Background: an optimization exercise with open tools, aiming at small area, a short achievable clock period and few clock cycles. Do not read the settings as production practice.
Where RTL was checked, it was by simulation tests only, not by an equivalence proof against the original.
The series may have gaps, and a smaller design here may also do less where the tests do not look.
No functional check of the RTL was part of run 6.

Run 1, met1 routing:
Drawn at 1 px/µm. Supply wires on this layer in gray.
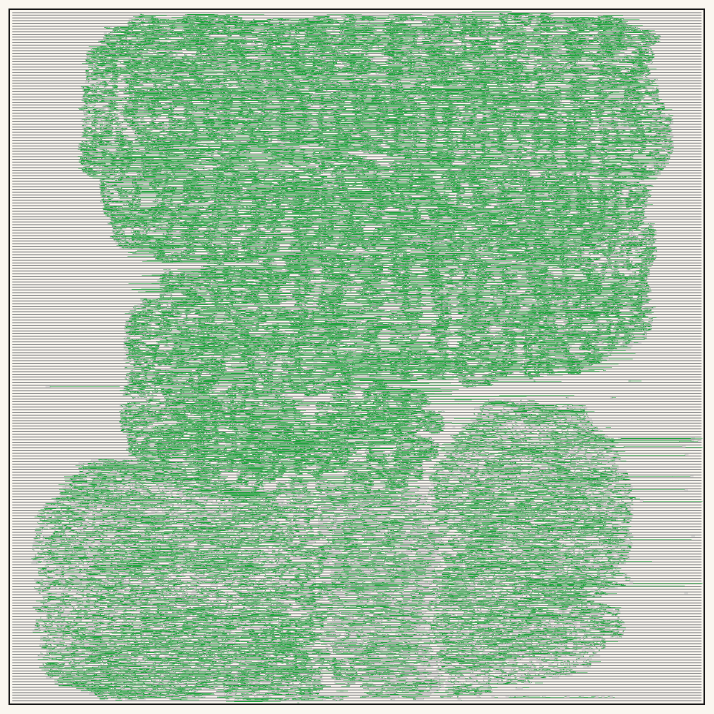
Run 1, signal wires on met2:
Drawn at 1 px/µm.
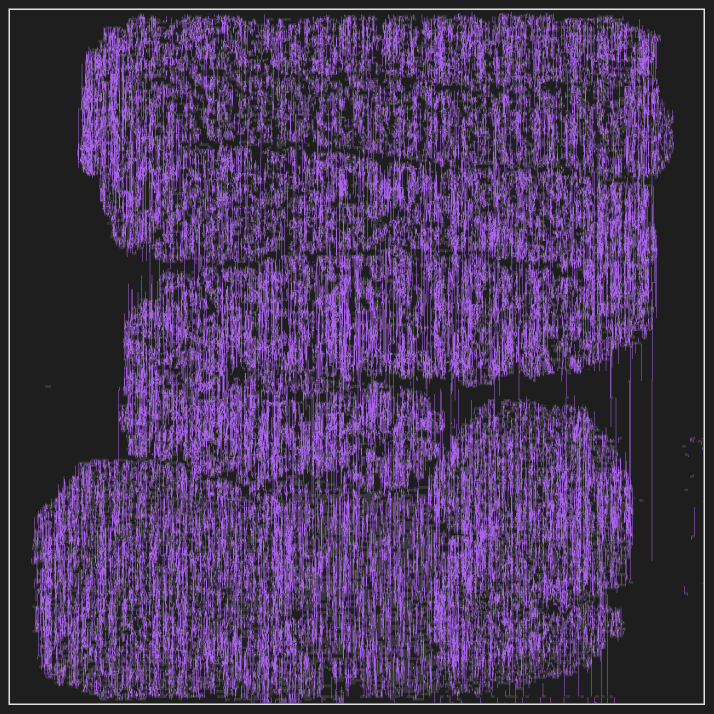
Run 1, M3 wires:
Drawn at 1 px/µm.
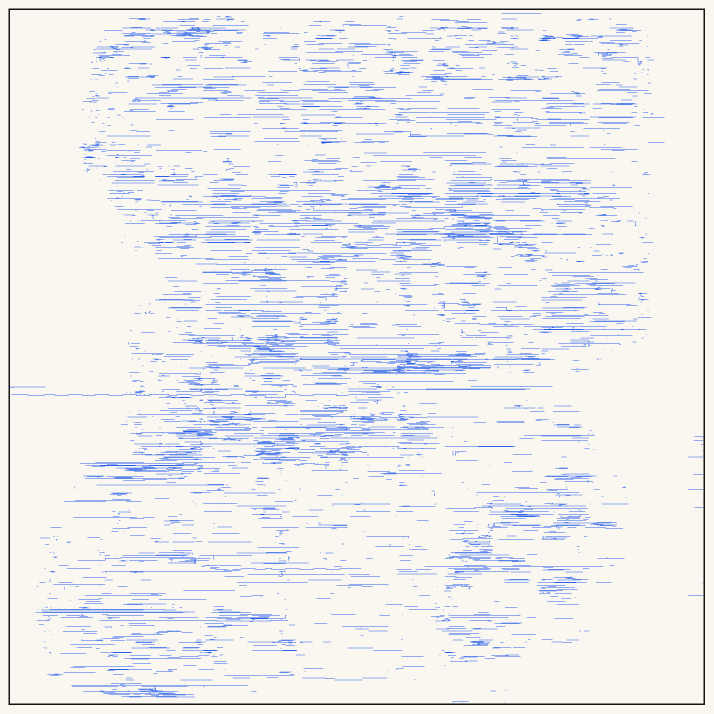
--- flow/config.mk ---
export PLATFORM = sky130hd
export DESIGN_NAME = SoftMax
export DESIGN_NICKNAME = SoftMax
export VERILOG_FILES = /design/flow/design.v
export SDC_FILE = /design/flow/constraint.sdc
export NUM_CORES = 8
export LEC_CHECK = 0
export CAP_MARGIN = 20
export CORE_MARGIN = 2
export CORE_UTILIZATION = 40
export SLEW_MARGIN = 20
--- flow/constraint.sdc ---
create_clock -name core_clock -period 310.0 [get_ports {clk}]
set_input_delay 62.0000 -clock core_clock [delete_from_list [all_inputs] [get_ports {clk}]]
set_output_delay 62.0000 -clock core_clock [all_outputs]
set_load 0.01 [all_outputs]
--- flow/design.v ---
module Counter #(parameter DATA_WIDTH = 32, VALMAX = 10)
(
	clk,
	rst_n,
	clear,
	en,
	val,
	fin
);
	input clk;
	input rst_n;
	input clear;
	input en;
	output reg [DATA_WIDTH-1:0] val;
	output fin;
	always @(posedge clk, negedge rst_n) begin
		if (~rst_n) begin
			val <= 0;
		end
		else begin
			if (clear)
				val <= 0;
			else if (en) begin
				if (fin) val <= 0;
				else val <= val + 1;
			end
		end
	end
	assign fin = (val == VALMAX);
endmodule
module Register #(parameter SIZE = 32) (
    clk, 
    rst, 
    ld,
    clr,
    dataIn,
    dataOut
);
    input clk, rst, ld, clr;
    input [SIZE-1:0] dataIn;
    output reg [SIZE-1:0] dataOut;
    always @(posedge clk or posedge rst) begin
        if (rst)
            dataOut <= {SIZE{1'b0}};
        else if (clr)
            dataOut <= {SIZE{1'b0}};
        else if (ld)
            dataOut <= dataIn;
    end
endmodule
module Buffer #(parameter 
    WORD_SIZE = 32, 
    LENGTH_SIZE = 10, 
    ADR_SIZE = 4
) (
    clk,
    wr,
    adr,
    dataIn,
    dataOut
);
    input clk, wr;
    input [ADR_SIZE-1:0] adr;
    input [WORD_SIZE-1:0] dataIn;
    output [WORD_SIZE-1:0] dataOut;
    reg [WORD_SIZE-1:0] mem [0:LENGTH_SIZE-1];
    assign dataOut = mem[adr];
    always @(posedge clk) begin
        if (wr)
            mem[adr] <= dataIn;
    end
endmodule
module Maximum
#(parameter
	DATA_WIDTH = 32
)
(
	clk,
	rst_n,
	clear,
	ld,
	dataIn,
	dataOut
);
input								clk;
input								rst_n;
input								clear;
input								ld;
input	signed	[DATA_WIDTH-1:0]	dataIn;
output			[DATA_WIDTH-1:0]	dataOut;
wire	signed	[DATA_WIDTH-1:0]	most_negative;
reg		signed	[DATA_WIDTH-1:0]	regOut;
assign most_negative	=	{1'b1, {(DATA_WIDTH-1){1'b0}}};	 
assign dataOut			=	regOut;
always @(posedge clk, negedge rst_n) begin
	if (~rst_n) begin
		regOut <= most_negative;
	end
	else begin	 
		if (clear) begin
			regOut <= most_negative;
		end
		else if (ld) begin
			if (dataIn > regOut) begin
				regOut <= dataIn;
			end
		end
	end
end
endmodule
module FixedPointMultiplier #(parameter WIDTH = 32, FRAC_SIZE = 30) (
    data0,
    data1,
    prod
);
    input   signed   [WIDTH-1:0] data0, data1;
    output  signed  [WIDTH-1:0] prod;
    localparam PARTIAL_PROD_SIZE = 2 * WIDTH;
    localparam INT_SIZE = WIDTH - FRAC_SIZE;
    wire    [PARTIAL_PROD_SIZE-1:0]     partialProd;
    assign partialProd = data0 * data1;
    assign prod = partialProd[PARTIAL_PROD_SIZE - INT_SIZE - 1 : FRAC_SIZE];
endmodule
module ExpTaylorLut
#(parameter
	DATA_WIDTH = 32,
	FRACTION_BITS = 30
)
(
	adr,
	val
);
input	[4:0]					adr;
output	[DATA_WIDTH-1:0]		val;
wire	[31:0]					mem[0:31];
wire	[2*DATA_WIDTH+32-1:0]	intermediate;
wire	[DATA_WIDTH-1:0]		zero;
assign		zero			=	{DATA_WIDTH{1'b0}};
assign		intermediate	=	{zero, mem[adr], zero};
localparam	NEW_FRAC_BITS	=	31 + DATA_WIDTH;
localparam	EXTRA_FRAC_BITS	=	NEW_FRAC_BITS - FRACTION_BITS;
assign		val				=	intermediate[DATA_WIDTH + EXTRA_FRAC_BITS - 1 : EXTRA_FRAC_BITS];
assign	mem[0]	=	32'b0_0000000000000000000000000000000;
assign	mem[1]	=	32'b1_0000000000000000000000000000000;
assign	mem[2]	=	32'b0_1000000000000000000000000000000;
assign	mem[3]	=	32'b0_0101010101010101010101010101010;
assign	mem[4]	=	32'b0_0100000000000000000000000000000;
assign	mem[5]	=	32'b0_0011001100110011001100110011001;
assign	mem[6]	=	32'b0_0010101010101010101010101010101;
assign	mem[7]	=	32'b0_0010010010010010010010010010010;
assign	mem[8]	=	32'b0_0010000000000000000000000000000;
assign	mem[9]	=	32'b0_0001110001110001110001110001110;
assign	mem[10]	=	32'b0_0001100110011001100110011001100;
assign	mem[11]	=	32'b0_0001011101000101110100010111010;
assign	mem[12]	=	32'b0_0001010101010101010101010101010;
assign	mem[13]	=	32'b0_0001001110110001001110110001001;
assign	mem[14]	=	32'b0_0001001001001001001001001001001;
assign	mem[15]	=	32'b0_0001000100010001000100010001000;
assign	mem[16]	=	32'b0_0001000000000000000000000000000;
assign	mem[17]	=	32'b0_0000111100001111000011110000111;
assign	mem[18]	=	32'b0_0000111000111000111000111000111;
assign	mem[19]	=	32'b0_0000000000000000000000000000000;
assign	mem[20]	=	32'b0_0000000000000000000000000000000;
assign	mem[21]	=	32'b0_0000000000000000000000000000000;
assign	mem[22]	=	32'b0_0000000000000000000000000000000;
assign	mem[23]	=	32'b0_0000000000000000000000000000000;
assign	mem[24]	=	32'b0_0000000000000000000000000000000;
assign	mem[25]	=	32'b0_0000000000000000000000000000000;
assign	mem[26]	=	32'b0_0000000000000000000000000000000;
assign	mem[27]	=	32'b0_0000000000000000000000000000000;
assign	mem[28]	=	32'b0_0000000000000000000000000000000;
assign	mem[29]	=	32'b0_0000000000000000000000000000000;
assign	mem[30]	=	32'b0_0000000000000000000000000000000;
assign	mem[31]	=	32'b0_0000000000000000000000000000000;
endmodule
module Exponential
#(parameter
	DATA_WIDTH=32,
	FRACTION_BITS=30
)
(
	clk,
	rst_n,
	start,
	done,
	in,
	out
);
localparam					K			=	18,
							ADR_WIDTH	=	5;
wire	signed	[DATA_WIDTH-1:0]	ZERO;
wire	signed	[DATA_WIDTH-1:0]	ONE;
wire	signed	[DATA_WIDTH-1:0]	MINUS6;
assign	ZERO	=	{DATA_WIDTH{1'b0}};
assign	ONE		=	{{(DATA_WIDTH-FRACTION_BITS-1){1'b0}}, 1'b1, {FRACTION_BITS{1'b0}}};
assign	MINUS6	=	{{(DATA_WIDTH-FRACTION_BITS-3){1'b1}}, 3'b010, {FRACTION_BITS{1'b0}}};
input								clk;
input								rst_n;
input								start;
input	signed	[DATA_WIDTH-1:0]	in;
output								done;
output			[DATA_WIDTH-1:0]	out;
wire			[ADR_WIDTH-1:0]		lut_in_adr;
wire			[DATA_WIDTH-1:0]	lut_out_val;
ExpTaylorLut #(.DATA_WIDTH(DATA_WIDTH), .FRACTION_BITS(FRACTION_BITS)) Lut
(
	.adr(lut_in_adr),
	.val(lut_out_val)
);
wire								cnt_in_clear;
wire								cnt_in_en;
wire			[ADR_WIDTH-1:0]		cnt_out_val;
wire								cnt_out_fin;
Counter #(.DATA_WIDTH(ADR_WIDTH), .VALMAX(K + 1)) Cnt
(
	.clk(clk),
	.rst_n(rst_n),
	.clear(cnt_in_clear),
	.en(cnt_in_en),
	.val(cnt_out_val),
	.fin(cnt_out_fin)
);
wire								sumReg_in_ld;
wire								sumReg_in_clr;
wire			[DATA_WIDTH-1:0]	sumReg_in_dataIn;
wire			[DATA_WIDTH-1:0]	sumReg_out_dataOut;
Register #(.SIZE(DATA_WIDTH)) SumReg
(
	.clk(clk),
	.rst(~rst_n),
	.ld(sumReg_in_ld),
	.clr(sumReg_in_clr),
	.dataIn(sumReg_in_dataIn),
	.dataOut(sumReg_out_dataOut)
);
wire								prodReg_in_ld;
wire								prodReg_in_clr;
wire			[DATA_WIDTH-1:0]	prodReg_in_dataIn;
wire			[DATA_WIDTH-1:0]	prodReg_out_dataOut;
Register #(.SIZE(DATA_WIDTH)) ProdReg
(
	.clk(clk),
	.rst(~rst_n),
	.ld(prodReg_in_ld),
	.clr(prodReg_in_clr),
	.dataIn(prodReg_in_dataIn),
	.dataOut(prodReg_out_dataOut)
);
wire	signed	[DATA_WIDTH-1:0]	mult_in_data0;
wire	signed	[DATA_WIDTH-1:0]	mult_in_data1;
wire			[DATA_WIDTH-1:0]	mult_out_prod;
FixedPointMultiplier #(.WIDTH(DATA_WIDTH), .FRAC_SIZE(FRACTION_BITS)) Mult
(
    .data0(mult_in_data0),
    .data1(mult_in_data1),
    .prod(mult_out_prod)
);
wire	signed	[DATA_WIDTH-1:0]	gtm6_in_val;
wire								gtm6_out_out;
assign	gtm6_out_out	=	(gtm6_in_val > MINUS6);
wire	cu_in_start;
wire	cu_in_gtm6;
wire	cu_in_fin;
reg		cu_out_clear;
reg		cu_out_done;
reg		cu_out_en;
reg		cu_out_sumRegLd;
reg		cu_out_prodRegLd;
reg		cu_out_timesX;
localparam	IDLE		=	0,
			INIT		=	1,
			PROD_X		=	2,
			PROD_LUT	=	3;
localparam	STATES		=	4,
			STATE_BITS	=	2;	 
reg	[STATE_BITS-1:0]	ps, ns;
always @(posedge clk, negedge rst_n) begin
	if (~rst_n)	ps <= IDLE;
	else		ps <= ns;
end
always @(*) begin
	ns = IDLE;
	case (ps)
		IDLE:		ns =	(cu_in_start)	?	INIT:
												IDLE;
		INIT:		ns =	(cu_in_gtm6)	?	PROD_X:
												IDLE;
		PROD_X:		ns =	PROD_LUT;
		PROD_LUT:	ns =	(cu_in_fin)		?	IDLE:
												PROD_X;
	endcase
end
always @(*) begin
	{
		cu_out_clear,
		cu_out_done,
		cu_out_en,
		cu_out_sumRegLd,
		cu_out_prodRegLd,
		cu_out_timesX
	} = 0;
	case (ps)
		IDLE: begin
			cu_out_done			=	1;
		end
		INIT: begin
			cu_out_clear		=	1;
		end
		PROD_X: begin
			cu_out_en			=	1;
			cu_out_sumRegLd		=	1;
			cu_out_prodRegLd	=	1;
			cu_out_timesX		=	1;
		end
		PROD_LUT: begin
			cu_out_prodRegLd	=	~cu_in_fin;
		end
	endcase
end
assign	lut_in_adr			=	cnt_out_val;
assign	cnt_in_clear		=	cu_out_clear;
assign	cnt_in_en			=	cu_out_en;
assign	sumReg_in_ld		=	cu_out_sumRegLd;
assign	sumReg_in_clr		=	cu_out_clear;
assign	sumReg_in_dataIn	=	sumReg_out_dataOut + prodReg_out_dataOut;
assign	prodReg_in_ld		=	cu_out_clear | cu_out_prodRegLd;
assign	prodReg_in_clr		=	0;
assign	prodReg_in_dataIn	=	cu_out_clear	?	ONE:
													mult_out_prod;
assign	mult_in_data0		=	prodReg_out_dataOut;
assign	mult_in_data1		=	(cu_out_timesX) ? in : lut_out_val;
assign	gtm6_in_val			=	in;
assign	cu_in_start			=	start;
assign	cu_in_gtm6			=	gtm6_out_out;
assign	cu_in_fin			=	cnt_out_fin;
assign	done				=	cu_out_done;
assign	out					=	sumReg_out_dataOut;
endmodule
module Reciprocal
#(parameter
	DATA_WIDTH=32,
	FRACTION_BITS=30
)
(
	in,
	out
);
input	[DATA_WIDTH-1:0]	in;				 
output	[DATA_WIDTH-1:0]	out;			 
wire	[2*DATA_WIDTH-1:0]	PowerOf2;
assign	PowerOf2	=	{{(2*DATA_WIDTH - 2*FRACTION_BITS - 1){1'b0}}, 1'b1, {(2*FRACTION_BITS){1'b0}}};
assign	out			=	PowerOf2 / in;
endmodule
module SoftMax
#(parameter
	DATA_WIDTH = 32,
	FRACTION_BITS = 20,
	DATA_NUM = 10,
	ADR_WIDTH = 4
)
(
	clk,
	rst_n,
	axisif_in_start,
	axisif_out_done,
	out_adrIn,
	in_dataIn,
	out_adrOut,
	out_dataOut,
	out_wr
);
input								clk;
input								rst_n;
input								axisif_in_start;
output								axisif_out_done;
output			[ADR_WIDTH-1:0]		out_adrIn;
input	signed	[DATA_WIDTH-1:0]	in_dataIn;
output			[ADR_WIDTH-1:0]		out_adrOut;
output			[DATA_WIDTH-1:0]	out_dataOut;
output								out_wr;
wire								cntAdr_in_clear;
wire								cntAdr_in_en;
wire			[ADR_WIDTH-1:0]		cntAdr_out_val;
wire								cntAdr_out_fin;
Counter #(.DATA_WIDTH(ADR_WIDTH), .VALMAX(DATA_NUM - 1)) CntAdr
(
	.clk(clk),
	.rst_n(rst_n),
	.clear(cntAdr_in_clear),
	.en(cntAdr_in_en),
	.val(cntAdr_out_val),
	.fin(cntAdr_out_fin)
);
wire								maxReg_in_clear;
wire								maxReg_in_ld;
wire			[DATA_WIDTH-1:0]	maxReg_in_dataIn;
wire			[DATA_WIDTH-1:0]	maxReg_out_dataOut;
Maximum #(.DATA_WIDTH(DATA_WIDTH)) MaxReg
(
	.clk(clk),
	.rst_n(rst_n),
	.clear(maxReg_in_clear),
	.ld(maxReg_in_ld),
	.dataIn(maxReg_in_dataIn),
	.dataOut(maxReg_out_dataOut)
);
wire								exp_in_start;
wire			[DATA_WIDTH-1:0]	exp_in_dataIn;
wire								exp_out_done;
wire			[DATA_WIDTH-1:0]	exp_out_dataOut;
Exponential #(.DATA_WIDTH(DATA_WIDTH), .FRACTION_BITS(FRACTION_BITS)) Exp
(
	.clk(clk),
	.rst_n(rst_n),
	.start(exp_in_start),
	.done(exp_out_done),
	.in(exp_in_dataIn),
	.out(exp_out_dataOut)
);
wire								expBuffer_in_wr;
wire			[ADR_WIDTH-1:0]		expBuffer_in_adr;
wire			[DATA_WIDTH-1:0]	expBuffer_in_dataIn;
wire			[DATA_WIDTH-1:0]	expBuffer_out_dataOut;
Buffer #(.WORD_SIZE(DATA_WIDTH), .LENGTH_SIZE(DATA_NUM), .ADR_SIZE(ADR_WIDTH)) ExpBuffer
(
	.clk(clk),
	.wr(expBuffer_in_wr),
	.adr(expBuffer_in_adr),
	.dataIn(expBuffer_in_dataIn),
	.dataOut(expBuffer_out_dataOut)
);
wire								sum_in_ld;
wire								sum_in_clear;
wire			[DATA_WIDTH-1:0]	sum_in_dataIn;
wire			[DATA_WIDTH-1:0]	sum_out_dataOut;
Register #(.SIZE(DATA_WIDTH)) Sum
(
    .clk(clk),
    .rst(~rst_n),
    .ld(sum_in_ld),
    .clr(sum_in_clear),
    .dataIn(sum_in_dataIn),
    .dataOut(sum_out_dataOut)
);
wire			[DATA_WIDTH-1:0]	recip_in_dataIn;
wire			[DATA_WIDTH-1:0]	recip_out_dataOut;
Reciprocal #(.DATA_WIDTH(DATA_WIDTH), .FRACTION_BITS(FRACTION_BITS)) Recip
(
	.in(recip_in_dataIn),
	.out(recip_out_dataOut)
);
wire								denom_in_ld;
wire								denom_in_clear;
wire			[DATA_WIDTH-1:0]	denom_in_dataIn;
wire			[DATA_WIDTH-1:0]	denom_out_dataOut;
Register #(.SIZE(DATA_WIDTH)) Denom
(
    .clk(clk),
    .rst(~rst_n),
    .ld(denom_in_ld),
    .clr(denom_in_clear),
    .dataIn(denom_in_dataIn),
    .dataOut(denom_out_dataOut)
);
wire			[DATA_WIDTH-1:0]	mult_in_data0;
wire			[DATA_WIDTH-1:0]	mult_in_data1;
wire			[DATA_WIDTH-1:0]	mult_out_prod;
FixedPointMultiplier #(.WIDTH(DATA_WIDTH), .FRAC_SIZE(FRACTION_BITS)) Mult
(
	.data0(mult_in_data0),
	.data1(mult_in_data1),
	.prod(mult_out_prod)
);
wire	cu_in_start;
wire	cu_in_expDone;
wire	cu_in_cntAdrFin;
reg		cu_out_cntAdrClear;
reg		cu_out_sumClear;
reg		cu_out_done;
reg		cu_out_maxRegClear;
reg		cu_out_cntAdrEn;
reg		cu_out_maxRegLd;
reg		cu_out_expStart;
reg		cu_out_expWr;
reg		cu_out_outWr;
localparam	IDLE		=	0,
			MAX			=	1,
			EXPIN		=	2,
			EXPWAIT		=	3,
			EXPCNT		=	4,
			DIV			=	5,
			OUTPUT		=	6;
localparam	STATES		=	7,
			STATE_BITS	=	3;	 
reg	[STATE_BITS-1:0]	ps, ns;
always @(posedge clk, negedge rst_n) begin
	if (~rst_n)	ps <= IDLE;
	else		ps <= ns;
end
always @(*) begin
	ns = IDLE;
	case (ps)
		IDLE:		ns	=	(cu_in_start)		?	MAX:
													IDLE;
		MAX:		ns	=	(cu_in_cntAdrFin)	?	EXPIN:
													MAX;
		EXPIN:		ns	=							EXPWAIT;
		EXPWAIT:	ns	=	(cu_in_expDone)		?	EXPCNT:
													EXPWAIT;
		EXPCNT:		ns	=	(cu_in_cntAdrFin)	?	DIV:
													EXPIN;
		DIV:		ns	=							OUTPUT;
		OUTPUT:		ns	=	(cu_in_cntAdrFin)	?	IDLE:
													OUTPUT;
	endcase
end
always @(*) begin
	{
		cu_out_cntAdrClear,
		cu_out_sumClear,
		cu_out_done,
		cu_out_maxRegClear,
		cu_out_cntAdrEn,
		cu_out_maxRegLd,
		cu_out_expStart,
		cu_out_expWr,
		cu_out_outWr
	} = 0;
	case (ps)
		IDLE: begin
			cu_out_cntAdrClear = 1;
			cu_out_sumClear = 1;
			cu_out_done = 1;
			cu_out_maxRegClear = 1;
		end
		MAX: begin
			cu_out_cntAdrEn = 1;
			cu_out_maxRegLd = 1;
		end
		EXPIN: begin
			cu_out_expStart = 1;
		end
		EXPWAIT: begin
		end
		EXPCNT: begin
			cu_out_cntAdrEn = 1;
			cu_out_expWr = 1;
		end
		DIV: begin
		end
		OUTPUT: begin
			cu_out_cntAdrEn = 1;
			cu_out_outWr = 1;
		end
	endcase
end
assign	cntAdr_in_clear		=	cu_out_cntAdrClear;
assign	cntAdr_in_en		=	cu_out_cntAdrEn;
assign	maxReg_in_clear		=	cu_out_maxRegClear;
assign	maxReg_in_ld		=	cu_out_maxRegLd;
assign	maxReg_in_dataIn	=	in_dataIn;
assign	exp_in_start		=	cu_out_expStart;
assign	exp_in_dataIn		=	in_dataIn - maxReg_out_dataOut;
assign	expBuffer_in_wr		=	cu_out_expWr;
assign	expBuffer_in_adr	=	cntAdr_out_val;
assign	expBuffer_in_dataIn	=	exp_out_dataOut;
assign	sum_in_ld			=	cu_out_expWr;
assign	sum_in_clear		=	cu_out_sumClear;
assign	sum_in_dataIn		=	sum_out_dataOut + exp_out_dataOut;
assign	recip_in_dataIn		=	sum_out_dataOut;
assign	denom_in_ld			=	1;
assign	denom_in_clear		=	0;
assign	denom_in_dataIn		=	recip_out_dataOut;
assign	mult_in_data0		=	expBuffer_out_dataOut;
assign	mult_in_data1		=	denom_out_dataOut;
assign	cu_in_start			=	axisif_in_start;
assign	cu_in_expDone		=	exp_out_done;
assign	cu_in_cntAdrFin		=	cntAdr_out_fin;
assign	axisif_out_done		=	cu_out_done;
assign	out_adrIn			=	cntAdr_out_val;
assign	out_adrOut			=	cntAdr_out_val;
assign	out_dataOut			=	mult_out_prod;
assign	out_wr				=	cu_out_outWr;
endmodule
--- flow/run.sh ---
#!/bin/bash
# synth_recipe.tcl (not shown) runs the flow's synth.tcl, then flattens the netlist and writes it again
# the make line also repeats each setting of config.mk as NAME=value (left out here)
make -C /OpenROAD-flow-scripts/flow DESIGN_CONFIG=/design/flow/config.mk WORK_HOME=/design/flow/orfs CLKGATE_MAP_FILE= SYNTH_SCRIPT=/design/flow/synth_recipe.tcl finish
==> results.toml, run 1 <==
[finish]
nClkBuffers = 98
layout_common_cells = "nand2_1 (2545), inv_1 (2521), nor2_1 (2005)"
buffers = 484
seq_area_share_pct = 6.95
multi_input_comb_cells = 20200
seqCellArea_um2 = 14000
finalNonFillerCells = 30100
final_util_pct = 42.4
nets = 27600
antenna_cells = 4
top_register = "ExpBuffer.mem"
multi_input_area_share_pct = 81.2
final_common_cell = "nand2_1"
largest_class = "multi-input combinational cells"
multiInputGateArea_um2 = 163000
design_area_um2 = 201000
fillers = 48100
seq_cell_count = 494

[synthesis]
yosys.area_share.adder_pct = 32.0
ys.flop_type = "edfxtp_1"
muxShareOfSynthArea_pct = 3.31
synth_xor_area_share_pct = 7.62
synthArstFlopShare_pct = 35.2
yosysSeqAreaShare_pct = 7.34
synth_top_area_share_pct = 19.3
synth.distinct_cells = 155
synth-simple-area-share_pct = 20.1
ys_ff_latch = 494
mappedNetlistArea_um2 = 190000
syn_inst = 24300
synth_edf_count = 320
synth_compound_area_share_pct = 22.3

[worst_setup_path]
worstPathArrival_ns = 292.14
critPathLaunch = "Sum.dataOut[17]"
r2r_slack_ns = 18.51
critPathMaxFanout = 76
path_common_cell = "o21a_1"
critical-path-top-delay-family = "compound AO/OA/AOI/OAI gates"
cp_data_required_time_ns = 310.64
end_kind = "flop"
slowest_delay_ns = 1.01
endpoint = "Denom.dataOut[0]"
crit_buf_inv = 53

[clock_tree]
cts_buffers = 73
ctsHoldBuffers = 0
htree_levels = 3
cts.sinks = 494
insertion_delay_ns = 0.81
clkTransAtPathRegs_ns = 0.06

[hold_path]
worstHoldStart = "Exp.ProdReg.dataOut[13]"
hold_class = "reg2reg"

[place]
gp_congestion = 0.985
dp_hpwl_mm = 525
place_inst = 29900

[grt]
met2_usage_pct = 40.9
first_global_vias = 171000
antenna_found_initial = 8
top_usage_layer = "met1"
use_met1_pct = 41.5
grt_pass1_wl_mm = 1040

[timing]
finalHoldWorstSlack_ns = 0.513
setup_slack_ns = 18.51
period_share_pct = 94.0
fin_crit_ns = 291.49
setup_violations = 0

[routing]
drtPass1Iterations = 6
drtAntennaViolNets = 0
wl_met2_mm = 283
finalWirelength_mm = 682
vias = 180000
drtIter0Drc = 17500
top_layer = "met5"
routed_via_density = 5.96

[status]
outcome = "complete, no violations"

[floorplan]
die-height_um = 694
ioPinCount = 77
n_tap_cell = 6247
start_util_pct = 40.1
core-area_um2 = 474000

[run]
cap_violations = 0
Testbench counts for the RTL of run 1, summed over its fixed seeds: cycles 78,550.
About 'met1 routing':
nets with wire on the layer = 26173
wire length on this layer = 318 mm
share of all routed wire = 47%

About 'signal wires on met2':
share of all routed wire = 42%
main direction = vertical
longest straight run = 182 µm
nets with wire on the layer = 23266
wire length on this layer = 283 mm

About 'M3 wires':
main direction = horizontal
nets with wire on the layer = 2051
wire length on this layer = 56.7 mm

Run 1, the metal 4 layer:
Drawn at 1 px/µm. Supply wires on this layer in gray.
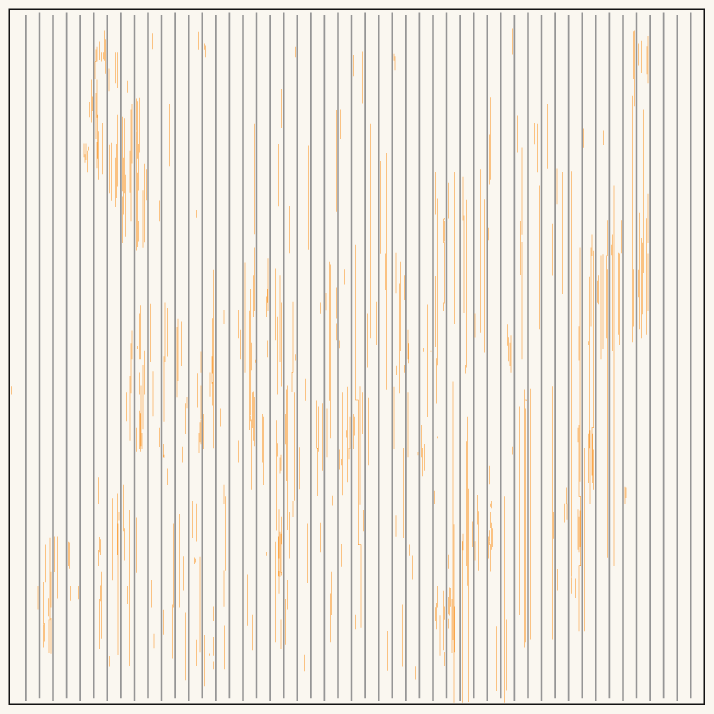

==> run 2: a larger rewrite; changed files in full <==
==> flow/design.v <==
module SoftMax (
	input				clk,
	input				rst_n,
	input				axisif_in_start,
	output				axisif_out_done,
	output		[3:0]	out_adrIn,
	input		[31:0]	in_dataIn,
	output		[3:0]	out_adrOut,
	output		[31:0]	out_dataOut,
	output				out_wr
);
localparam DIVK = 6;
localparam [2:0] S_IDLE = 3'd0, S_READ = 3'd1, S_SCAN = 3'd2, S_DIV = 3'd3, S_OUT = 3'd4;
reg		[2:0]	st;
reg		[3:0]	adr;		 
reg		[3:0]	sidx;		 
reg				scan_end;	 
reg				first;		 
reg		[30:0]	xr;			 
reg		[30:0]	m;			 
reg				busy;
reg		[22:0]	D;			 
reg		[26:0]	P;			 
reg		[20:0]	s;			 
reg		[4:0]	k;
reg				kfirst;		 
reg		[3:0]	cur;
reg				wb;			 
reg		[3:0]	wbi;
reg		[20:0]	E [0:9];
reg		[23:0]	S;
reg		[4:0]	dcnt;
reg		[3:0]	oidx;
reg				owr;
reg		[3:0]	oadr;
reg		[20:0]	y;
reg				done_r;
wire signed [31:0] diff = {m[30], m} - {xr[30], xr};	 
wire		xgt = diff[31];								 
wire		inact = (diff[30:0] >= 31'h0060_0000);
wire		ismax = (diff[30:0] == 31'd0);
reg [19:0] L;
always @(*) begin
	case (k)
		5'd1:  L = 20'd524288;
		5'd2:  L = 20'd349525;
		5'd3:  L = 20'd262144;
		5'd4:  L = 20'd209715;
		5'd5:  L = 20'd174762;
		5'd6:  L = 20'd149796;
		5'd7:  L = 20'd131072;
		5'd8:  L = 20'd116508;
		5'd9:  L = 20'd104857;
		5'd10: L = 20'd95325;
		5'd11: L = 20'd87381;
		5'd12: L = 20'd80659;
		5'd13: L = 20'd74898;
		5'd14: L = 20'd69905;
		5'd15: L = 20'd65536;
		5'd16: L = 20'd61680;
		5'd17: L = 20'd58254;
		default: L = 20'd0;
	endcase
end
wire		ceilm = ~k[0] & (st != S_OUT);
wire [49:0]	prod1 = P * D + (ceilm ? 50'hFFFFF : 50'd0);
wire [28:0]	Q = prod1[48:20];
wire [48:0]	prod2 = Q * L + (ceilm ? 49'hFFFFF : 49'd0);
wire [26:0]	Pn = prod2[46:20];
wire [20:0]	s_new = (kfirst ? 21'h100000 : s) + (k[0] ? -P[20:0] : P[20:0]);
wire		last = (k == 5'd17) | (Pn == 27'd0);
wire [20:0]	e_fin = s_new + ((k == 5'd17) ? Pn[20:0] : 21'd0);
wire		sc_act = (st == S_SCAN) & ~scan_end;
wire		sc_triv = sc_act & (inact | ismax);			 
wire		sc_load = sc_act & ~inact & ~ismax;			 
wire		exp_free = ~busy | last;
wire		do_load = sc_load & exp_free;
wire		do_triv = sc_triv & ~wb;
wire		sc_adv = do_load | do_triv;
wire [20:0]	wdata = wb ? s : (ismax ? 21'h100000 : 21'd0);
wire [3:0]	widx = wb ? wbi : sidx;
wire		wen = wb | do_triv;
localparam DIVT = ((21 + DIVK - 1) / DIVK) * DIVK;	 
reg [24:0]	dr;
reg [22:0]	dq;
integer		i;
always @(*) begin
	dr = P[24:0];
	dq = D;
	for (i = 0; i < DIVK; i = i + 1) begin
		if ({dr[23:0], 1'b0} >= {1'b0, S}) begin
			dr = {dr[23:0], 1'b0} - {1'b0, S};
			dq = {dq[21:0], 1'b1};
		end else begin
			dr = {dr[23:0], 1'b0};
			dq = {dq[21:0], 1'b0};
		end
	end
end
wire [4:0]	dcnt_n = dcnt + DIVK;
wire		div_last = (dcnt_n >= DIVT);
always @(posedge clk or negedge rst_n) begin
	if (~rst_n) begin
		st <= S_IDLE;
		adr <= 4'd0;
		done_r <= 1'b1;
		busy <= 1'b0;
		wb <= 1'b0;
		owr <= 1'b0;
		scan_end <= 1'b0;
		first <= 1'b0;
		sidx <= 4'd0;
		dcnt <= 5'd0;
		oidx <= 4'd0;
		k <= 5'd0;
		kfirst <= 1'b0;
	end else begin
		owr <= 1'b0;
		case (st)
			S_IDLE: begin
				if (~done_r) done_r <= 1'b1;	 
				else if (axisif_in_start) begin
					st <= S_READ;
					adr <= 4'd1;
					done_r <= 1'b0;
					first <= 1'b1;
				end
			end
			S_READ: begin
				first <= 1'b0;
				adr <= (adr == 4'd9) ? 4'd0 : adr + 4'd1;
				if (adr == 4'd0) begin
					st <= S_SCAN;
					adr <= 4'd1;
					sidx <= 4'd0;
					scan_end <= 1'b0;
				end
			end
			S_SCAN: begin
				if (sc_adv) begin
					sidx <= sidx + 4'd1;
					adr <= adr + 4'd1;
					if (sidx == 4'd9) scan_end <= 1'b1;
				end
				if (wen) wb <= 1'b0;
				if (busy) begin
					k <= k + 5'd1;
					kfirst <= 1'b0;
					if (last) begin
						busy <= 1'b0;
						wb <= 1'b1;
					end
				end
				if (do_load) begin
					busy <= 1'b1;
					k <= 5'd1;
					kfirst <= 1'b1;
				end
				if (scan_end & ~busy & ~wb) begin
					st <= S_DIV;
					dcnt <= 5'd0;
				end
			end
			S_DIV: begin
				dcnt <= dcnt_n;
				if (div_last) begin
					st <= S_OUT;
					oidx <= 4'd1;
					oadr <= 4'd0;
				end
			end
			S_OUT: begin
				oidx <= oidx + 4'd1;
				owr <= (oidx != 4'd0) && (oidx <= 4'd10);
				if (owr) oadr <= oadr + 4'd1;
				if (oidx == 4'd10) begin
					st <= S_IDLE;
					adr <= 4'd0;
				end
			end
			default: st <= S_IDLE;
		endcase
	end
end
always @(posedge clk) begin
	if (st != S_SCAN || sc_adv) xr <= in_dataIn[30:0];	 
	if (st == S_READ && (first | xgt)) m <= xr;
	if (wen) begin
		E[widx] <= wdata;
	end
	case (st)
		S_IDLE: S <= 24'd0;
		S_SCAN: if (wen) S <= S + {3'd0, wdata};
		default: ;
	endcase
	if (st == S_SCAN) begin
		if (busy) begin
			P <= Pn;
			s <= last ? e_fin : s_new;
		end
		if (busy & last) wbi <= cur;
		if (do_load) begin
			D <= diff[22:0];
			P <= {4'd0, diff[22:0]};
			cur <= sidx;
		end
		if (scan_end & ~busy & ~wb) begin
			P <= 27'h80000 >> (DIVT - 21);
			D <= 23'd0;
		end
	end
	if (st == S_DIV) begin
		P <= {2'd0, dr};
		D <= dq;
		if (div_last) P <= {6'd0, E[0]};
	end
	if (st == S_OUT) begin
		y <= prod1[40:20];
		P <= {6'd0, E[(oidx > 4'd9) ? 4'd9 : oidx]};
	end
end
assign axisif_out_done = done_r;
assign out_adrIn = adr;
assign out_adrOut = oadr;
assign out_dataOut = {11'd0, y};
assign out_wr = owr;
endmodule
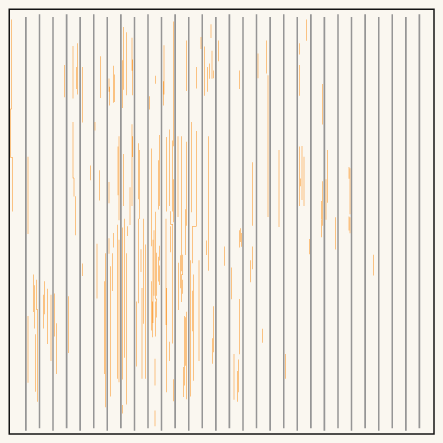
Run 2: the metal 4 layer
Drawn at 1 px/µm. Supply wires on this layer in gray.
nets with wire on the layer = 135
longest straight run = 154 µm
wire length on this layer = 8630 µm
main direction = vertical
share of all routed wire = 3.9%
drt total wl: 220 mm
Vias: 55.8k

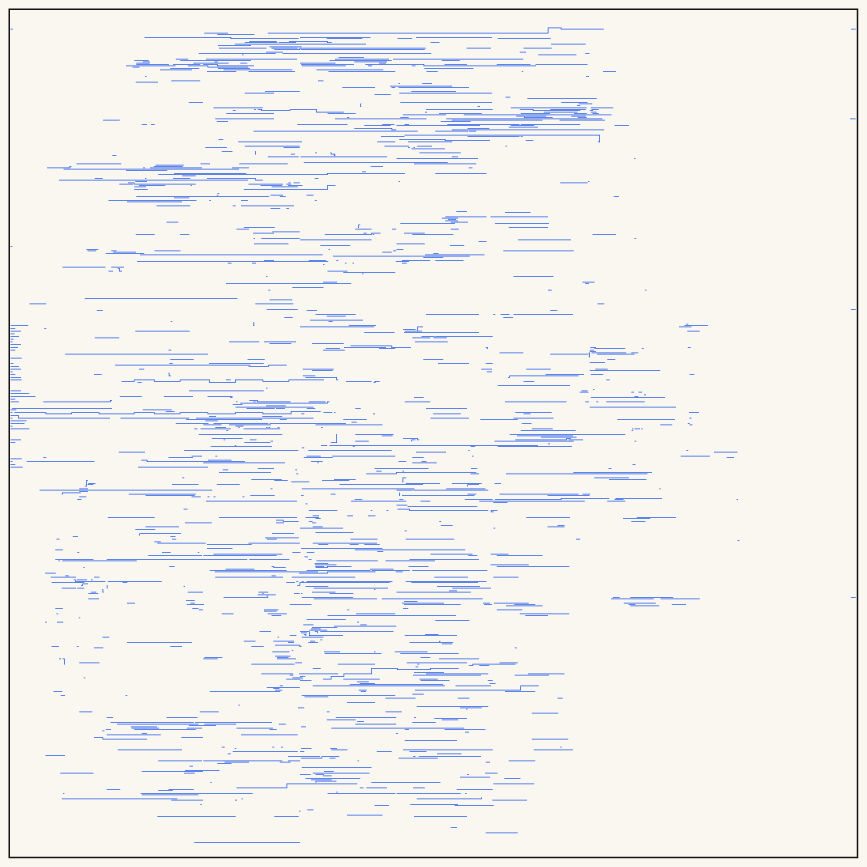
Run 2: M3 wires
Drawn at 2 px/µm.
met3 Usage GRT: 3.33%

==> run 2 against run 1 <==
Via count shrank 69%. Fmax grew to 4.6 times the previous value. Critical path depth shrank 745. Critical path type is now reg2out. Sequential share of layout area grew 9.9 points. Die area shrank 63%. Largest cell class unchanged. Hold slack lost 0.11 ns. Register-to-register slack gained 270 ns.
==> results.toml, run 2 <==
[finish]
antenna_cells = 1
nets = 9340
buffers = 229
fillers = 17100
multi_input_comb_cells = 5739
final_util_pct = 43.4
multiInputGateArea_um2 = 51800
final_common_cell = "inv_1"
largest_class = "multi-input combinational cells"

[worst_setup_path]
critPathMaxFanout = 7
slowest_delay_ns = 0.61
worstPathArrival_ns = 1.79
crit_buf_inv = 1
end_kind = "output port"
critical-path-top-delay-family = "buffers and inverters"
r2r_slack_ns = 289.64

[clock_tree]
htree_levels = 2
cts.sinks = 431
clkTransAtPathRegs_ns = 0.06
insertion_delay_ns = 0.66
ctsHoldBuffers = 0

[floorplan]
die-height_um = 423

[synthesis]
synthArstFlopShare_pct = 7.19
yosysSeqAreaShare_pct = 18.1
synth.distinct_cells = 118
ys.flop_type = "edfxtp_1"
mappedNetlistArea_um2 = 70300
synth_top_area_share_pct = 29.7
ys_ff_latch = 431
synth_xor_area_share_pct = 3.41
synth-simple-area-share_pct = 16.4
muxShareOfSynthArea_pct = 1.65

[routing]
top_layer = "met4"
routed_via_density = 5.56
drtIter0Drc = 5188

[grt]
met2_usage_pct = 39.2
grt_pass1_wl_mm = 340
antenna_found_initial = 0
first_global_vias = 57000
top_usage_layer = "met2"

[place]
dp_hpwl_mm = 169
gp_congestion = 0.918

[status]
outcome = "complete, no violations"

[timing]
setup_violations = 0
period_share_pct = 20.6

[run]
cap_violations = 0
Testbench counts for the RTL of run 2, summed over its fixed seeds: cycles 26,589.
Run 2, routing congestion map:
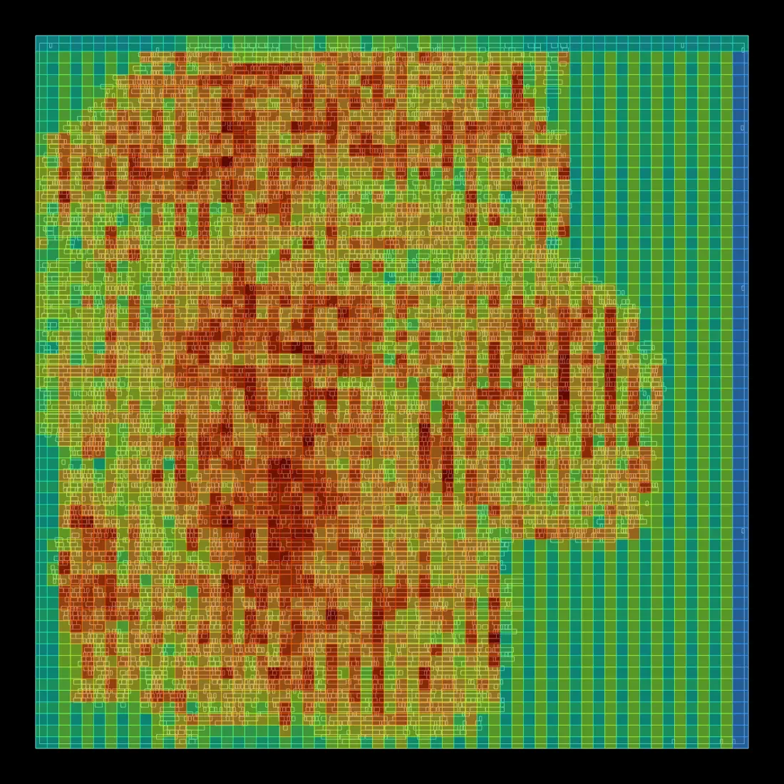

## Run 3: large edit since run 2, in outline
flow/design.v: 227 -> 3671 lines; modules unchanged: 0
  SM_RADD: new, 17 lines
  SM_M1: new, 1785 lines
  SM_M2: new, 1619 lines
  SM_FA: new, 4 lines
  SM_MAJ: new, 3 lines
  SM_PP3: new, 3 lines
  SM_LUT: new, 23 lines
  SM_DSTEP: new, 10 lines
  SoftMax: edited, 227 -> 207 lines
==> module SoftMax as of run 3 <==
module SoftMax (
	input				clk,
	input				rst_n,
	input				axisif_in_start,
	output				axisif_out_done,
	output		[3:0]	out_adrIn,
	input		[31:0]	in_dataIn,
	output		[3:0]	out_adrOut,
	output		[31:0]	out_dataOut,
	output				out_wr
);
localparam DIVK = 5;							 
localparam DIVT = ((21 + DIVK - 1) / DIVK) * DIVK;	 
localparam [2:0] S_IDLE = 3'd0, S_READ = 3'd1, S_SCAN = 3'd2, S_DIV = 3'd3, S_OUT = 3'd4;
reg		[2:0]	st;
reg		[3:0]	adr;		 
reg		[3:0]	sidx;		 
reg				scan_end;	 
reg				first;		 
reg		[30:0]	xr;			 
reg		[30:0]	m;			 
reg				busy;
reg		[22:0]	D;			 
reg		[26:0]	P;			 
reg		[20:0]	s;			 
reg		[4:0]	k;
reg				kfirst;		 
reg		[3:0]	cur;
reg				wb;			 
reg		[3:0]	wbi;
reg		[20:0]	E [0:9];
reg		[23:0]	S;
reg		[2:0]	dcnt;
reg		[3:0]	oidx;
reg				owr;
reg		[3:0]	oadr;
reg		[20:0]	y;
reg				done_r;
wire		[31:0]	diff;
SM_RADD #(.W(32)) Diff (.a({m[30], m}), .b(~{xr[30], xr}), .ci(1'b1), .s(diff), .co());
wire				xgt = diff[31];						 
wire				dzero = (diff[30:0] == 31'd0);
wire				inact = ~xgt & ((|diff[30:23]) | (&diff[22:21]));	 
wire				ismax = xgt | dzero;
wire		[24:0]	D3;
SM_RADD #(.W(25)) Triple (.a({2'd0, D}), .b({1'b0, D, 1'b0}), .ci(1'b0), .s(D3), .co());
wire		[18:0]	l;
wire		[20:0]	l3;
SM_LUT Lut (.k(k), .l(l), .l3(l3));
wire				ceilm = ~k[0] & (st == S_SCAN);
wire		[28:0]	Q;
wire		[26:0]	Pm;
SM_M1 M1 (.x(D), .x3(D3), .yv(P), .rnd(ceilm), .y(Q));
SM_M2 M2 (.x(l), .x3(l3), .yv(Q), .rnd(ceilm), .y(Pm));
wire				k1 = (k == 5'd1);
wire		[26:0]	Pn = k1 ? Q[27:1] : Pm;				 
wire		[20:0]	s_base = kfirst ? 21'h100000 : s;
wire		[20:0]	s_new;
SM_RADD #(.W(21)) SAdd (.a(s_base), .b(P[20:0] ^ {21{k[0]}}), .ci(k[0]), .s(s_new), .co());
wire				k17 = (k == 5'd17);
wire				last = k17 | (Pn == 27'd0);
wire		[20:0]	e_fin;
SM_RADD #(.W(21)) EAdd (.a(s_new), .b(Pn[20:0] & {21{k17}}), .ci(1'b0), .s(e_fin), .co());
wire				sc_act = (st == S_SCAN) & ~scan_end;
wire				sc_triv = sc_act & (inact | ismax);		 
wire				sc_load = sc_act & ~inact & ~ismax;		 
wire				exp_free = ~busy | last;
wire				do_load = sc_load & exp_free;
wire				do_triv = sc_triv & ~wb;
wire				sc_adv = do_load | do_triv;
wire		[20:0]	wdata = wb ? s : {ismax, 20'd0};
wire		[3:0]	widx = wb ? wbi : sidx;
wire				wen = wb | do_triv;
wire		[20:0]	wadd = wb ? s : {do_triv & ismax, 20'd0};	 
wire		[23:0]	S_sum;
SM_RADD #(.W(24)) SumAdd (.a(S), .b({3'd0, wadd}), .ci(1'b0), .s(S_sum), .co());
wire		[23:0]	sn = ~S;
wire		[23:0]	dr [0:DIVK];
wire		[DIVK-1:0]	dqb;
assign dr[0] = P[23:0];
genvar gi;
generate
	for (gi = 0; gi < DIVK; gi = gi + 1) begin : g_div
		SM_DSTEP Step (.r(dr[gi]), .sn(sn), .q(dqb[DIVK-1-gi]), .rn(dr[gi+1]));
	end
endgenerate
wire		[22:0]	dq = {D[22-DIVK:0], dqb};
wire				div_last = (dcnt == DIVT / DIVK - 1);
wire				scan_done = scan_end & ~busy & ~wb;
reg			[26:0]	P_nx;
always @(*) begin
	case (st)
		S_DIV:		P_nx = div_last ? {6'd0, E[0]} : {3'd0, dr[DIVK]};
		S_OUT:		P_nx = {6'd0, E[(oidx > 4'd9) ? 4'd9 : oidx]};
		default:	P_nx = do_load ? {4'd0, diff[22:0]} :
						scan_done ? (27'h80000 >> (DIVT - 21)) :	 
						Pn;
	endcase
end
always @(posedge clk or negedge rst_n) begin
	if (~rst_n) begin
		st <= S_IDLE;
		adr <= 4'd0;
		done_r <= 1'b1;
		busy <= 1'b0;
		wb <= 1'b0;
		owr <= 1'b0;
		scan_end <= 1'b0;
		first <= 1'b0;
		sidx <= 4'd0;
		dcnt <= 3'd0;
		oidx <= 4'd0;
		oadr <= 4'd0;
		k <= 5'd0;
		kfirst <= 1'b0;
	end else begin
		owr <= 1'b0;
		case (st)
			S_IDLE: begin
				if (~done_r) done_r <= 1'b1;	 
				else if (axisif_in_start) begin
					st <= S_READ;
					adr <= 4'd1;
					done_r <= 1'b0;
					first <= 1'b1;
				end
			end
			S_READ: begin
				first <= 1'b0;
				adr <= adr + 4'd1;
				if (adr == 4'd9) begin
					st <= S_SCAN;
					adr <= 4'd0;
					sidx <= 4'd9;
					scan_end <= 1'b0;
				end
			end
			S_SCAN: begin
				if (sc_adv) begin
					sidx <= (sidx == 4'd9) ? 4'd0 : sidx + 4'd1;
					adr <= adr + 4'd1;
					if (sidx == 4'd8) scan_end <= 1'b1;
				end
				if (wen) wb <= 1'b0;
				if (busy) begin
					k <= k + 5'd1;
					kfirst <= 1'b0;
					if (last) begin
						busy <= 1'b0;
						wb <= 1'b1;
					end
				end
				if (do_load) begin
					busy <= 1'b1;
					k <= 5'd1;
					kfirst <= 1'b1;
				end
				if (scan_done) begin
					st <= S_DIV;
					dcnt <= 3'd0;
				end
			end
			S_DIV: begin
				dcnt <= dcnt + 3'd1;
				if (div_last) begin
					st <= S_OUT;
					oidx <= 4'd1;
					oadr <= 4'd0;
				end
			end
			S_OUT: begin
				oidx <= oidx + 4'd1;
				owr <= 1'b1;
				if (owr) oadr <= oadr + 4'd1;
				if (oidx == 4'd10) begin
					st <= S_IDLE;
					adr <= 4'd0;
				end
			end
			default: st <= S_IDLE;
		endcase
	end
end
always @(posedge clk) begin
	if (st != S_SCAN || sc_adv) xr <= in_dataIn[30:0];	 
	if ((st == S_READ && first) || xgt) m <= xr;
	if (wen) E[widx] <= wdata;
	S <= (st == S_IDLE) ? 24'd0 : S_sum;
	y <= Q[20:0];
	P <= P_nx;
	s <= last ? e_fin : s_new;
	if (busy & last) wbi <= cur;
	case (st)
		S_SCAN: if (do_load) begin
			D <= diff[22:0];
			cur <= sidx;
		end
		S_DIV: D <= dq;
		default: ;
	endcase
end
assign axisif_out_done = done_r;
assign out_adrIn = adr;
assign out_adrOut = oadr;
assign out_dataOut = {11'd0, y};
assign out_wr = owr;
endmodule
==> module SM_PP3 as of run 3 <==
module SM_PP3 (input s1, input x1, input s2, input x2, input s3, input x3, output pn);
	assign pn = ~((s1 & x1) | (s2 & x2) | (s3 & x3));
endmodule
==> module SM_RADD as of run 3 <==
module SM_RADD #(parameter W = 8) (
	input	[W-1:0]	a,
	input	[W-1:0]	b,
	input			ci,
	output	[W-1:0]	s,
	output			co
);
	wire [W:0] c;
	assign c[0] = ci;
	genvar i;
	generate
		for (i = 0; i < W; i = i + 1) begin : g
			SM_FA fa (.a(a[i]), .b(b[i]), .c(c[i]), .s(s[i]), .co(c[i+1]));
		end
	endgenerate
	assign co = c[W];
endmodule
==> module SM_LUT as of run 3 <==
module SM_LUT (input [4:0] k, output reg [18:0] l, output reg [20:0] l3);
	always @(*) begin
		case (k)
			5'd2: begin l = 19'd349525; l3 = 21'd1048575; end
			5'd3: begin l = 19'd262144; l3 = 21'd786432; end
			5'd4: begin l = 19'd209715; l3 = 21'd629145; end
			5'd5: begin l = 19'd174762; l3 = 21'd524286; end
			5'd6: begin l = 19'd149796; l3 = 21'd449388; end
			5'd7: begin l = 19'd131072; l3 = 21'd393216; end
			5'd8: begin l = 19'd116508; l3 = 21'd349524; end
			5'd9: begin l = 19'd104857; l3 = 21'd314571; end
			5'd10: begin l = 19'd95325; l3 = 21'd285975; end
			5'd11: begin l = 19'd87381; l3 = 21'd262143; end
			5'd12: begin l = 19'd80659; l3 = 21'd241977; end
			5'd13: begin l = 19'd74898; l3 = 21'd224694; end
			5'd14: begin l = 19'd69905; l3 = 21'd209715; end
			5'd15: begin l = 19'd65536; l3 = 21'd196608; end
			5'd16: begin l = 19'd61680; l3 = 21'd185040; end
			5'd17: begin l = 19'd58254; l3 = 21'd174762; end
			default: begin l = 19'd0; l3 = 21'd0; end
		endcase
	end
endmodule
==> module SM_MAJ as of run 3 <==
module SM_MAJ (input a, input b, input c, output y);
	assign y = (a & b) | (a & c) | (b & c);
endmodule
==> module SM_DSTEP as of run 3 <==
module SM_DSTEP (
	input	[23:0]	r,
	input	[23:0]	sn,
	output			q,
	output	[23:0]	rn
);
	wire [24:0] t;
	SM_RADD #(.W(25)) Sub (.a({r, 1'b0}), .b({1'b1, sn}), .ci(1'b1), .s(t), .co(q));
	assign rn = q ? t[23:0] : {r[22:0], 1'b0};
endmodule
==> module SM_FA as of run 3 <==
module SM_FA (input a, input b, input c, output s, output co);
	assign s = a ^ b ^ c;
	assign co = (a & b) | (a & c) | (b & c);
endmodule
--- a/flow/config.mk
+++ b/flow/config.mk
@@ -8,4 +8,6 @@
 export CAP_MARGIN = 20
 export CORE_MARGIN = 2
-export CORE_UTILIZATION = 40
+export CORE_UTILIZATION = 55
 export SLEW_MARGIN = 20
+export SYNTH_HIERARCHICAL = 1
+export SYNTH_MINIMUM_KEEP_SIZE = 0
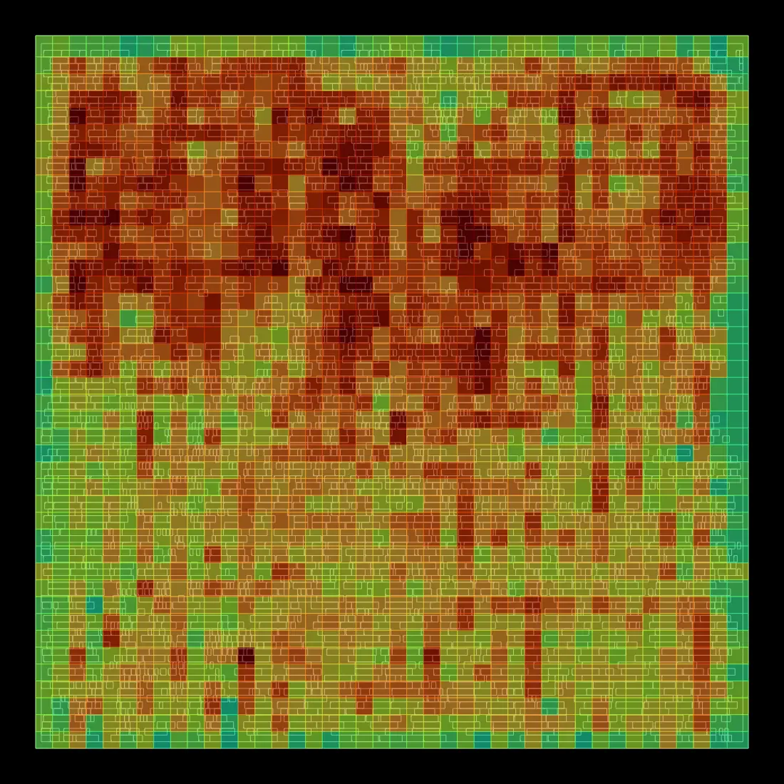
Run 3: routing congestion map
met3 Usage GRT: 12.2%
most used routing layer: met2
Core Util, Final: 61.0%
WL per Instance: 34.1 µm
M1 GR Usage: 51.2%

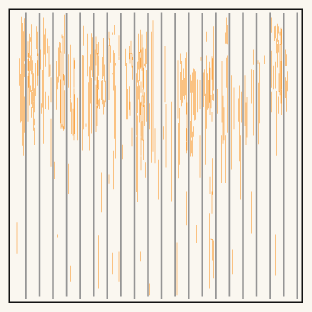
Run 3: the metal 4 layer
Drawn at 1 px/µm. Supply wires on this layer in gray.
nets with wire on the layer = 179
main direction = vertical
wire length on this layer = 9190 µm

==> run 3 against run 2 <==
Still clean. Synthesized area fell by 35%. Global-route usage is 13 points higher. Clock skew rose by 0.026 ns. Non-clock buffer count up 27. Critical path type unchanged.
==> results.toml, run 3 <==
[timing]
fmax_ghz = 0.0157
rsz0062_at_grt = "false"
hold_viol = 0
fin_crit_ns = 63.69
setup_violations = 0
finalHoldWorstSlack_ns = 0.421
drv_slew = 0
setup_slack_ns = 246.31
worst_pin_slew_ns = 1.11
period_share_pct = 20.5

[floorplan]
start_util_pct = 55.5
row_count = 105
dieWidth_um = 292
n_tap_cell = 1070
dieArea_um2 = 85000
die-height_um = 292
ioPinCount = 77

[synthesis]
mappedNetlistArea_um2 = 45500
synth_top_area_share_pct = 37.8
ys.flop_type = "edfxtp_1"
yosys.area_share.adder_pct = 39.2
syn_avg_cell_area_um2 = 13.7
yosysWarnings = 8
synth-simple-area-share_pct = 6.88
synth_area_leaders = "fa_1 (38%), edfxtp_1 (20%), a222oi_1 (12%)"
ys_ff_latch = 430
synth.distinct_cells = 82
muxShareOfSynthArea_pct = 9.11
synthArstFlopShare_pct = 7.91
yosysSeqAreaShare_pct = 26.0
synth_xor_area_share_pct = 0.578
synth_edf_count = 303

[clock_tree]
ctsLongestPathBuffers = 3
insertion_delay_ns = 0.64
clkTransAtPathRegs_ns = 0.06
ctsHoldBuffers = 0
cts_setup_buffers = 0
cts.sinks = 430
cts_tree = "built"
htree_levels = 2
cts_root_buffer = "clkbuf_16"

[finish]
largest_class = "multi-input combinational cells"
multiInputGateArea_um2 = 32700
layout.nonclk_buf_share_pct = 4.17
seq_area_share_pct = 23.6
clk_share_pct = 2.97
antenna_cells = 2
reg_top3 = "E: 210 flops, m: 31 flops, xr: 31 flops"
seq_cell_count = 430
nets = 4487
multi_input_comb_cells = 2703
buffers = 256
final_common_cell = "fa_1"
fillers = 6525

[grt]
antenna_found_initial = 4
grt_remaining_overflow = 0
met2_usage_pct = 56.3
first_global_vias = 37900
grt_pass1_wl_mm = 243

[place]
dp_hpwl_mm = 106
io_buffers = 64
placed_area_um2 = 48500
gp_congestion = 0.973

[run]
cap_violations = 0

[routing]
vias = 35000
routed_via_density = 7.48
drtAntennaViolNets = 0
wl_met2_mm = 70.3
drtIter0Drc = 7130
top_layer = "met5"
finalWirelength_mm = 160
route.met3.wl_mm = 21.7

[hold_path]
hold_class = "reg2reg"
worstHoldStart = "cur[0]"

[worst_setup_path]
crit_buf_inv = 1
worstPathArrival_ns = 1.69
r2r_start = "S[0]"
r2r_cells = 135
cp.depth = 1
critical-path-top-delay-family = "flip-flops"
crit-reg2reg-capture = "P[17]"
critPathMaxFanout = 3
slowest_delay_ns = 0.54
path_cells = "clkdlybuf4s50_1"
r2r_slack_ns = 258.17
crit_path_start_kind = "flop"
end_kind = "output port"
cp_data_required_time_ns = 248.00

[status]
outcome = "complete, no violations"
Testbench counts for the RTL of run 3, summed over its fixed seeds: cycles 26,582.
Run 3, M3 wires:
Drawn at 3 px/µm.
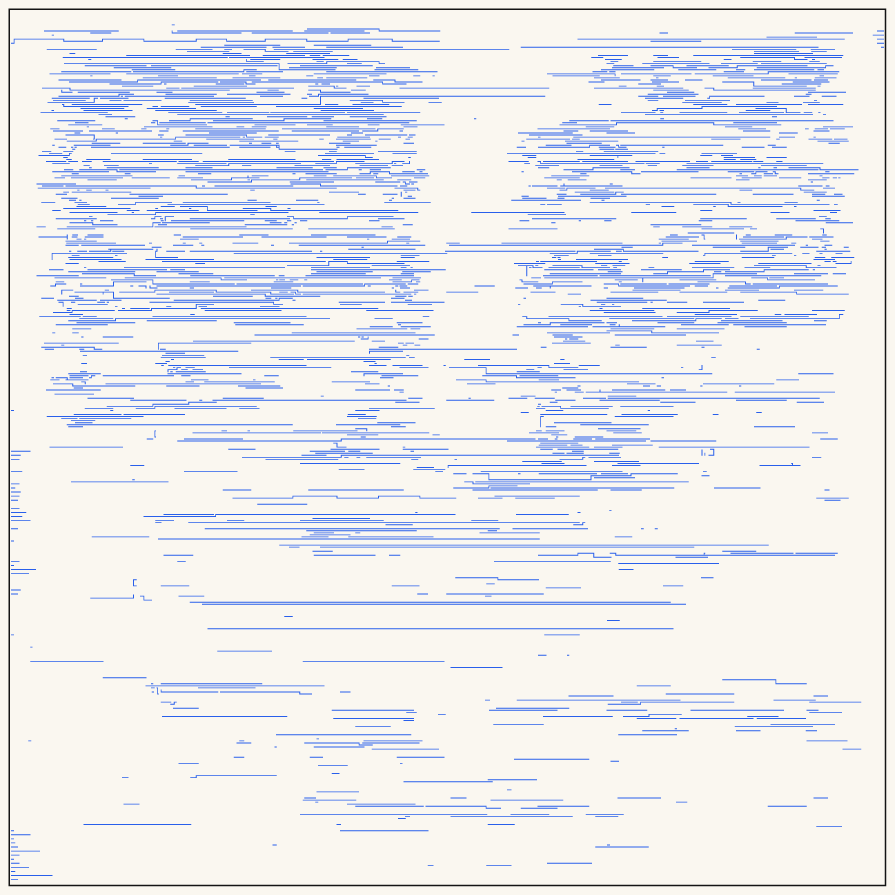

==> run 3 -> run 4 <==
--- a/flow/design.v
+++ b/flow/design.v
@@ -3452,15 +3452,80 @@
 		endcase
 	end
 endmodule
-module SM_DSTEP (
-	input	[23:0]	r,
-	input	[23:0]	sn,
-	output			q,
-	output	[23:0]	rn
-);
-	wire [24:0] t;
-	SM_RADD #(.W(25)) Sub (.a({r, 1'b0}), .b({1'b1, sn}), .ci(1'b1), .s(t), .co(q));
-	assign rn = q ? t[23:0] : {r[22:0], 1'b0};
+module SM_RLUT (input [23:0] s, output [22:0] r0);
+	wire [1:0] o = s[23] ? 2'd3 : s[22] ? 2'd2 : s[21] ? 2'd1 : 2'd0;
+	wire [5:0] idx = s[23] ? s[22:17] : s[22] ? s[21:16] : s[21] ? s[20:15] : s[19:14];
+	reg [7:0] mant;
+	always @(*) begin
+		case (idx)
+			6'd0: mant = 8'd252;
+			6'd1: mant = 8'd248;
+			6'd2: mant = 8'd244;
+			6'd3: mant = 8'd240;
+			6'd4: mant = 8'd237;
+			6'd5: mant = 8'd234;
+			6'd6: mant = 8'd230;
+			6'd7: mant = 8'd227;
+			6'd8: mant = 8'd224;
+			6'd9: mant = 8'd221;
+			6'd10: mant = 8'd218;
+			6'd11: mant = 8'd215;
+			6'd12: mant = 8'd212;
+			6'd13: mant = 8'd210;
+			6'd14: mant = 8'd207;
+			6'd15: mant = 8'd204;
+			6'd16: mant = 8'd202;
+			6'd17: mant = 8'd199;
+			6'd18: mant = 8'd197;
+			6'd19: mant = 8'd195;
+			6'd20: mant = 8'd192;
+			6'd21: mant = 8'd190;
+			6'd22: mant = 8'd188;
+			6'd23: mant = 8'd186;
+			6'd24: mant = 8'd184;
+			6'd25: mant = 8'd182;
+			6'd26: mant = 8'd180;
+			6'd27: mant = 8'd178;
+			6'd28: mant = 8'd176;
+			6'd29: mant = 8'd174;
+			6'd30: mant = 8'd172;
+			6'd31: mant = 8'd170;
+			6'd32: mant = 8'd168;
+			6'd33: mant = 8'd167;
+			6'd34: mant = 8'd165;
+			6'd35: mant = 8'd163;
+			6'd36: mant = 8'd162;
+			6'd37: mant = 8'd160;
+			6'd38: mant = 8'd159;
+			6'd39: mant = 8'd157;
+			6'd40: mant = 8'd156;
+			6'd41: mant = 8'd154;
+			6'd42: mant = 8'd153;
+			6'd43: mant = 8'd151;
+			6'd44: mant = 8'd150;
+			6'd45: mant = 8'd148;
+			6'd46: mant = 8'd147;
+			6'd47: mant = 8'd146;
+			6'd48: mant = 8'd144;
+			6'd49: mant = 8'd143;
+			6'd50: mant = 8'd142;
+			6'd51: mant = 8'd141;
+			6'd52: mant = 8'd140;
+			6'd53: mant = 8'd138;
+			6'd54: mant = 8'd137;
+			6'd55: mant = 8'd136;
+			6'd56: mant = 8'd135;
+			6'd57: mant = 8'd134;
+			6'd58: mant = 8'd133;
+			6'd59: mant = 8'd132;
+			6'd60: mant = 8'd131;
+			6'd61: mant = 8'd130;
+			6'd62: mant = 8'd129;
+			6'd63: mant = 8'd128;
+			default: mant = 8'd0;
+		endcase
+	end
+	assign r0 = {15'd0, mant} << (5'd15 - {3'd0, o});
 endmodule
 module SoftMax (
 	input				clk,
@@ -3473,14 +3538,15 @@
 	output		[31:0]	out_dataOut,
 	output				out_wr
 );
-localparam DIVK = 5;							 
-localparam DIVT = ((21 + DIVK - 1) / DIVK) * DIVK;	 
 localparam [2:0] S_IDLE = 3'd0, S_READ = 3'd1, S_SCAN = 3'd2, S_DIV = 3'd3, S_OUT = 3'd4;
 reg		[2:0]	st;
 reg		[3:0]	adr;		 
 reg		[3:0]	sidx;		 
-reg				scan_end;	 
-reg				first;		 
+reg				sb_ok;		 
+reg				f_ok;		 
+reg		[9:0]	todo;		 
+reg		[9:0]	zr;			 
+reg		[3:0]	imax;		 
 reg		[30:0]	xr;			 
 reg		[30:0]	m;			 
 reg				busy;
@@ -3494,28 +3560,35 @@
 reg		[3:0]	wbi;
 reg		[20:0]	E [0:9];
 reg		[23:0]	S;
-reg		[2:0]	dcnt;
-reg		[3:0]	oidx;
+reg		[1:0]	dcnt;		 
+reg		[3:0]	oc;			 
+reg		[3:0]	eidx;		 
 reg				owr;
 reg		[3:0]	oadr;
 reg		[20:0]	y;
 reg				done_r;
+wire				rd_st = (st == S_READ);
+wire				sc_st = (st == S_SCAN);
+wire				dv_st = (st == S_DIV);
+wire				ou_st = (st == S_OUT);
 wire		[31:0]	diff;
 SM_RADD #(.W(32)) Diff (.a({m[30], m}), .b(~{xr[30], xr}), .ci(1'b1), .s(diff), .co());
 wire				xgt = diff[31];						 
 wire				dzero = (diff[30:0] == 31'd0);
 wire				inact = ~xgt & ((|diff[30:23]) | (&diff[22:21]));	 
-wire				ismax = xgt | dzero;
 wire		[24:0]	D3;
 SM_RADD #(.W(25)) Triple (.a({2'd0, D}), .b({1'b0, D, 1'b0}), .ci(1'b0), .s(D3), .co());
 wire		[18:0]	l;
 wire		[20:0]	l3;
 SM_LUT Lut (.k(k), .l(l), .l3(l3));
-wire				ceilm = ~k[0] & (st == S_SCAN);
+wire				nr2 = dv_st & (dcnt == 2'd1);
+wire				chk = dv_st & (dcnt == 2'd2);
+wire				ceilm = ~k[0] & (rd_st | sc_st);
 wire		[28:0]	Q;
 wire		[26:0]	Pm;
-SM_M1 M1 (.x(D), .x3(D3), .yv(P), .rnd(ceilm), .y(Q));
-SM_M2 M2 (.x(l), .x3(l3), .yv(Q), .rnd(ceilm), .y(Pm));
+SM_M1 M1 (.x(D), .x3(D3), .yv(P), .rnd(ceilm | chk), .y(Q));
+SM_M2 M2 (.x(dv_st ? D[22:4] : l), .x3(dv_st ? D3[24:4] : l3),
+		  .yv(dv_st ? {6'd0, ~Q[22:0]} : Q), .rnd(ceilm | nr2), .y(Pm));
 wire				k1 = (k == 5'd1);
 wire		[26:0]	Pn = k1 ? Q[27:1] : Pm;				 
 wire		[20:0]	s_base = kfirst ? 21'h100000 : s;
@@ -3525,42 +3598,73 @@
 wire				last = k17 | (Pn == 27'd0);
 wire		[20:0]	e_fin;
 SM_RADD #(.W(21)) EAdd (.a(s_new), .b(Pn[20:0] & {21{k17}}), .ci(1'b0), .s(e_fin), .co());
-wire				sc_act = (st == S_SCAN) & ~scan_end;
-wire				sc_triv = sc_act & (inact | ismax);		 
-wire				sc_load = sc_act & ~inact & ~ismax;		 
+wire				act = rd_st | (sc_st & sb_ok);
+wire				newmax = rd_st & ((sidx == 4'd0) | xgt);	 
 wire				exp_free = ~busy | last;
-wire				do_load = sc_load & exp_free;
-wire				do_triv = sc_triv & ~wb;
-wire				sc_adv = do_load | do_triv;
-wire		[20:0]	wdata = wb ? s : {ismax, 20'd0};
-wire		[3:0]	widx = wb ? wbi : sidx;
-wire				wen = wb | do_triv;
-wire		[20:0]	wadd = wb ? s : {do_triv & ismax, 20'd0};	 
+wire				wbv = wb & ~newmax;					 
+wire				is_z = act & ~newmax & inact;			 
+wire				is_one = act & ~newmax & dzero;		 
+wire				is_exp = act & ~newmax & ~inact & ~dzero;
+wire				do_load = is_exp & exp_free;
+wire				do_one = is_one & ~wb;
+wire				hold = sc_st & ((is_one & wb) | (is_exp & ~exp_free));	 
+wire				defer = rd_st & ((is_one & wb) | (is_exp & ~exp_free));	 
+wire				shift = sc_st & ~hold;				 
+wire				wen = wbv | newmax | do_one;
+wire		[20:0]	wdata = wbv ? s : 21'h100000;
+wire		[3:0]	widx = wbv ? wbi : sidx;
 wire		[23:0]	S_sum;
-SM_RADD #(.W(24)) SumAdd (.a(S), .b({3'd0, wadd}), .ci(1'b0), .s(S_sum), .co());
-wire		[23:0]	sn = ~S;
-wire		[23:0]	dr [0:DIVK];
-wire		[DIVK-1:0]	dqb;
-assign dr[0] = P[23:0];
-genvar gi;
-generate
-	for (gi = 0; gi < DIVK; gi = gi + 1) begin : g_div
-		SM_DSTEP Step (.r(dr[gi]), .sn(sn), .q(dqb[DIVK-1-gi]), .rn(dr[gi+1]));
-	end
-endgenerate
-wire		[22:0]	dq = {D[22-DIVK:0], dqb};
-wire				div_last = (dcnt == DIVT / DIVK - 1);
-wire				scan_done = scan_end & ~busy & ~wb;
+SM_RADD #(.W(24)) SumAdd (.a(S), .b({3'd0, (wbv | do_one) ? wdata : 21'd0}), .ci(1'b0), .s(S_sum), .co());
+wire				fetch = (rd_st & (sidx == 4'd9)) | shift;
+wire		[9:0]	seen = (10'd1 << sidx) - 10'd1;
+reg			[9:0]	todo_nx;
+always @(*) begin
+	todo_nx = todo;
+	if (newmax) todo_nx = todo | (~zr & seen);
+	if (defer) todo_nx[sidx] = 1'b1;
+	if (fetch & f_ok) todo_nx[adr] = 1'b0;
+end
+reg			[3:0]	nx_adr;
+integer				j;
+always @(*) begin
+	nx_adr = 4'd0;
+	for (j = 9; j >= 0; j = j - 1)
+		if (todo_nx[j]) nx_adr = j[3:0];
+end
+wire				nx_ok = |todo_nx;
+wire		[22:0]	nr_s;
+wire				nr_co;
+SM_RADD #(.W(23)) NrAdd (.a(D), .b(chk ? 23'h7FFFFF : {Pm[21:0], nr2}), .ci(nr2), .s(nr_s), .co(nr_co));
+wire				accept = ~(|Q[28:21]) & (~Q[20] | ~(|Q[19:0]));
+wire		[22:0]	r0;
+SM_RLUT Rlut (.s(S_sum), .r0(r0));
+wire				scan_done = sc_st & ~sb_ok & ~f_ok & ~busy;	 
+wire		[3:0]	e_first = (imax == 4'd0) ? 4'd1 : 4'd0;
+wire		[3:0]	e_inc = eidx + 4'd1;
+wire		[3:0]	e_next = (e_inc == imax) ? eidx + 4'd2 : e_inc;
+wire		[3:0]	e_rd = dv_st ? e_first : (e_next > 4'd9) ? 4'd9 : e_next;	 
+wire		[20:0]	e_val = zr[e_rd] ? 21'd0 : E[e_rd];
 reg			[26:0]	P_nx;
+reg			[22:0]	D_nx;
 always @(*) begin
-	case (st)
-		S_DIV:		P_nx = div_last ? {6'd0, E[0]} : {3'd0, dr[DIVK]};
-		S_OUT:		P_nx = {6'd0, E[(oidx > 4'd9) ? 4'd9 : oidx]};
-		default:	P_nx = do_load ? {4'd0, diff[22:0]} :
-						scan_done ? (27'h80000 >> (DIVT - 21)) :	 
-						Pn;
-	endcase
+	P_nx = Pn;
+	D_nx = D;
+	if (do_load) begin
+		P_nx = {4'd0, diff[22:0]};
+		D_nx = diff[22:0];
+	end
+	if (scan_done) begin
+		P_nx = {3'd0, S_sum};
+		D_nx = r0;
+	end
+	if (dv_st) begin
+		P_nx = chk ? {6'd0, e_val} : P;
+		D_nx = chk ? (accept ? D : nr_s) : nr2 ? {2'd0, nr_co, nr_s[22:3]} : nr_s;
+	end
+	if (ou_st) P_nx = {6'd0, e_val};
 end
+wire				rd_end = rd_st & (sidx == 4'd9);
+wire				out_end = ou_st & (oc == 4'd9);
 always @(posedge clk or negedge rst_n) begin
 	if (~rst_n) begin
 		st <= S_IDLE;
@@ -3569,99 +3673,97 @@
 		busy <= 1'b0;
 		wb <= 1'b0;
 		owr <= 1'b0;
-		scan_end <= 1'b0;
-		first <= 1'b0;
-		sidx <= 4'd0;
-		dcnt <= 3'd0;
-		oidx <= 4'd0;
-		oadr <= 4'd0;
-		k <= 5'd0;
-		kfirst <= 1'b0;
 	end else begin
-		owr <= 1'b0;
+		if (wen) wb <= 1'b0;
+		if (busy & last) begin
+			busy <= 1'b0;
+			wb <= 1'b1;
+		end
+		if (do_load) busy <= 1'b1;
+		if (newmax) begin
+			busy <= 1'b0;
+			wb <= 1'b0;
+		end
 		case (st)
-			S_IDLE: begin
-				if (~done_r) done_r <= 1'b1;	 
-				else if (axisif_in_start) begin
-					st <= S_READ;
-					adr <= 4'd1;
-					done_r <= 1'b0;
-					first <= 1'b1;
-				end
+			S_IDLE:	if (axisif_in_start) begin
+				st <= S_READ;
+				adr <= 4'd1;
+				done_r <= 1'b0;
 			end
 			S_READ: begin
-				first <= 1'b0;
 				adr <= adr + 4'd1;
-				if (adr == 4'd9) begin
+				if (sidx == 4'd8) adr <= nx_adr;		 
+				if (rd_end) begin
 					st <= S_SCAN;
-					adr <= 4'd0;
-					sidx <= 4'd9;
-					scan_end <= 1'b0;
+					adr <= nx_adr;
 				end
 			end
 			S_SCAN: begin
-				if (sc_adv) begin
-					sidx <= (sidx == 4'd9) ? 4'd0 : sidx + 4'd1;
-					adr <= adr + 4'd1;
-					if (sidx == 4'd8) scan_end <= 1'b1;
-				end
-				if (wen) wb <= 1'b0;
-				if (busy) begin
-					k <= k + 5'd1;
-					kfirst <= 1'b0;
-					if (last) begin
-						busy <= 1'b0;
-						wb <= 1'b1;
-					end
-				end
-				if (do_load) begin
-					busy <= 1'b1;
-					k <= 5'd1;
-					kfirst <= 1'b1;
-				end
-				if (scan_done) begin
-					st <= S_DIV;
-					dcnt <= 3'd0;
-				end
+				if (shift) adr <= nx_adr;
+				if (scan_done) st <= S_DIV;
 			end
-			S_DIV: begin
-				dcnt <= dcnt + 3'd1;
-				if (div_last) begin
-					st <= S_OUT;
-					oidx <= 4'd1;
-					oadr <= 4'd0;
-				end
-			end
-			S_OUT: begin
-				oidx <= oidx + 4'd1;
+			S_DIV: if (chk) begin
+				st <= S_OUT;
 				owr <= 1'b1;
-				if (owr) oadr <= oadr + 4'd1;
-				if (oidx == 4'd10) begin
-					st <= S_IDLE;
-					adr <= 4'd0;
-				end
+			end
+			S_OUT: if (out_end) begin
+				st <= S_IDLE;
+				owr <= 1'b0;
+				done_r <= 1'b1;
+				adr <= 4'd0;
 			end
 			default: st <= S_IDLE;
 		endcase
 	end
 end
 always @(posedge clk) begin
-	if (st != S_SCAN || sc_adv) xr <= in_dataIn[30:0];	 
-	if ((st == S_READ && first) || xgt) m <= xr;
+	todo <= todo_nx;
+	if (is_z) zr[sidx] <= 1'b1;
+	if (newmax) imax <= sidx;
+	if (st == S_IDLE) begin
+		sidx <= 4'd0;
+		todo <= 10'd0;
+		zr <= 10'd0;
+	end
+	if (rd_st) sidx <= sidx + 4'd1;
+	if (rd_st & (sidx == 4'd8)) f_ok <= nx_ok;
+	if (fetch) begin
+		sidx <= adr;
+		sb_ok <= f_ok;
+		f_ok <= nx_ok;
+	end
+	if (busy) begin
+		k <= k + 5'd1;
+		kfirst <= 1'b0;
+		if (last) wbi <= cur;
+	end
+	if (do_load) begin
+		k <= 5'd1;
+		kfirst <= 1'b1;
+		cur <= sidx;
+	end
+	if (scan_done) dcnt <= 2'd0;
+	if (dv_st) dcnt <= dcnt + 2'd1;
+	if (chk) begin
+		oadr <= imax;
+		oc <= 4'd0;
+		eidx <= e_first;
+	end
+	if (ou_st) begin
+		oc <= oc + 4'd1;
+		oadr <= eidx;
+		eidx <= e_next;
+	end
+end
+always @(posedge clk) begin
+	if (~sc_st | shift) xr <= in_dataIn[30:0];			 
+	if (newmax) m <= xr;
 	if (wen) E[widx] <= wdata;
-	S <= (st == S_IDLE) ? 24'd0 : S_sum;
-	y <= Q[20:0];
+	S <= (st == S_IDLE) ? 24'd0 : newmax ? 24'h100000 : S_sum;
+	y <= chk ? D_nx[20:0] : Q[20:0];
 	P <= P_nx;
 	s <= last ? e_fin : s_new;
-	if (busy & last) wbi <= cur;
-	case (st)
-		S_SCAN: if (do_load) begin
-			D <= diff[22:0];
-			cur <= sidx;
-		end
-		S_DIV: D <= dq;
-		default: ;
-	endcase
+	D <= D_nx;
 end
 assign axisif_out_done = done_r;
 assign out_adrIn = adr;
--- a/flow/config.mk
+++ b/flow/config.mk
@@ -7,7 +7,7 @@
 export LEC_CHECK = 0
 export CAP_MARGIN = 20
 export CORE_MARGIN = 2
-export CORE_UTILIZATION = 55
+export CORE_UTILIZATION = 40
 export SLEW_MARGIN = 20
 export SYNTH_HIERARCHICAL = 1
 export SYNTH_MINIMUM_KEEP_SIZE = 0
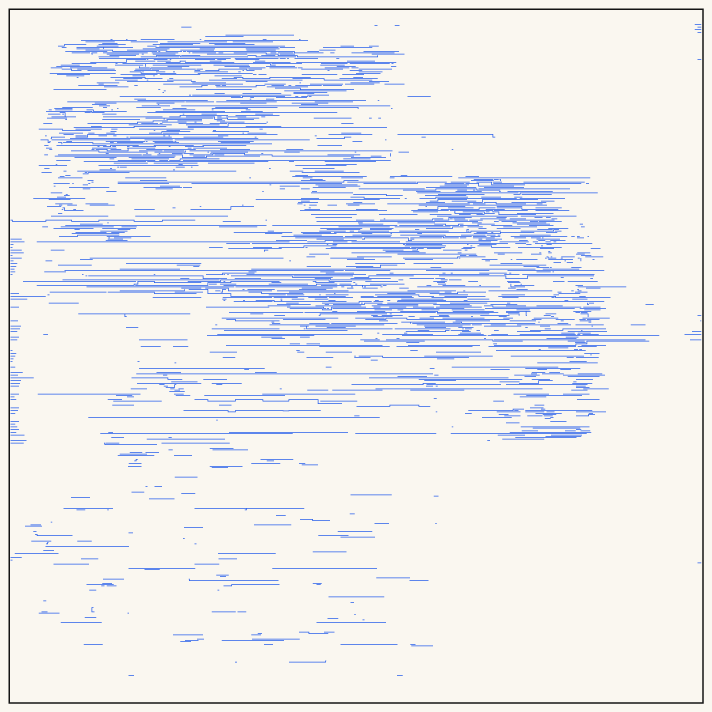
Run 4: M3 wires
Drawn at 2 px/µm.
met3 Usage GRT: 9.57%
drt total wl: 165 mm
Vias: 38.1k

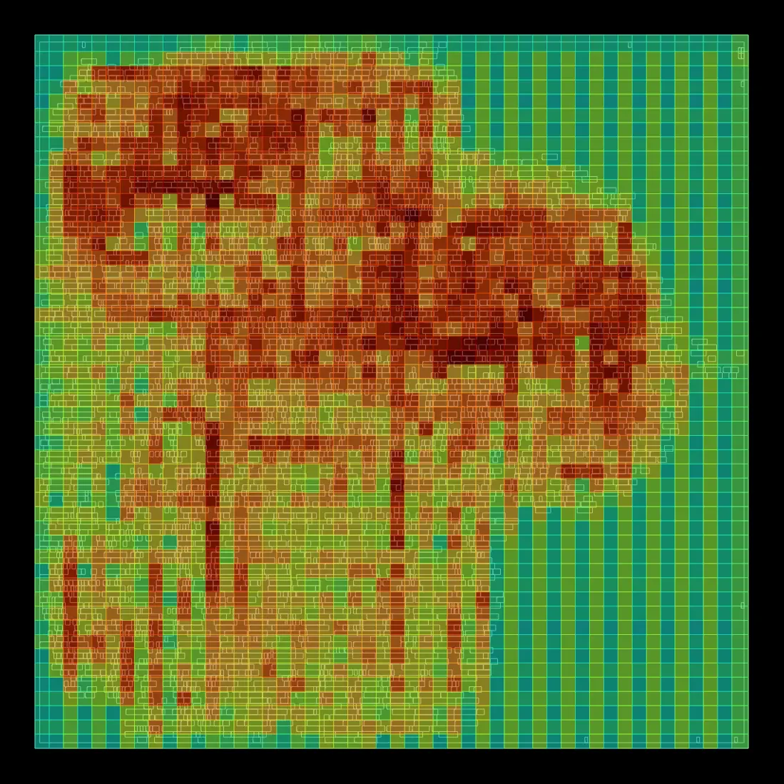
Run 4: routing congestion map
GR Util met2: 40.0%
Core Util, Final: 44.7%
WL per Instance: 29.2 µm
All-Layer GR Usage: 27.2%
M1 GR Usage: 36.5%

==> run 4 against run 3 <==
Synthesized area up 2.9%. Hold slack got worse by 0.0020 ns. First-iteration DRC count rose by 19%. Critical path depth is the same. Highest routed layer unchanged. Clock skew decreased by 0.023 ns. Die area rose by 41%. Cell count increased by 21%. Fmax is 0.24% lower. Still clean on timing, DRC and antenna.
==> results.toml, run 4 <==
[clock_tree]
cts_resized = 0
insertion_delay_ns = 0.65
ctsLongestPathBuffers = 3
cts.sinks = 457
htree_levels = 2
ctsHoldBuffers = 0
cts_setup_buffers = 0
cts_root_buffer = "clkbuf_16"

[finish]
nets = 4905
multi_input_comb_cells = 3205
largest_class = "multi-input combinational cells"
multiInputGateArea_um2 = 33300
final_common_cell = "fa_1"
buffers = 236
antenna_cells = 0
largest_reg_flops = 210
clk_share_pct = 3.55
reg_top3 = "E: 210 flops, m: 31 flops, xr: 31 flops"
fillers = 10700
seq_area_share_pct = 24.0
layout.nonclk_buf_share_pct = 3.72

[routing]
top_layer = "met5"
route.met3.wl_mm = 23.0
drtPass1Iterations = 20
routed_via_density = 6.75
wl_met2_mm = 71.0
drtAntennaViolNets = 0
drtIter0Drc = 8492

[synthesis]
synthArstFlopShare_pct = 2.41
yosysWarnings = 9
yosysSeqAreaShare_pct = 26.7
syn_avg_cell_area_um2 = 12.0
yosys.area_share.adder_pct = 34.2
synth.distinct_cells = 112
synth_common_cells = "fa_1 (756), a222oi_1 (539), nand2_1 (446), edfxtp_1 (327), nor2_1 (128)"
synth_edf_count = 327
synth_top_area_share_pct = 32.3
synth-simple-area-share_pct = 10.0
ys_ff_latch = 457
mappedNetlistArea_um2 = 46800
ys.flop_type = "edfxtp_1"

[timing]
fin_crit_ns = 63.84
worst_pin_slew_ns = 1.13
hold_viol = 0
fmax_ghz = 0.0157
period_share_pct = 20.6
setup_violations = 0
finalHoldWorstSlack_ns = 0.419
drv_slew = 0
rsz0062_at_grt = "false"

[worst_setup_path]
crit_path_start_kind = "flop"
path_cells = "clkdlybuf4s50_1"
slowest_delay_ns = 0.64
worstPathArrival_ns = 1.84
crit_buf_inv = 1
crit-reg2reg-capture = "P[3]"
critical-path-top-delay-family = "buffers and inverters"
r2r_slack_ns = 272.77
critPathMaxFanout = 10
cp_data_required_time_ns = 248.00

[run]
cap_violations = 0

[floorplan]
die-height_um = 346
dieArea_um2 = 120000
dieWidth_um = 346
row_count = 125
start_util_pct = 40.3

[place]
placed_area_um2 = 50000
dp_hpwl_mm = 112
io_buffers = 64
gp_congestion = 0.971

[hold_path]
worstHoldStart = "cur[3]"
hold_class = "reg2reg"

[grt]
grt_pass1_wl_mm = 250
antenna_found_initial = 5
first_global_vias = 38900
top_usage_layer = "met2"

[status]
outcome = "complete, no violations"
Testbench counts for the RTL of run 4, summed over its fixed seeds: cycles 23,987.
Run 4, the metal 4 layer:
Drawn at 1 px/µm. Supply wires on this layer in gray.
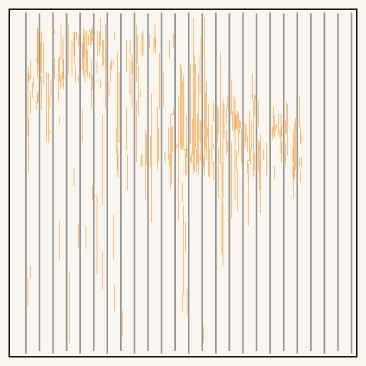

==> run 4 -> run 5 <==
--- a/flow/design.v
+++ b/flow/design.v
@@ -3561,8 +3561,8 @@
 reg		[20:0]	E [0:9];
 reg		[23:0]	S;
 reg		[1:0]	dcnt;		 
-reg		[3:0]	oc;			 
 reg		[3:0]	eidx;		 
+reg				ef;			 
 reg				owr;
 reg		[3:0]	oadr;
 reg		[20:0]	y;
@@ -3624,26 +3624,26 @@
 	if (defer) todo_nx[sidx] = 1'b1;
 	if (fetch & f_ok) todo_nx[adr] = 1'b0;
 end
+wire		[9:0]	omask = ~zr & ~(10'd1 << imax);		 
+wire		[9:0]	pe_in = dv_st ? omask : ou_st ? todo : todo_nx;
 reg			[3:0]	nx_adr;
 integer				j;
 always @(*) begin
 	nx_adr = 4'd0;
 	for (j = 9; j >= 0; j = j - 1)
-		if (todo_nx[j]) nx_adr = j[3:0];
+		if (pe_in[j]) nx_adr = j[3:0];
 end
-wire				nx_ok = |todo_nx;
+wire				nx_ok = |pe_in;
+wire		[9:0]	pe_rest = pe_in & (pe_in - 10'd1);		 
 wire		[22:0]	nr_s;
 wire				nr_co;
-SM_RADD #(.W(23)) NrAdd (.a(D), .b(chk ? 23'h7FFFFF : {Pm[21:0], nr2}), .ci(nr2), .s(nr_s), .co(nr_co));
+SM_RADD #(.W(23)) NrAdd (.a(D), .b(chk ? 23'h7FFFFF : {Pm[21:0], nr2}), .ci(1'b0), .s(nr_s), .co(nr_co));
+wire				div_fin = chk | (nr2 & (nr_s[2:0] >= 3'd3));	 
 wire				accept = ~(|Q[28:21]) & (~Q[20] | ~(|Q[19:0]));
 wire		[22:0]	r0;
 SM_RLUT Rlut (.s(S_sum), .r0(r0));
 wire				scan_done = sc_st & ~sb_ok & ~f_ok & ~busy;	 
-wire		[3:0]	e_first = (imax == 4'd0) ? 4'd1 : 4'd0;
-wire		[3:0]	e_inc = eidx + 4'd1;
-wire		[3:0]	e_next = (e_inc == imax) ? eidx + 4'd2 : e_inc;
-wire		[3:0]	e_rd = dv_st ? e_first : (e_next > 4'd9) ? 4'd9 : e_next;	 
-wire		[20:0]	e_val = zr[e_rd] ? 21'd0 : E[e_rd];
+wire		[20:0]	e_val = E[nx_adr];					 
 reg			[26:0]	P_nx;
 reg			[22:0]	D_nx;
 always @(*) begin
@@ -3658,21 +3658,18 @@
 		D_nx = r0;
 	end
 	if (dv_st) begin
-		P_nx = chk ? {6'd0, e_val} : P;
+		P_nx = div_fin ? {6'd0, e_val} : P;
 		D_nx = chk ? (accept ? D : nr_s) : nr2 ? {2'd0, nr_co, nr_s[22:3]} : nr_s;
 	end
 	if (ou_st) P_nx = {6'd0, e_val};
 end
 wire				rd_end = rd_st & (sidx == 4'd9);
-wire				out_end = ou_st & (oc == 4'd9);
+wire				out_end = ou_st & ~ef;			 
 always @(posedge clk or negedge rst_n) begin
 	if (~rst_n) begin
 		st <= S_IDLE;
-		adr <= 4'd0;
-		done_r <= 1'b1;
 		busy <= 1'b0;
 		wb <= 1'b0;
-		owr <= 1'b0;
 	end else begin
 		if (wen) wb <= 1'b0;
 		if (busy & last) begin
@@ -3685,39 +3682,45 @@
 			wb <= 1'b0;
 		end
 		case (st)
-			S_IDLE:	if (axisif_in_start) begin
-				st <= S_READ;
-				adr <= 4'd1;
-				done_r <= 1'b0;
-			end
-			S_READ: begin
-				adr <= adr + 4'd1;
-				if (sidx == 4'd8) adr <= nx_adr;		 
-				if (rd_end) begin
-					st <= S_SCAN;
-					adr <= nx_adr;
-				end
-			end
-			S_SCAN: begin
-				if (shift) adr <= nx_adr;
-				if (scan_done) st <= S_DIV;
-			end
-			S_DIV: if (chk) begin
-				st <= S_OUT;
-				owr <= 1'b1;
-			end
-			S_OUT: if (out_end) begin
-				st <= S_IDLE;
-				owr <= 1'b0;
+			S_IDLE:		if (axisif_in_start) st <= S_READ;
+			S_READ:		if (rd_end) st <= S_SCAN;
+			S_SCAN:		if (scan_done) st <= S_DIV;
+			S_DIV:		if (div_fin) st <= S_OUT;
+			S_OUT:		if (out_end) st <= S_IDLE;
+			default:	st <= S_IDLE;
+		endcase
+	end
+end
+always @(posedge clk) begin
+	owr <= 1'b0;
+	case (st)
+		S_IDLE: begin
+			adr <= axisif_in_start ? 4'd1 : 4'd0;
+			done_r <= ~axisif_in_start;
+		end
+		S_READ: begin
+			adr <= (sidx == 4'd8 || rd_end) ? nx_adr : sidx + 4'd2;
+			owr <= is_z;
+		end
+		S_SCAN: begin
+			if (shift) adr <= nx_adr;
+			owr <= is_z;
+		end
+		S_DIV:	owr <= div_fin;
+		S_OUT:	begin
+			owr <= ef;
+			if (out_end) begin
 				done_r <= 1'b1;
 				adr <= 4'd0;
 			end
-			default: st <= S_IDLE;
-		endcase
-	end
+		end
+		default: ;
+	endcase
+	oadr <= (rd_st | sc_st) ? sidx : dv_st ? imax : eidx;
+	y <= div_fin ? D_nx[20:0] : ou_st ? Q[20:0] : 21'd0;
 end
 always @(posedge clk) begin
-	todo <= todo_nx;
+	todo <= (dv_st | ou_st) ? pe_rest : todo_nx;
 	if (is_z) zr[sidx] <= 1'b1;
 	if (newmax) imax <= sidx;
 	if (st == S_IDLE) begin
@@ -3744,15 +3747,9 @@
 	end
 	if (scan_done) dcnt <= 2'd0;
 	if (dv_st) dcnt <= dcnt + 2'd1;
-	if (chk) begin
-		oadr <= imax;
-		oc <= 4'd0;
-		eidx <= e_first;
-	end
-	if (ou_st) begin
-		oc <= oc + 4'd1;
-		oadr <= eidx;
-		eidx <= e_next;
+	if ((dv_st & div_fin) | ou_st) begin
+		eidx <= nx_adr;
+		ef <= nx_ok;
 	end
 end
 always @(posedge clk) begin
@@ -3760,7 +3757,6 @@
 	if (newmax) m <= xr;
 	if (wen) E[widx] <= wdata;
 	S <= (st == S_IDLE) ? 24'd0 : newmax ? 24'h100000 : S_sum;
-	y <= chk ? D_nx[20:0] : Q[20:0];
 	P <= P_nx;
 	s <= last ? e_fin : s_new;
 	D <= D_nx;
--- a/flow/config.mk
+++ b/flow/config.mk
@@ -8,6 +8,8 @@
 export CAP_MARGIN = 20
 export CORE_MARGIN = 2
 export CORE_UTILIZATION = 40
+export CTS_CLUSTER_DIAMETER = 100
+export CTS_CLUSTER_SIZE = 20
 export SLEW_MARGIN = 20
 export SYNTH_HIERARCHICAL = 1
 export SYNTH_MINIMUM_KEEP_SIZE = 0
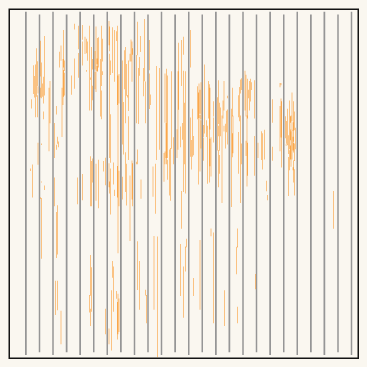
Run 5: the metal 4 layer
Drawn at 1 px/µm. Supply wires on this layer in gray.
share of all routed wire = 5.5%
main direction = vertical
longest straight run = 178 µm

==> run 5 against run 4 <==
Register-to-register slack worse by 2.0 ns. Synthesized cell count grew 3.5%. Design area down 1.2%. Global-route usage up 1.6 points. Critical path type unchanged.
==> results.toml, run 5 <==
[timing]
finalHoldWorstSlack_ns = 0.412
fmax_ghz = 0.0156
hold_viol = 0
rsz0062_at_grt = "false"
fin_crit_ns = 63.95
setup_violations = 0
drv_slew = 0
period_share_pct = 20.6
worst_pin_slew_ns = 1.11

[worst_setup_path]
r2r_slack_ns = 270.78
crit_buf_inv = 1
crit_path_start_kind = "flop"
cp_data_required_time_ns = 248.00
slowest_delay_ns = 0.70
critPathMaxFanout = 8
critical-path-top-delay-family = "buffers and inverters"
cp.depth = 1
crit_type = "reg2out"
path_cells = "clkdlybuf4s50_1"
crit-reg2reg-capture = "P[0]"
worstPathArrival_ns = 1.95

[finish]
final_common_cell = "fa_1"
largest_reg_flops = 210
antenna_cells = 3
layout.nonclk_buf_share_pct = 4.00
nets = 5003
largest_class = "multi-input combinational cells"
fillers = 11000
reg_top3 = "E: 210 flops, m: 31 flops, xr: 31 flops"
seq_area_share_pct = 24.1
multi_input_comb_cells = 3320
multiInputGateArea_um2 = 33600
buffers = 249
clk_share_pct = 1.71

[routing]
wl_met2_mm = 73.6
drtAntennaViolNets = 0
drtIter0Drc = 9131
finalWirelength_mm = 177
route.met3.wl_mm = 24.9
routed_via_density = 6.94
drtPass1Iterations = 17
vias = 39800
top_layer = "met5"

[clock_tree]
cts_resized = 0
cts.sinks = 454
htree_levels = 1
cts_buffers = 28
ctsLongestPathBuffers = 3
insertion_delay_ns = 0.65
ctsHoldBuffers = 0
cts_root_buffer = "clkbuf_16"
cts_setup_buffers = 0

[place]
dp_hpwl_mm = 120
gp_congestion = 0.964
placed_area_um2 = 50400
io_buffers = 64

[floorplan]
start_util_pct = 40.2
row_count = 126
dieArea_um2 = 121000
dieWidth_um = 347

[synthesis]
yosysWarnings = 9
synth_top_area_share_pct = 32.1
syn_avg_cell_area_um2 = 11.7
synth_common_cells = "fa_1 (756), a222oi_1 (538), nand2_1 (446), edfxtp_1 (325), nor2_1 (139)"
yosys.area_share.adder_pct = 33.9
ys.flop_type = "edfxtp_1"
synth.distinct_cells = 111
ys_ff_latch = 454
synth_edf_count = 325
synth-simple-area-share_pct = 10.8
synthArstFlopShare_pct = 1.10
yosysSeqAreaShare_pct = 26.2
mappedNetlistArea_um2 = 47200

[grt]
use_met1_pct = 39.7
first_global_vias = 40600
antenna_found_initial = 8
grt_remaining_overflow = 0
top_usage_layer = "met2"
grt_pass1_wl_mm = 265

[status]
outcome = "complete, no violations"

[hold_path]
worstHoldStart = "cur[1]"
hold_class = "reg2reg"

[run]
cap_violations = 0
Testbench counts for the RTL of run 5, summed over its fixed seeds: cycles 22,133.
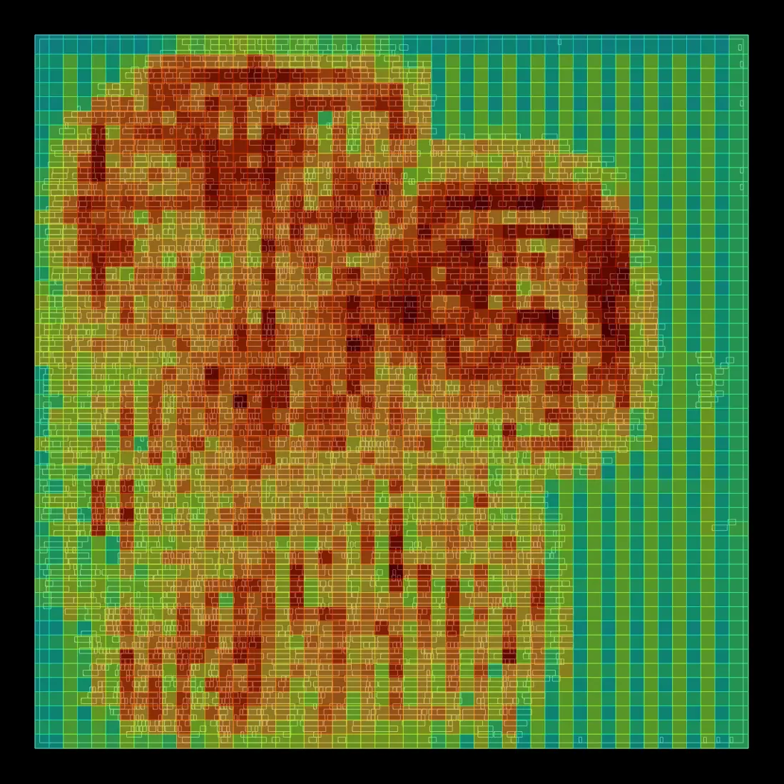
Run 5: routing congestion map
met3 Usage GRT: 9.44%
All-Layer GR Usage: 28.8%
GR Util met2: 41.5%
WL per Instance: 30.8 µm
Core Util, Final: 43.7%

Run 5, signal wires on met2:
Drawn at 1.5 px/µm.
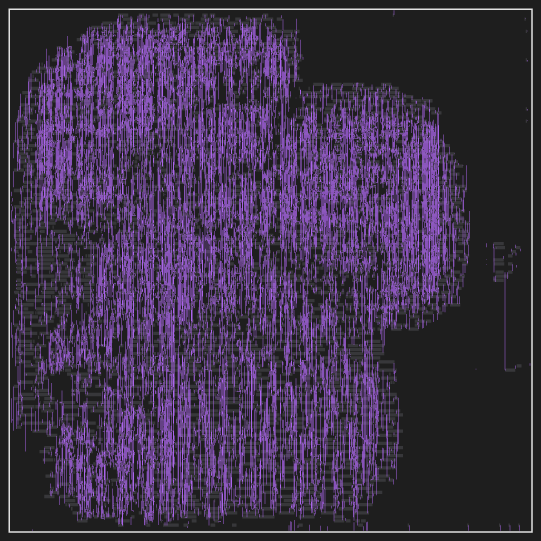

==> run 5 -> run 6 <==
--- a/flow/design.v
+++ b/flow/design.v
@@ -15,6 +15,23 @@
 	endgenerate
 	assign co = c[W];
 endmodule
+module SM_RINC #(parameter W = 8) (
+	input	[W-1:0]	a,
+	output	[W-1:0]	s
+);
+	wire [W:0] c;
+	assign c[0] = 1'b1;
+	genvar i;
+	generate
+		for (i = 0; i < W; i = i + 1) begin : g
+			SM_HA ha (.a(a[i]), .b(c[i]), .s(s[i]), .co(c[i+1]));
+		end
+	endgenerate
+endmodule
+module SM_HA (input a, input b, output s, output co);
+	assign s = a ^ b;
+	assign co = a & b;
+endmodule
 module SM_M1 (input [22:0] x, input [24:0] x3, input [26:0] yv, input rnd, output [28:0] y);
 	wire e1;
 	wire e2;
@@ -3602,6 +3619,11 @@
 wire				newmax = rd_st & ((sidx == 4'd0) | xgt);	 
 wire				exp_free = ~busy | last;
 wire				wbv = wb & ~newmax;					 
+wire				nm2 = rd_st & xgt & (sidx != 4'd0);
+wire		[23:0]	negd;								 
+SM_RINC #(.W(24)) Neg (.a(~diff[23:0]), .s(negd));
+wire				old_act = nm2 & (&diff[31:23]) & ~negd[23] & ~(negd[22] & negd[21]);
+wire				old_z = nm2 & ~old_act;				 
 wire				is_z = act & ~newmax & inact;			 
 wire				is_one = act & ~newmax & dzero;		 
 wire				is_exp = act & ~newmax & ~inact & ~dzero;
@@ -3620,7 +3642,7 @@
 reg			[9:0]	todo_nx;
 always @(*) begin
 	todo_nx = todo;
-	if (newmax) todo_nx = todo | (~zr & seen);
+	if (newmax) todo_nx = todo | (~zr & seen & ~(10'd1 << imax));
 	if (defer) todo_nx[sidx] = 1'b1;
 	if (fetch & f_ok) todo_nx[adr] = 1'b0;
 end
@@ -3653,6 +3675,10 @@
 		P_nx = {4'd0, diff[22:0]};
 		D_nx = diff[22:0];
 	end
+	if (old_act) begin
+		P_nx = {4'd0, negd[22:0]};
+		D_nx = negd[22:0];
+	end
 	if (scan_done) begin
 		P_nx = {3'd0, S_sum};
 		D_nx = r0;
@@ -3678,7 +3704,7 @@
 		end
 		if (do_load) busy <= 1'b1;
 		if (newmax) begin
-			busy <= 1'b0;
+			busy <= old_act;
 			wb <= 1'b0;
 		end
 		case (st)
@@ -3700,7 +3726,7 @@
 		end
 		S_READ: begin
 			adr <= (sidx == 4'd8 || rd_end) ? nx_adr : sidx + 4'd2;
-			owr <= is_z;
+			owr <= is_z | old_z;
 		end
 		S_SCAN: begin
 			if (shift) adr <= nx_adr;
@@ -3716,12 +3742,13 @@
 		end
 		default: ;
 	endcase
-	oadr <= (rd_st | sc_st) ? sidx : dv_st ? imax : eidx;
+	oadr <= old_z ? imax : (rd_st | sc_st) ? sidx : dv_st ? imax : eidx;
 	y <= div_fin ? D_nx[20:0] : ou_st ? Q[20:0] : 21'd0;
 end
 always @(posedge clk) begin
 	todo <= (dv_st | ou_st) ? pe_rest : todo_nx;
 	if (is_z) zr[sidx] <= 1'b1;
+	if (old_z) zr[imax] <= 1'b1;
 	if (newmax) imax <= sidx;
 	if (st == S_IDLE) begin
 		sidx <= 4'd0;
@@ -3740,10 +3767,10 @@
 		kfirst <= 1'b0;
 		if (last) wbi <= cur;
 	end
-	if (do_load) begin
+	if (do_load | old_act) begin
 		k <= 5'd1;
 		kfirst <= 1'b1;
-		cur <= sidx;
+		cur <= old_act ? imax : sidx;
 	end
 	if (scan_done) dcnt <= 2'd0;
 	if (dv_st) dcnt <= dcnt + 2'd1;
--- a/flow/config.mk
+++ b/flow/config.mk
@@ -6,6 +6,7 @@
 export NUM_CORES = 8
 export LEC_CHECK = 0
 export CAP_MARGIN = 20
+export CELL_PAD_IN_SITES_DETAIL_PLACEMENT = 1
 export CORE_MARGIN = 2
 export CORE_UTILIZATION = 40
 export CTS_CLUSTER_DIAMETER = 100
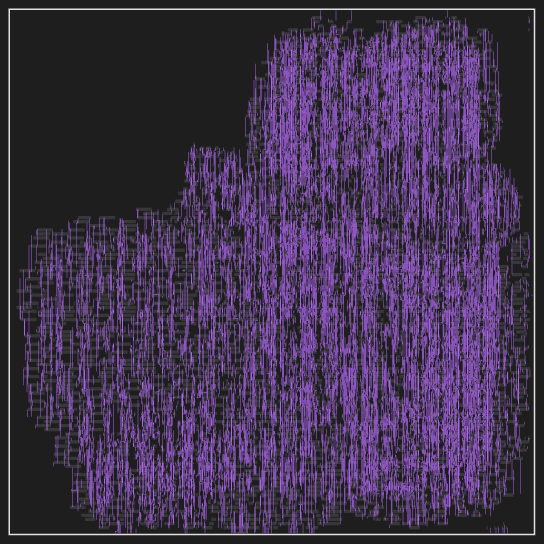
Run 6: signal wires on met2
Drawn at 1.5 px/µm.
share of all routed wire = 44%
wire length on this layer = 80.5 mm
longest straight run = 132 µm
nets with wire on the layer = 4600
main direction = vertical

==> run 6 against run 5 <==
Register-to-register slack worse by 0.06 ns. Still clean on timing, DRC and antenna. Sequential cell count did not move. Hold slack improved by 0.011 ns. Non-clock buffer count fell by 6. Global-route usage grew 1.2 points. Core utilization grew 0.33 points.
==> results.toml, run 6 <==
[place]
io_buffers = 64
gp_congestion = 0.941
placed_area_um2 = 50800

[routing]
top_layer = "met5"
routed_via_density = 7.02
drtPass1Iterations = 15
routedWlPerCell_um = 31.6
drtIter0Drc = 9136
route.met3.wl_mm = 22.7

[floorplan]
dieArea_um2 = 122000
row_count = 126
dieWidth_um = 349

[worst_setup_path]
r2r_slack_ns = 270.72
crit_path_start_kind = "flop"
worstPathArrival_ns = 1.74
crit_buf_inv = 1
path_cells = "clkdlybuf4s50_1"
cp_data_required_time_ns = 248.00
cp.depth = 1
crit-reg2reg-capture = "P[5]"
critPathMaxFanout = 8

[synthesis]
synth-simple-area-share_pct = 11.0
yosysSeqAreaShare_pct = 25.9
yosys.area_share.adder_pct = 34.3
mappedNetlistArea_um2 = 47700
synth_common_cells = "fa_1 (756), a222oi_1 (538), nand2_1 (427), edfxtp_1 (325), nor2_1 (198)"
synth_edf_count = 325
yosysWarnings = 9
synthArstFlopShare_pct = 1.10
ys_ff_latch = 454
ys.flop_type = "edfxtp_1"

[status]
outcome = "complete, no violations"

[finish]
final_common_cell = "fa_1"
largest_reg_flops = 210
fillers = 12600
reg_top3 = "E: 210 flops, m: 31 flops, xr: 31 flops"
layout.nonclk_buf_share_pct = 3.84
clk_share_pct = 2.12
seq_area_share_pct = 23.8
buffers = 243
antenna_cells = 1
final_util_pct = 44.0
largest_class = "multi-input combinational cells"

[timing]
fmax_ghz = 0.0157
fin_crit_ns = 63.74
worst_pin_slew_ns = 1.20
hold_viol = 0
drv_slew = 0
finalHoldWorstSlack_ns = 0.423

[hold_path]
hold_class = "reg2reg"
worstHoldStart = "cur[3]"

[clock_tree]
htree_levels = 2
cts.sinks = 454
ctsLongestPathBuffers = 3
ctsHoldBuffers = 0
cts_root_buffer = "clkbuf_16"
cts_resized = 0
cts_setup_buffers = 0
insertion_delay_ns = 0.64
cts_buffers = 34

[grt]
first_global_vias = 43000
top_usage_layer = "met2"
grt_usage_pct = 30.0
antenna_found_initial = 12
met2_usage_pct = 45.1
grt_pass1_wl_mm = 279
grt.met3_usage_pct = 8.21
grt_remaining_overflow = 0
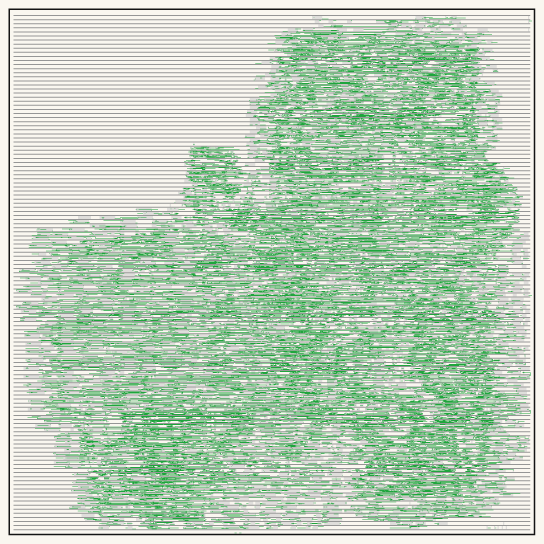
Run 6: met1 routing
Drawn at 1.5 px/µm. Supply wires on this layer in gray.
wire length on this layer = 69.5 mm
main direction = horizontal
nets with wire on the layer = 4660
longest straight run = 91.5 µm
share of all routed wire = 38%
drt total wl: 184 mm
M1 GR Usage: 39.5%
Vias: 40.9k

Run 6, the metal 4 layer:
Drawn at 1 px/µm. Supply wires on this layer in gray.
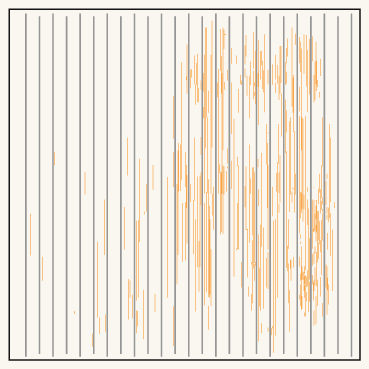

==> run 6 -> run 7 <==
--- a/flow/design.v
+++ b/flow/design.v
@@ -3721,8 +3721,8 @@
 	owr <= 1'b0;
 	case (st)
 		S_IDLE: begin
-			adr <= axisif_in_start ? 4'd1 : 4'd0;
-			done_r <= ~axisif_in_start;
+			adr <= (axisif_in_start & rst_n) ? 4'd1 : 4'd0;
+			done_r <= ~(axisif_in_start & rst_n);
 		end
 		S_READ: begin
 			adr <= (sidx == 4'd8 || rd_end) ? nx_adr : sidx + 4'd2;
--- a/flow/config.mk
+++ b/flow/config.mk
@@ -6,7 +6,6 @@
 export NUM_CORES = 8
 export LEC_CHECK = 0
 export CAP_MARGIN = 20
-export CELL_PAD_IN_SITES_DETAIL_PLACEMENT = 1
 export CORE_MARGIN = 2
 export CORE_UTILIZATION = 40
 export CTS_CLUSTER_DIAMETER = 100
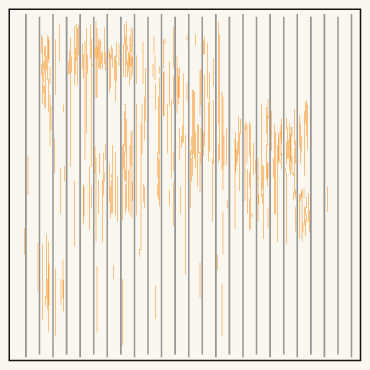
Run 7: the metal 4 layer
Drawn at 1 px/µm. Supply wires on this layer in gray.
longest straight run = 139 µm
main direction = vertical

==> run 7 against run 6 <==
Worst setup slack worse by 0.0090 ns. First-iteration DRC count up 0.43%. Highest routed layer is now met4. Routed wire length down 1.2%. Clock skew down 0.028 ns.
==> results.toml, run 7 <==
[finish]
layout.nonclk_buf_share_pct = 3.97
final_util_pct = 44.2
largest_reg_flops = 210
largest_class = "multi-input combinational cells"
clk_share_pct = 2.31
fillers = 11200

[routing]
top_layer = "met4"
drtIter0Drc = 9175
routed_via_density = 6.93
route.met3.wl_mm = 25.1
vias = 41100

[worst_setup_path]
worstPathArrival_ns = 1.75
critPathMaxFanout = 6
crit_path_start_kind = "flop"
crit-reg2reg-capture = "P[5]"
path_cells = "clkdlybuf4s50_1"
cp.depth = 1

[timing]
fmax_ghz = 0.0157
finalHoldWorstSlack_ns = 0.415
fin_crit_ns = 63.75
hold_viol = 0

[clock_tree]
insertion_delay_ns = 0.64
cts.sinks = 454
cts_buffers = 35

[grt]
antenna_found_initial = 6
grt.met3_usage_pct = 9.83
grt_pass1_wl_mm = 273
met2_usage_pct = 42.8
use_met1_pct = 39.9
top_usage_layer = "met2"

[hold_path]
worstHoldStart = "cur[3]"
hold_class = "reg2reg"

[synthesis]
yosys.area_share.adder_pct = 34.2
yosysSeqAreaShare_pct = 25.9
synth_edf_count = 325
synthArstFlopShare_pct = 1.10
ys_ff_latch = 454
mappedNetlistArea_um2 = 47800
synth-simple-area-share_pct = 11.9
ys.flop_type = "edfxtp_1"

[place]
io_buffers = 64
gp_congestion = 0.975

[status]
outcome = "complete, no violations"
Testbench counts for the RTL of run 7, summed over its fixed seeds: cycles 21,626.
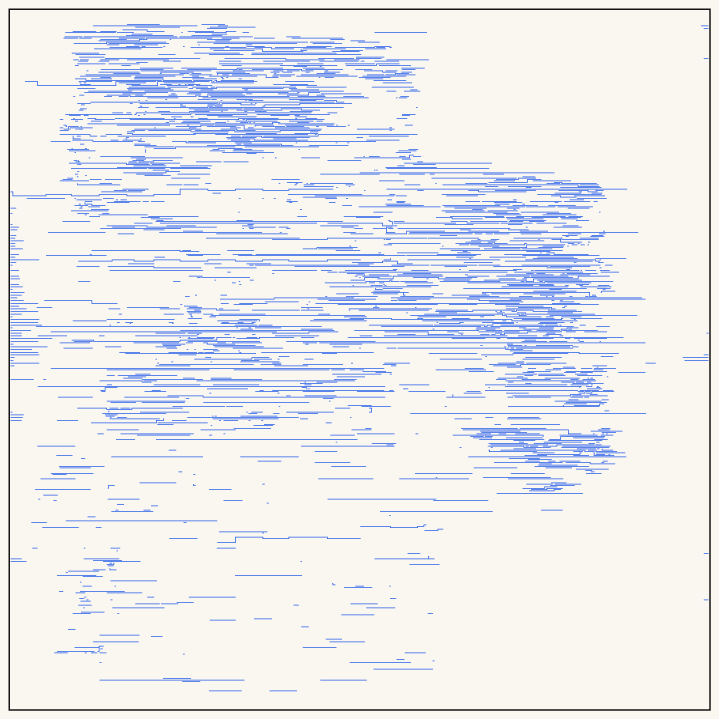
Run 7: M3 wires
Drawn at 2 px/µm.
main direction = horizontal
wire length on this layer = 25.1 mm
nets with wire on the layer = 673
share of all routed wire = 14%
longest straight run = 173 µm

Run 7, clock routing:
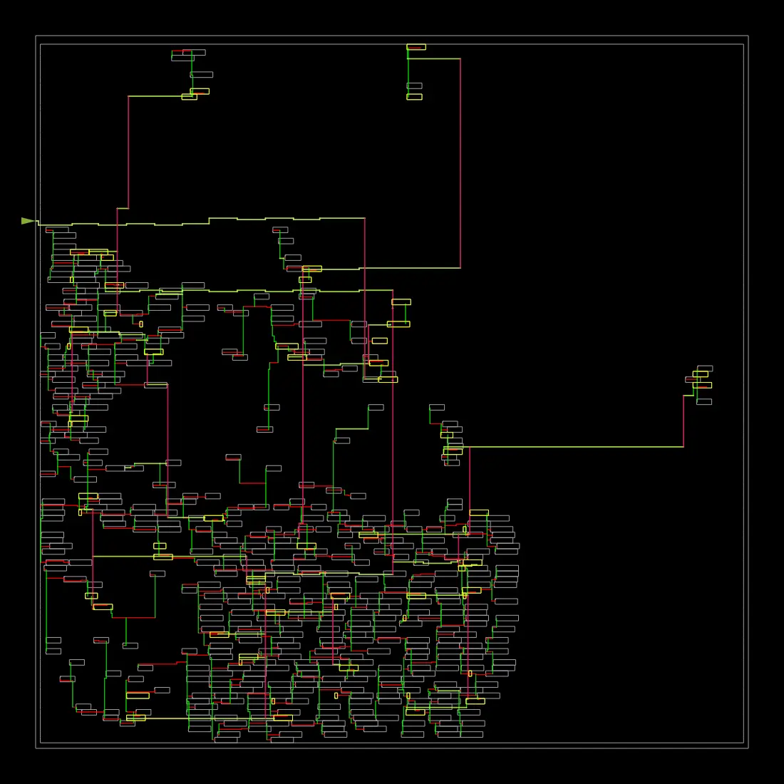

==> run 7 -> run 8 <==
==> flow/flow/run.sh (new file) <==
#!/bin/bash
# Layout: the standard flow (standard.sh), with one change: the port buffers that
# buffer_ports inserts are the smallest plain buffer, sky130_fd_sc_hd__buf_1, instead of its
# default clkdlybuf4s50_1, a delay cell.  Every port still gets its buffer.
set -euo pipefail
export BUFFER_PORTS_ARGS="-buffer_cell sky130_fd_sc_hd__buf_1"
bash standard.sh > standard.log 2>&1
==> flow/standard.sh (new file) <==
#!/bin/bash
# synth_recipe.tcl (not shown) runs the flow's synth.tcl, then flattens the netlist and writes it again
# the make line also repeats each setting of config.mk as NAME=value (left out here)
make -C /OpenROAD-flow-scripts/flow DESIGN_CONFIG=/design/flow/config.mk WORK_HOME=/design/flow/orfs CLKGATE_MAP_FILE= SYNTH_SCRIPT=/design/flow/synth_recipe.tcl "${@:-finish}"
removed: flow/run.sh
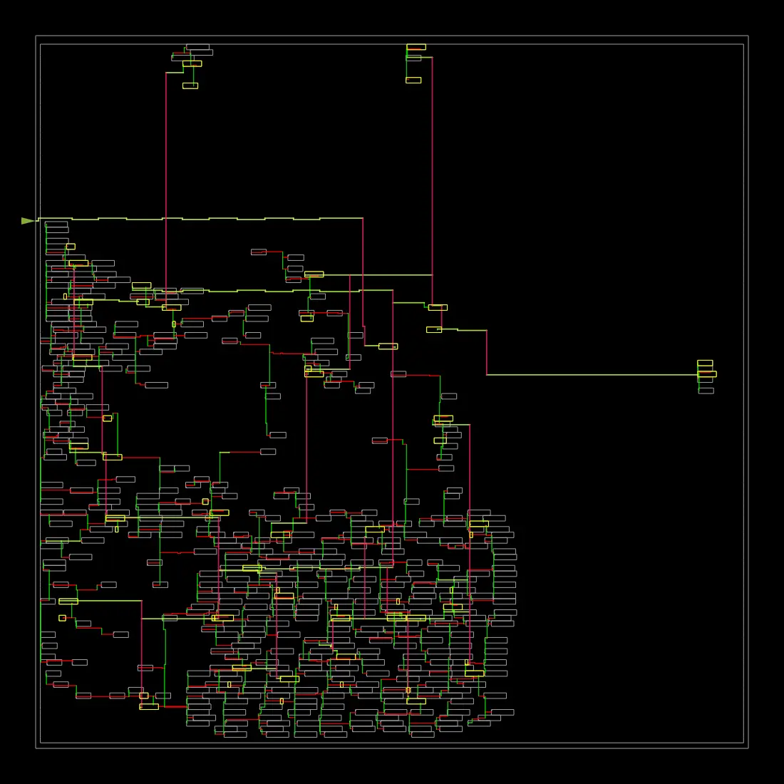
Run 8: clock routing
layout clock buffer count: 48
CTS Sinks: 454
CTS buffer count: 34

==> run 8 against run 7 <==
Via count rose by 0.33%. Sequential share of layout area rose by 0.22 points. Register-to-register slack improved by 0.10 ns. Critical endpoint unchanged.
==> results.toml, run 8 <==
[status]
outcome = "complete, no violations"

[synthesis]
synthArstFlopShare_pct = 1.10
synth.distinct_cells = 116
synth_edf_count = 325
ys_ff_latch = 454
synth_common_cells = "fa_1 (756), a222oi_1 (538), nand2_1 (519), edfxtp_1 (325), a21oi_1 (208)"
ys.flop_type = "edfxtp_1"
syn_avg_cell_area_um2 = 11.3
syn_inst = 4212
yosys.area_share.adder_pct = 34.2
mappedNetlistArea_um2 = 47800
yosysSeqAreaShare_pct = 25.9
synth-simple-area-share_pct = 11.9

[grt]
top_usage_layer = "met2"
grt_pass1_wl_mm = 273
grt_max_degree = 84
antenna_found_initial = 5
use_met1_pct = 40.3

[floorplan]
die-height_um = 350
core-area_um2 = 118000
row_count = 126

[routing]
top_layer = "met5"
drtIter0Drc = 9086
routed_via_density = 6.95
route.detailed.drc = 0
route.met3.wl_mm = 24.8
drtPass1Iterations = 17
vias = 41200

[worst_setup_path]
critPathMaxFanout = 6
cp.depth = 1
critPathLaunch = "adr[2]"
path_cells = "buf_1"
crit_path_top_delay_cell = "edfxtp_1"
crit_path_start_kind = "flop"
r2r_start = "D[1]"
worstPathArrival_ns = 1.35
crit-reg2reg-capture = "P[6]"

[timing]
maxSlewHeadroom_pct = 22.0
drv_slew = 0
finalHoldWorstSlack_ns = 0.431
fmax_ghz = 0.0158
fin_crit_ns = 63.35
hold_viol = 0
setup_violations = 0

[hold_path]
worstHoldStart = "cur[1]"
hold_class = "reg2reg"
min_to = "wbi[1]"

[finish]
reg_top3 = "E: 210 flops, m: 31 flops, xr: 31 flops"
largest_class = "multi-input combinational cells"
finalNonFillerCells = 5932
clk_share_pct = 2.11
largest_reg_flops = 210
layout_common_cells = "fa_1 (756), a222oi_1 (538), nand2_1 (519)"
layout.nonclk_buf_share_pct = 3.29
final_common_cell = "fa_1"
fillers = 11100

[place]
dp_hpwl_mm = 124
io_buffers = 64
gp_congestion = 0.977

[clock_tree]
insertion_delay_ns = 0.65
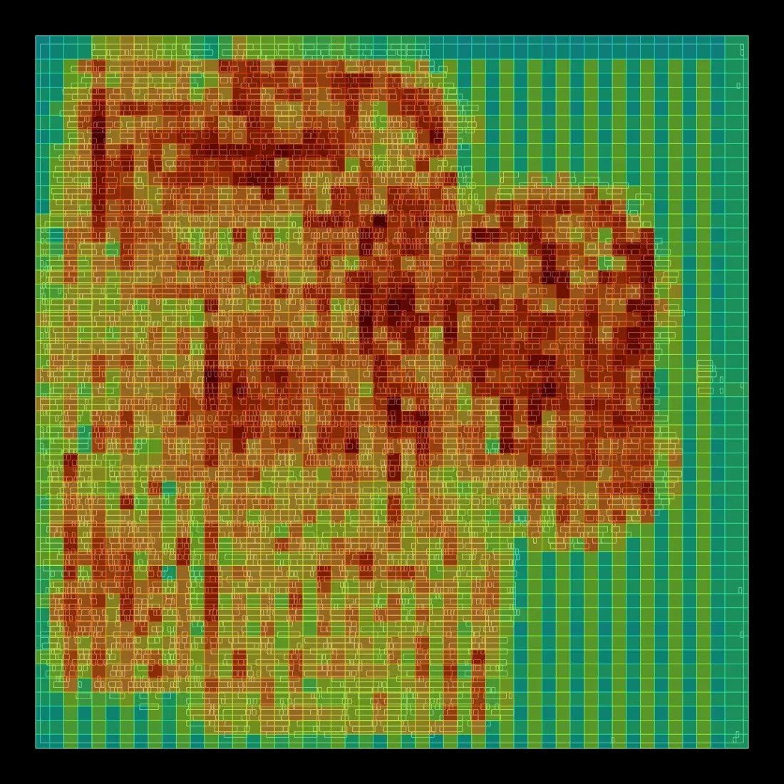
Run 8: routing congestion map
GR Util met2: 43.3%
Core Util, Final: 43.8%
met3 Usage GRT: 9.23%
All-Layer GR Usage: 29.5%


==> layout pictures side by side <==
Signal wires on met2.
panel A
Drawn at 1.5 px/µm.
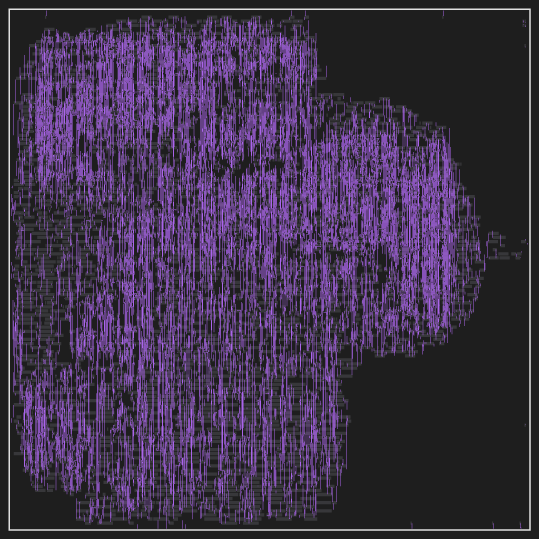
panel B
Drawn at 2 px/µm.
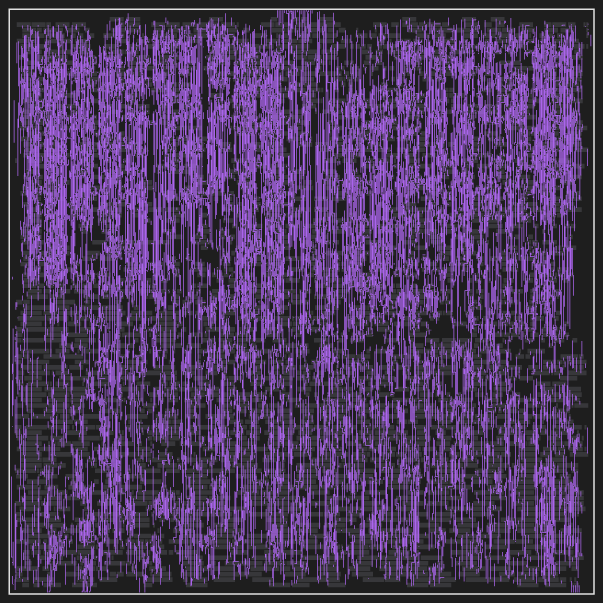
panel C
Drawn at 1.5 px/µm.
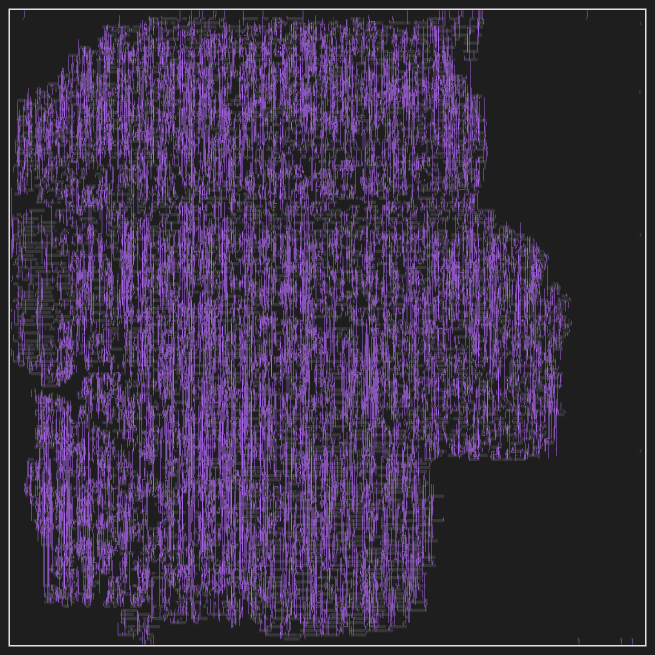
- run 3 = panel B
- run 4 = panel A
- run 2 = panel C

Key to panel A:
wire length on this layer = 71.0 mm
share of all routed wire = 43%
main direction = vertical
nets with wire on the layer = 4091
longest straight run = 102 µm


==> screenshots <==
Met1 routing.
shot_01.png
Drawn at 1.5 px/µm. Supply wires on this layer in gray.
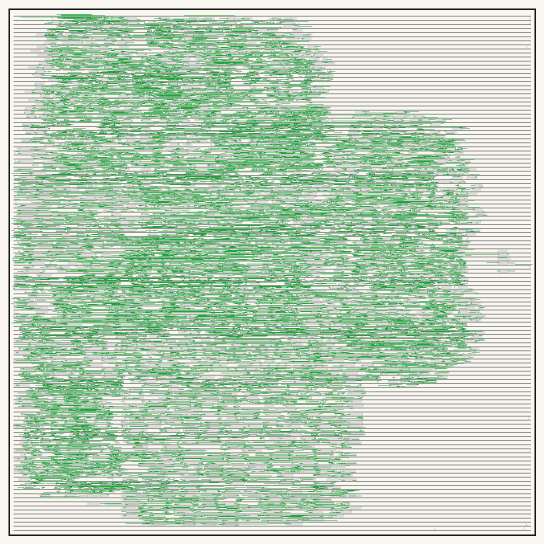
shot_02.png
Drawn at 2 px/µm. Supply wires on this layer in gray.
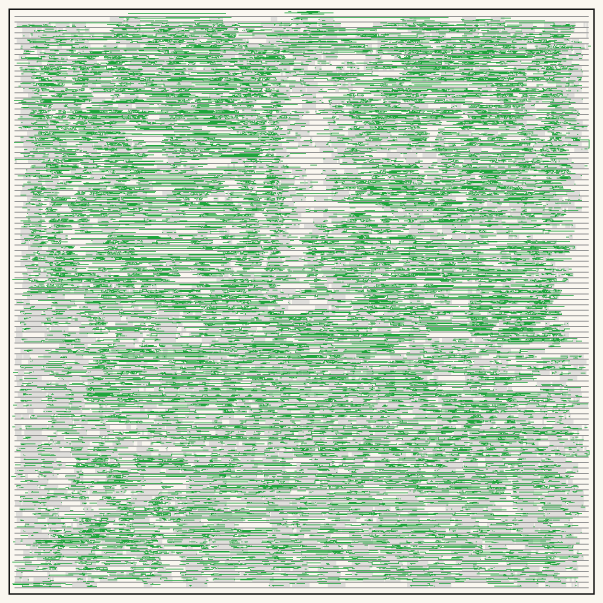
shot_03.png
Drawn at 1.5 px/µm. Supply wires on this layer in gray.
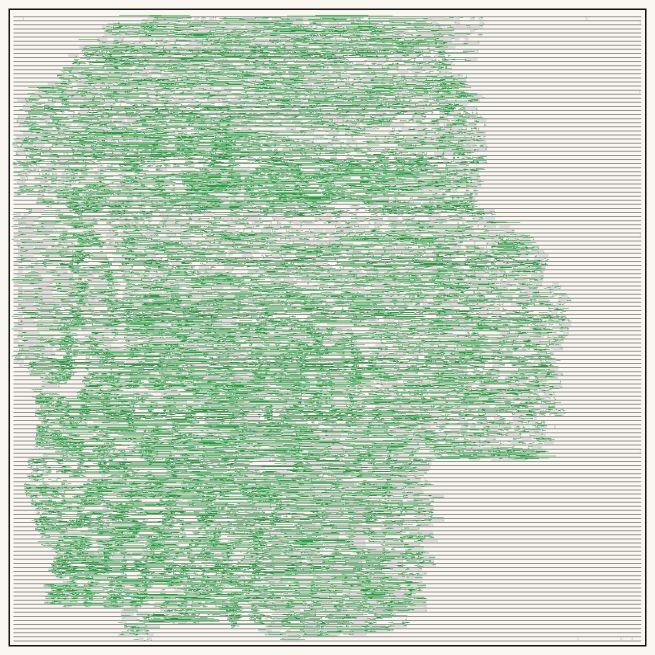
- smallest die: shot_02.png
- largest die: shot_03.png
| from | picture |
|---|---|
| run 8 | shot_01.png |
| run 3 | shot_02.png |
| run 2 | shot_03.png |

Key to shot_02.png:
share of all routed wire = 37%
nets with wire on the layer = 4070
wire length on this layer = 58.3 mm
main direction = horizontal

port drivers added, routing unchanged:
How much do the figures lean on ideal ports? The routed layouts below were timed once more, with nothing changed but the port constraints. Step 1: set_driving_cell puts a clkbuf_16 on clk and a buf_2 on each other input, an assumption about the parent block. Step 2, shift: input delay + t, output delay - t, t = (earliest + latest rising clock arrival at the registers) / 2. This alone moves slack from input paths to output paths. a / b / c = ideal ports / drivers / drivers and shift; a / b = the first two.
run | t (ns) | setup WS [ns] | worst setup path at the end
run 1 | 0.854 | 18.505 / 18.505 / 18.505 | register to register
run 2 | 0.716 | 246.210 / 246.135 / 246.080 | input to register
run 3 | 0.672 | 246.311 / 246.239 / 246.565 | input to register
run 4 | 0.702 | 246.156 / 246.086 / 246.586 | input to register
run 5 | 0.679 | 246.052 / 245.993 / 246.340 | input to register
run 6 | 0.656 | 246.256 / 246.199 / 246.719 | input to register
run 7 | 0.690 | 246.247 / 246.178 / 246.705 | input to register
run 8 | 0.681 | 246.649 / 246.584 / 246.969 | input to register
After both steps setup and hold are still met in every run listed. The setup slack of run 2, which loses most, moves by -0.075 ns with the drivers and by -0.130 ns with both steps.
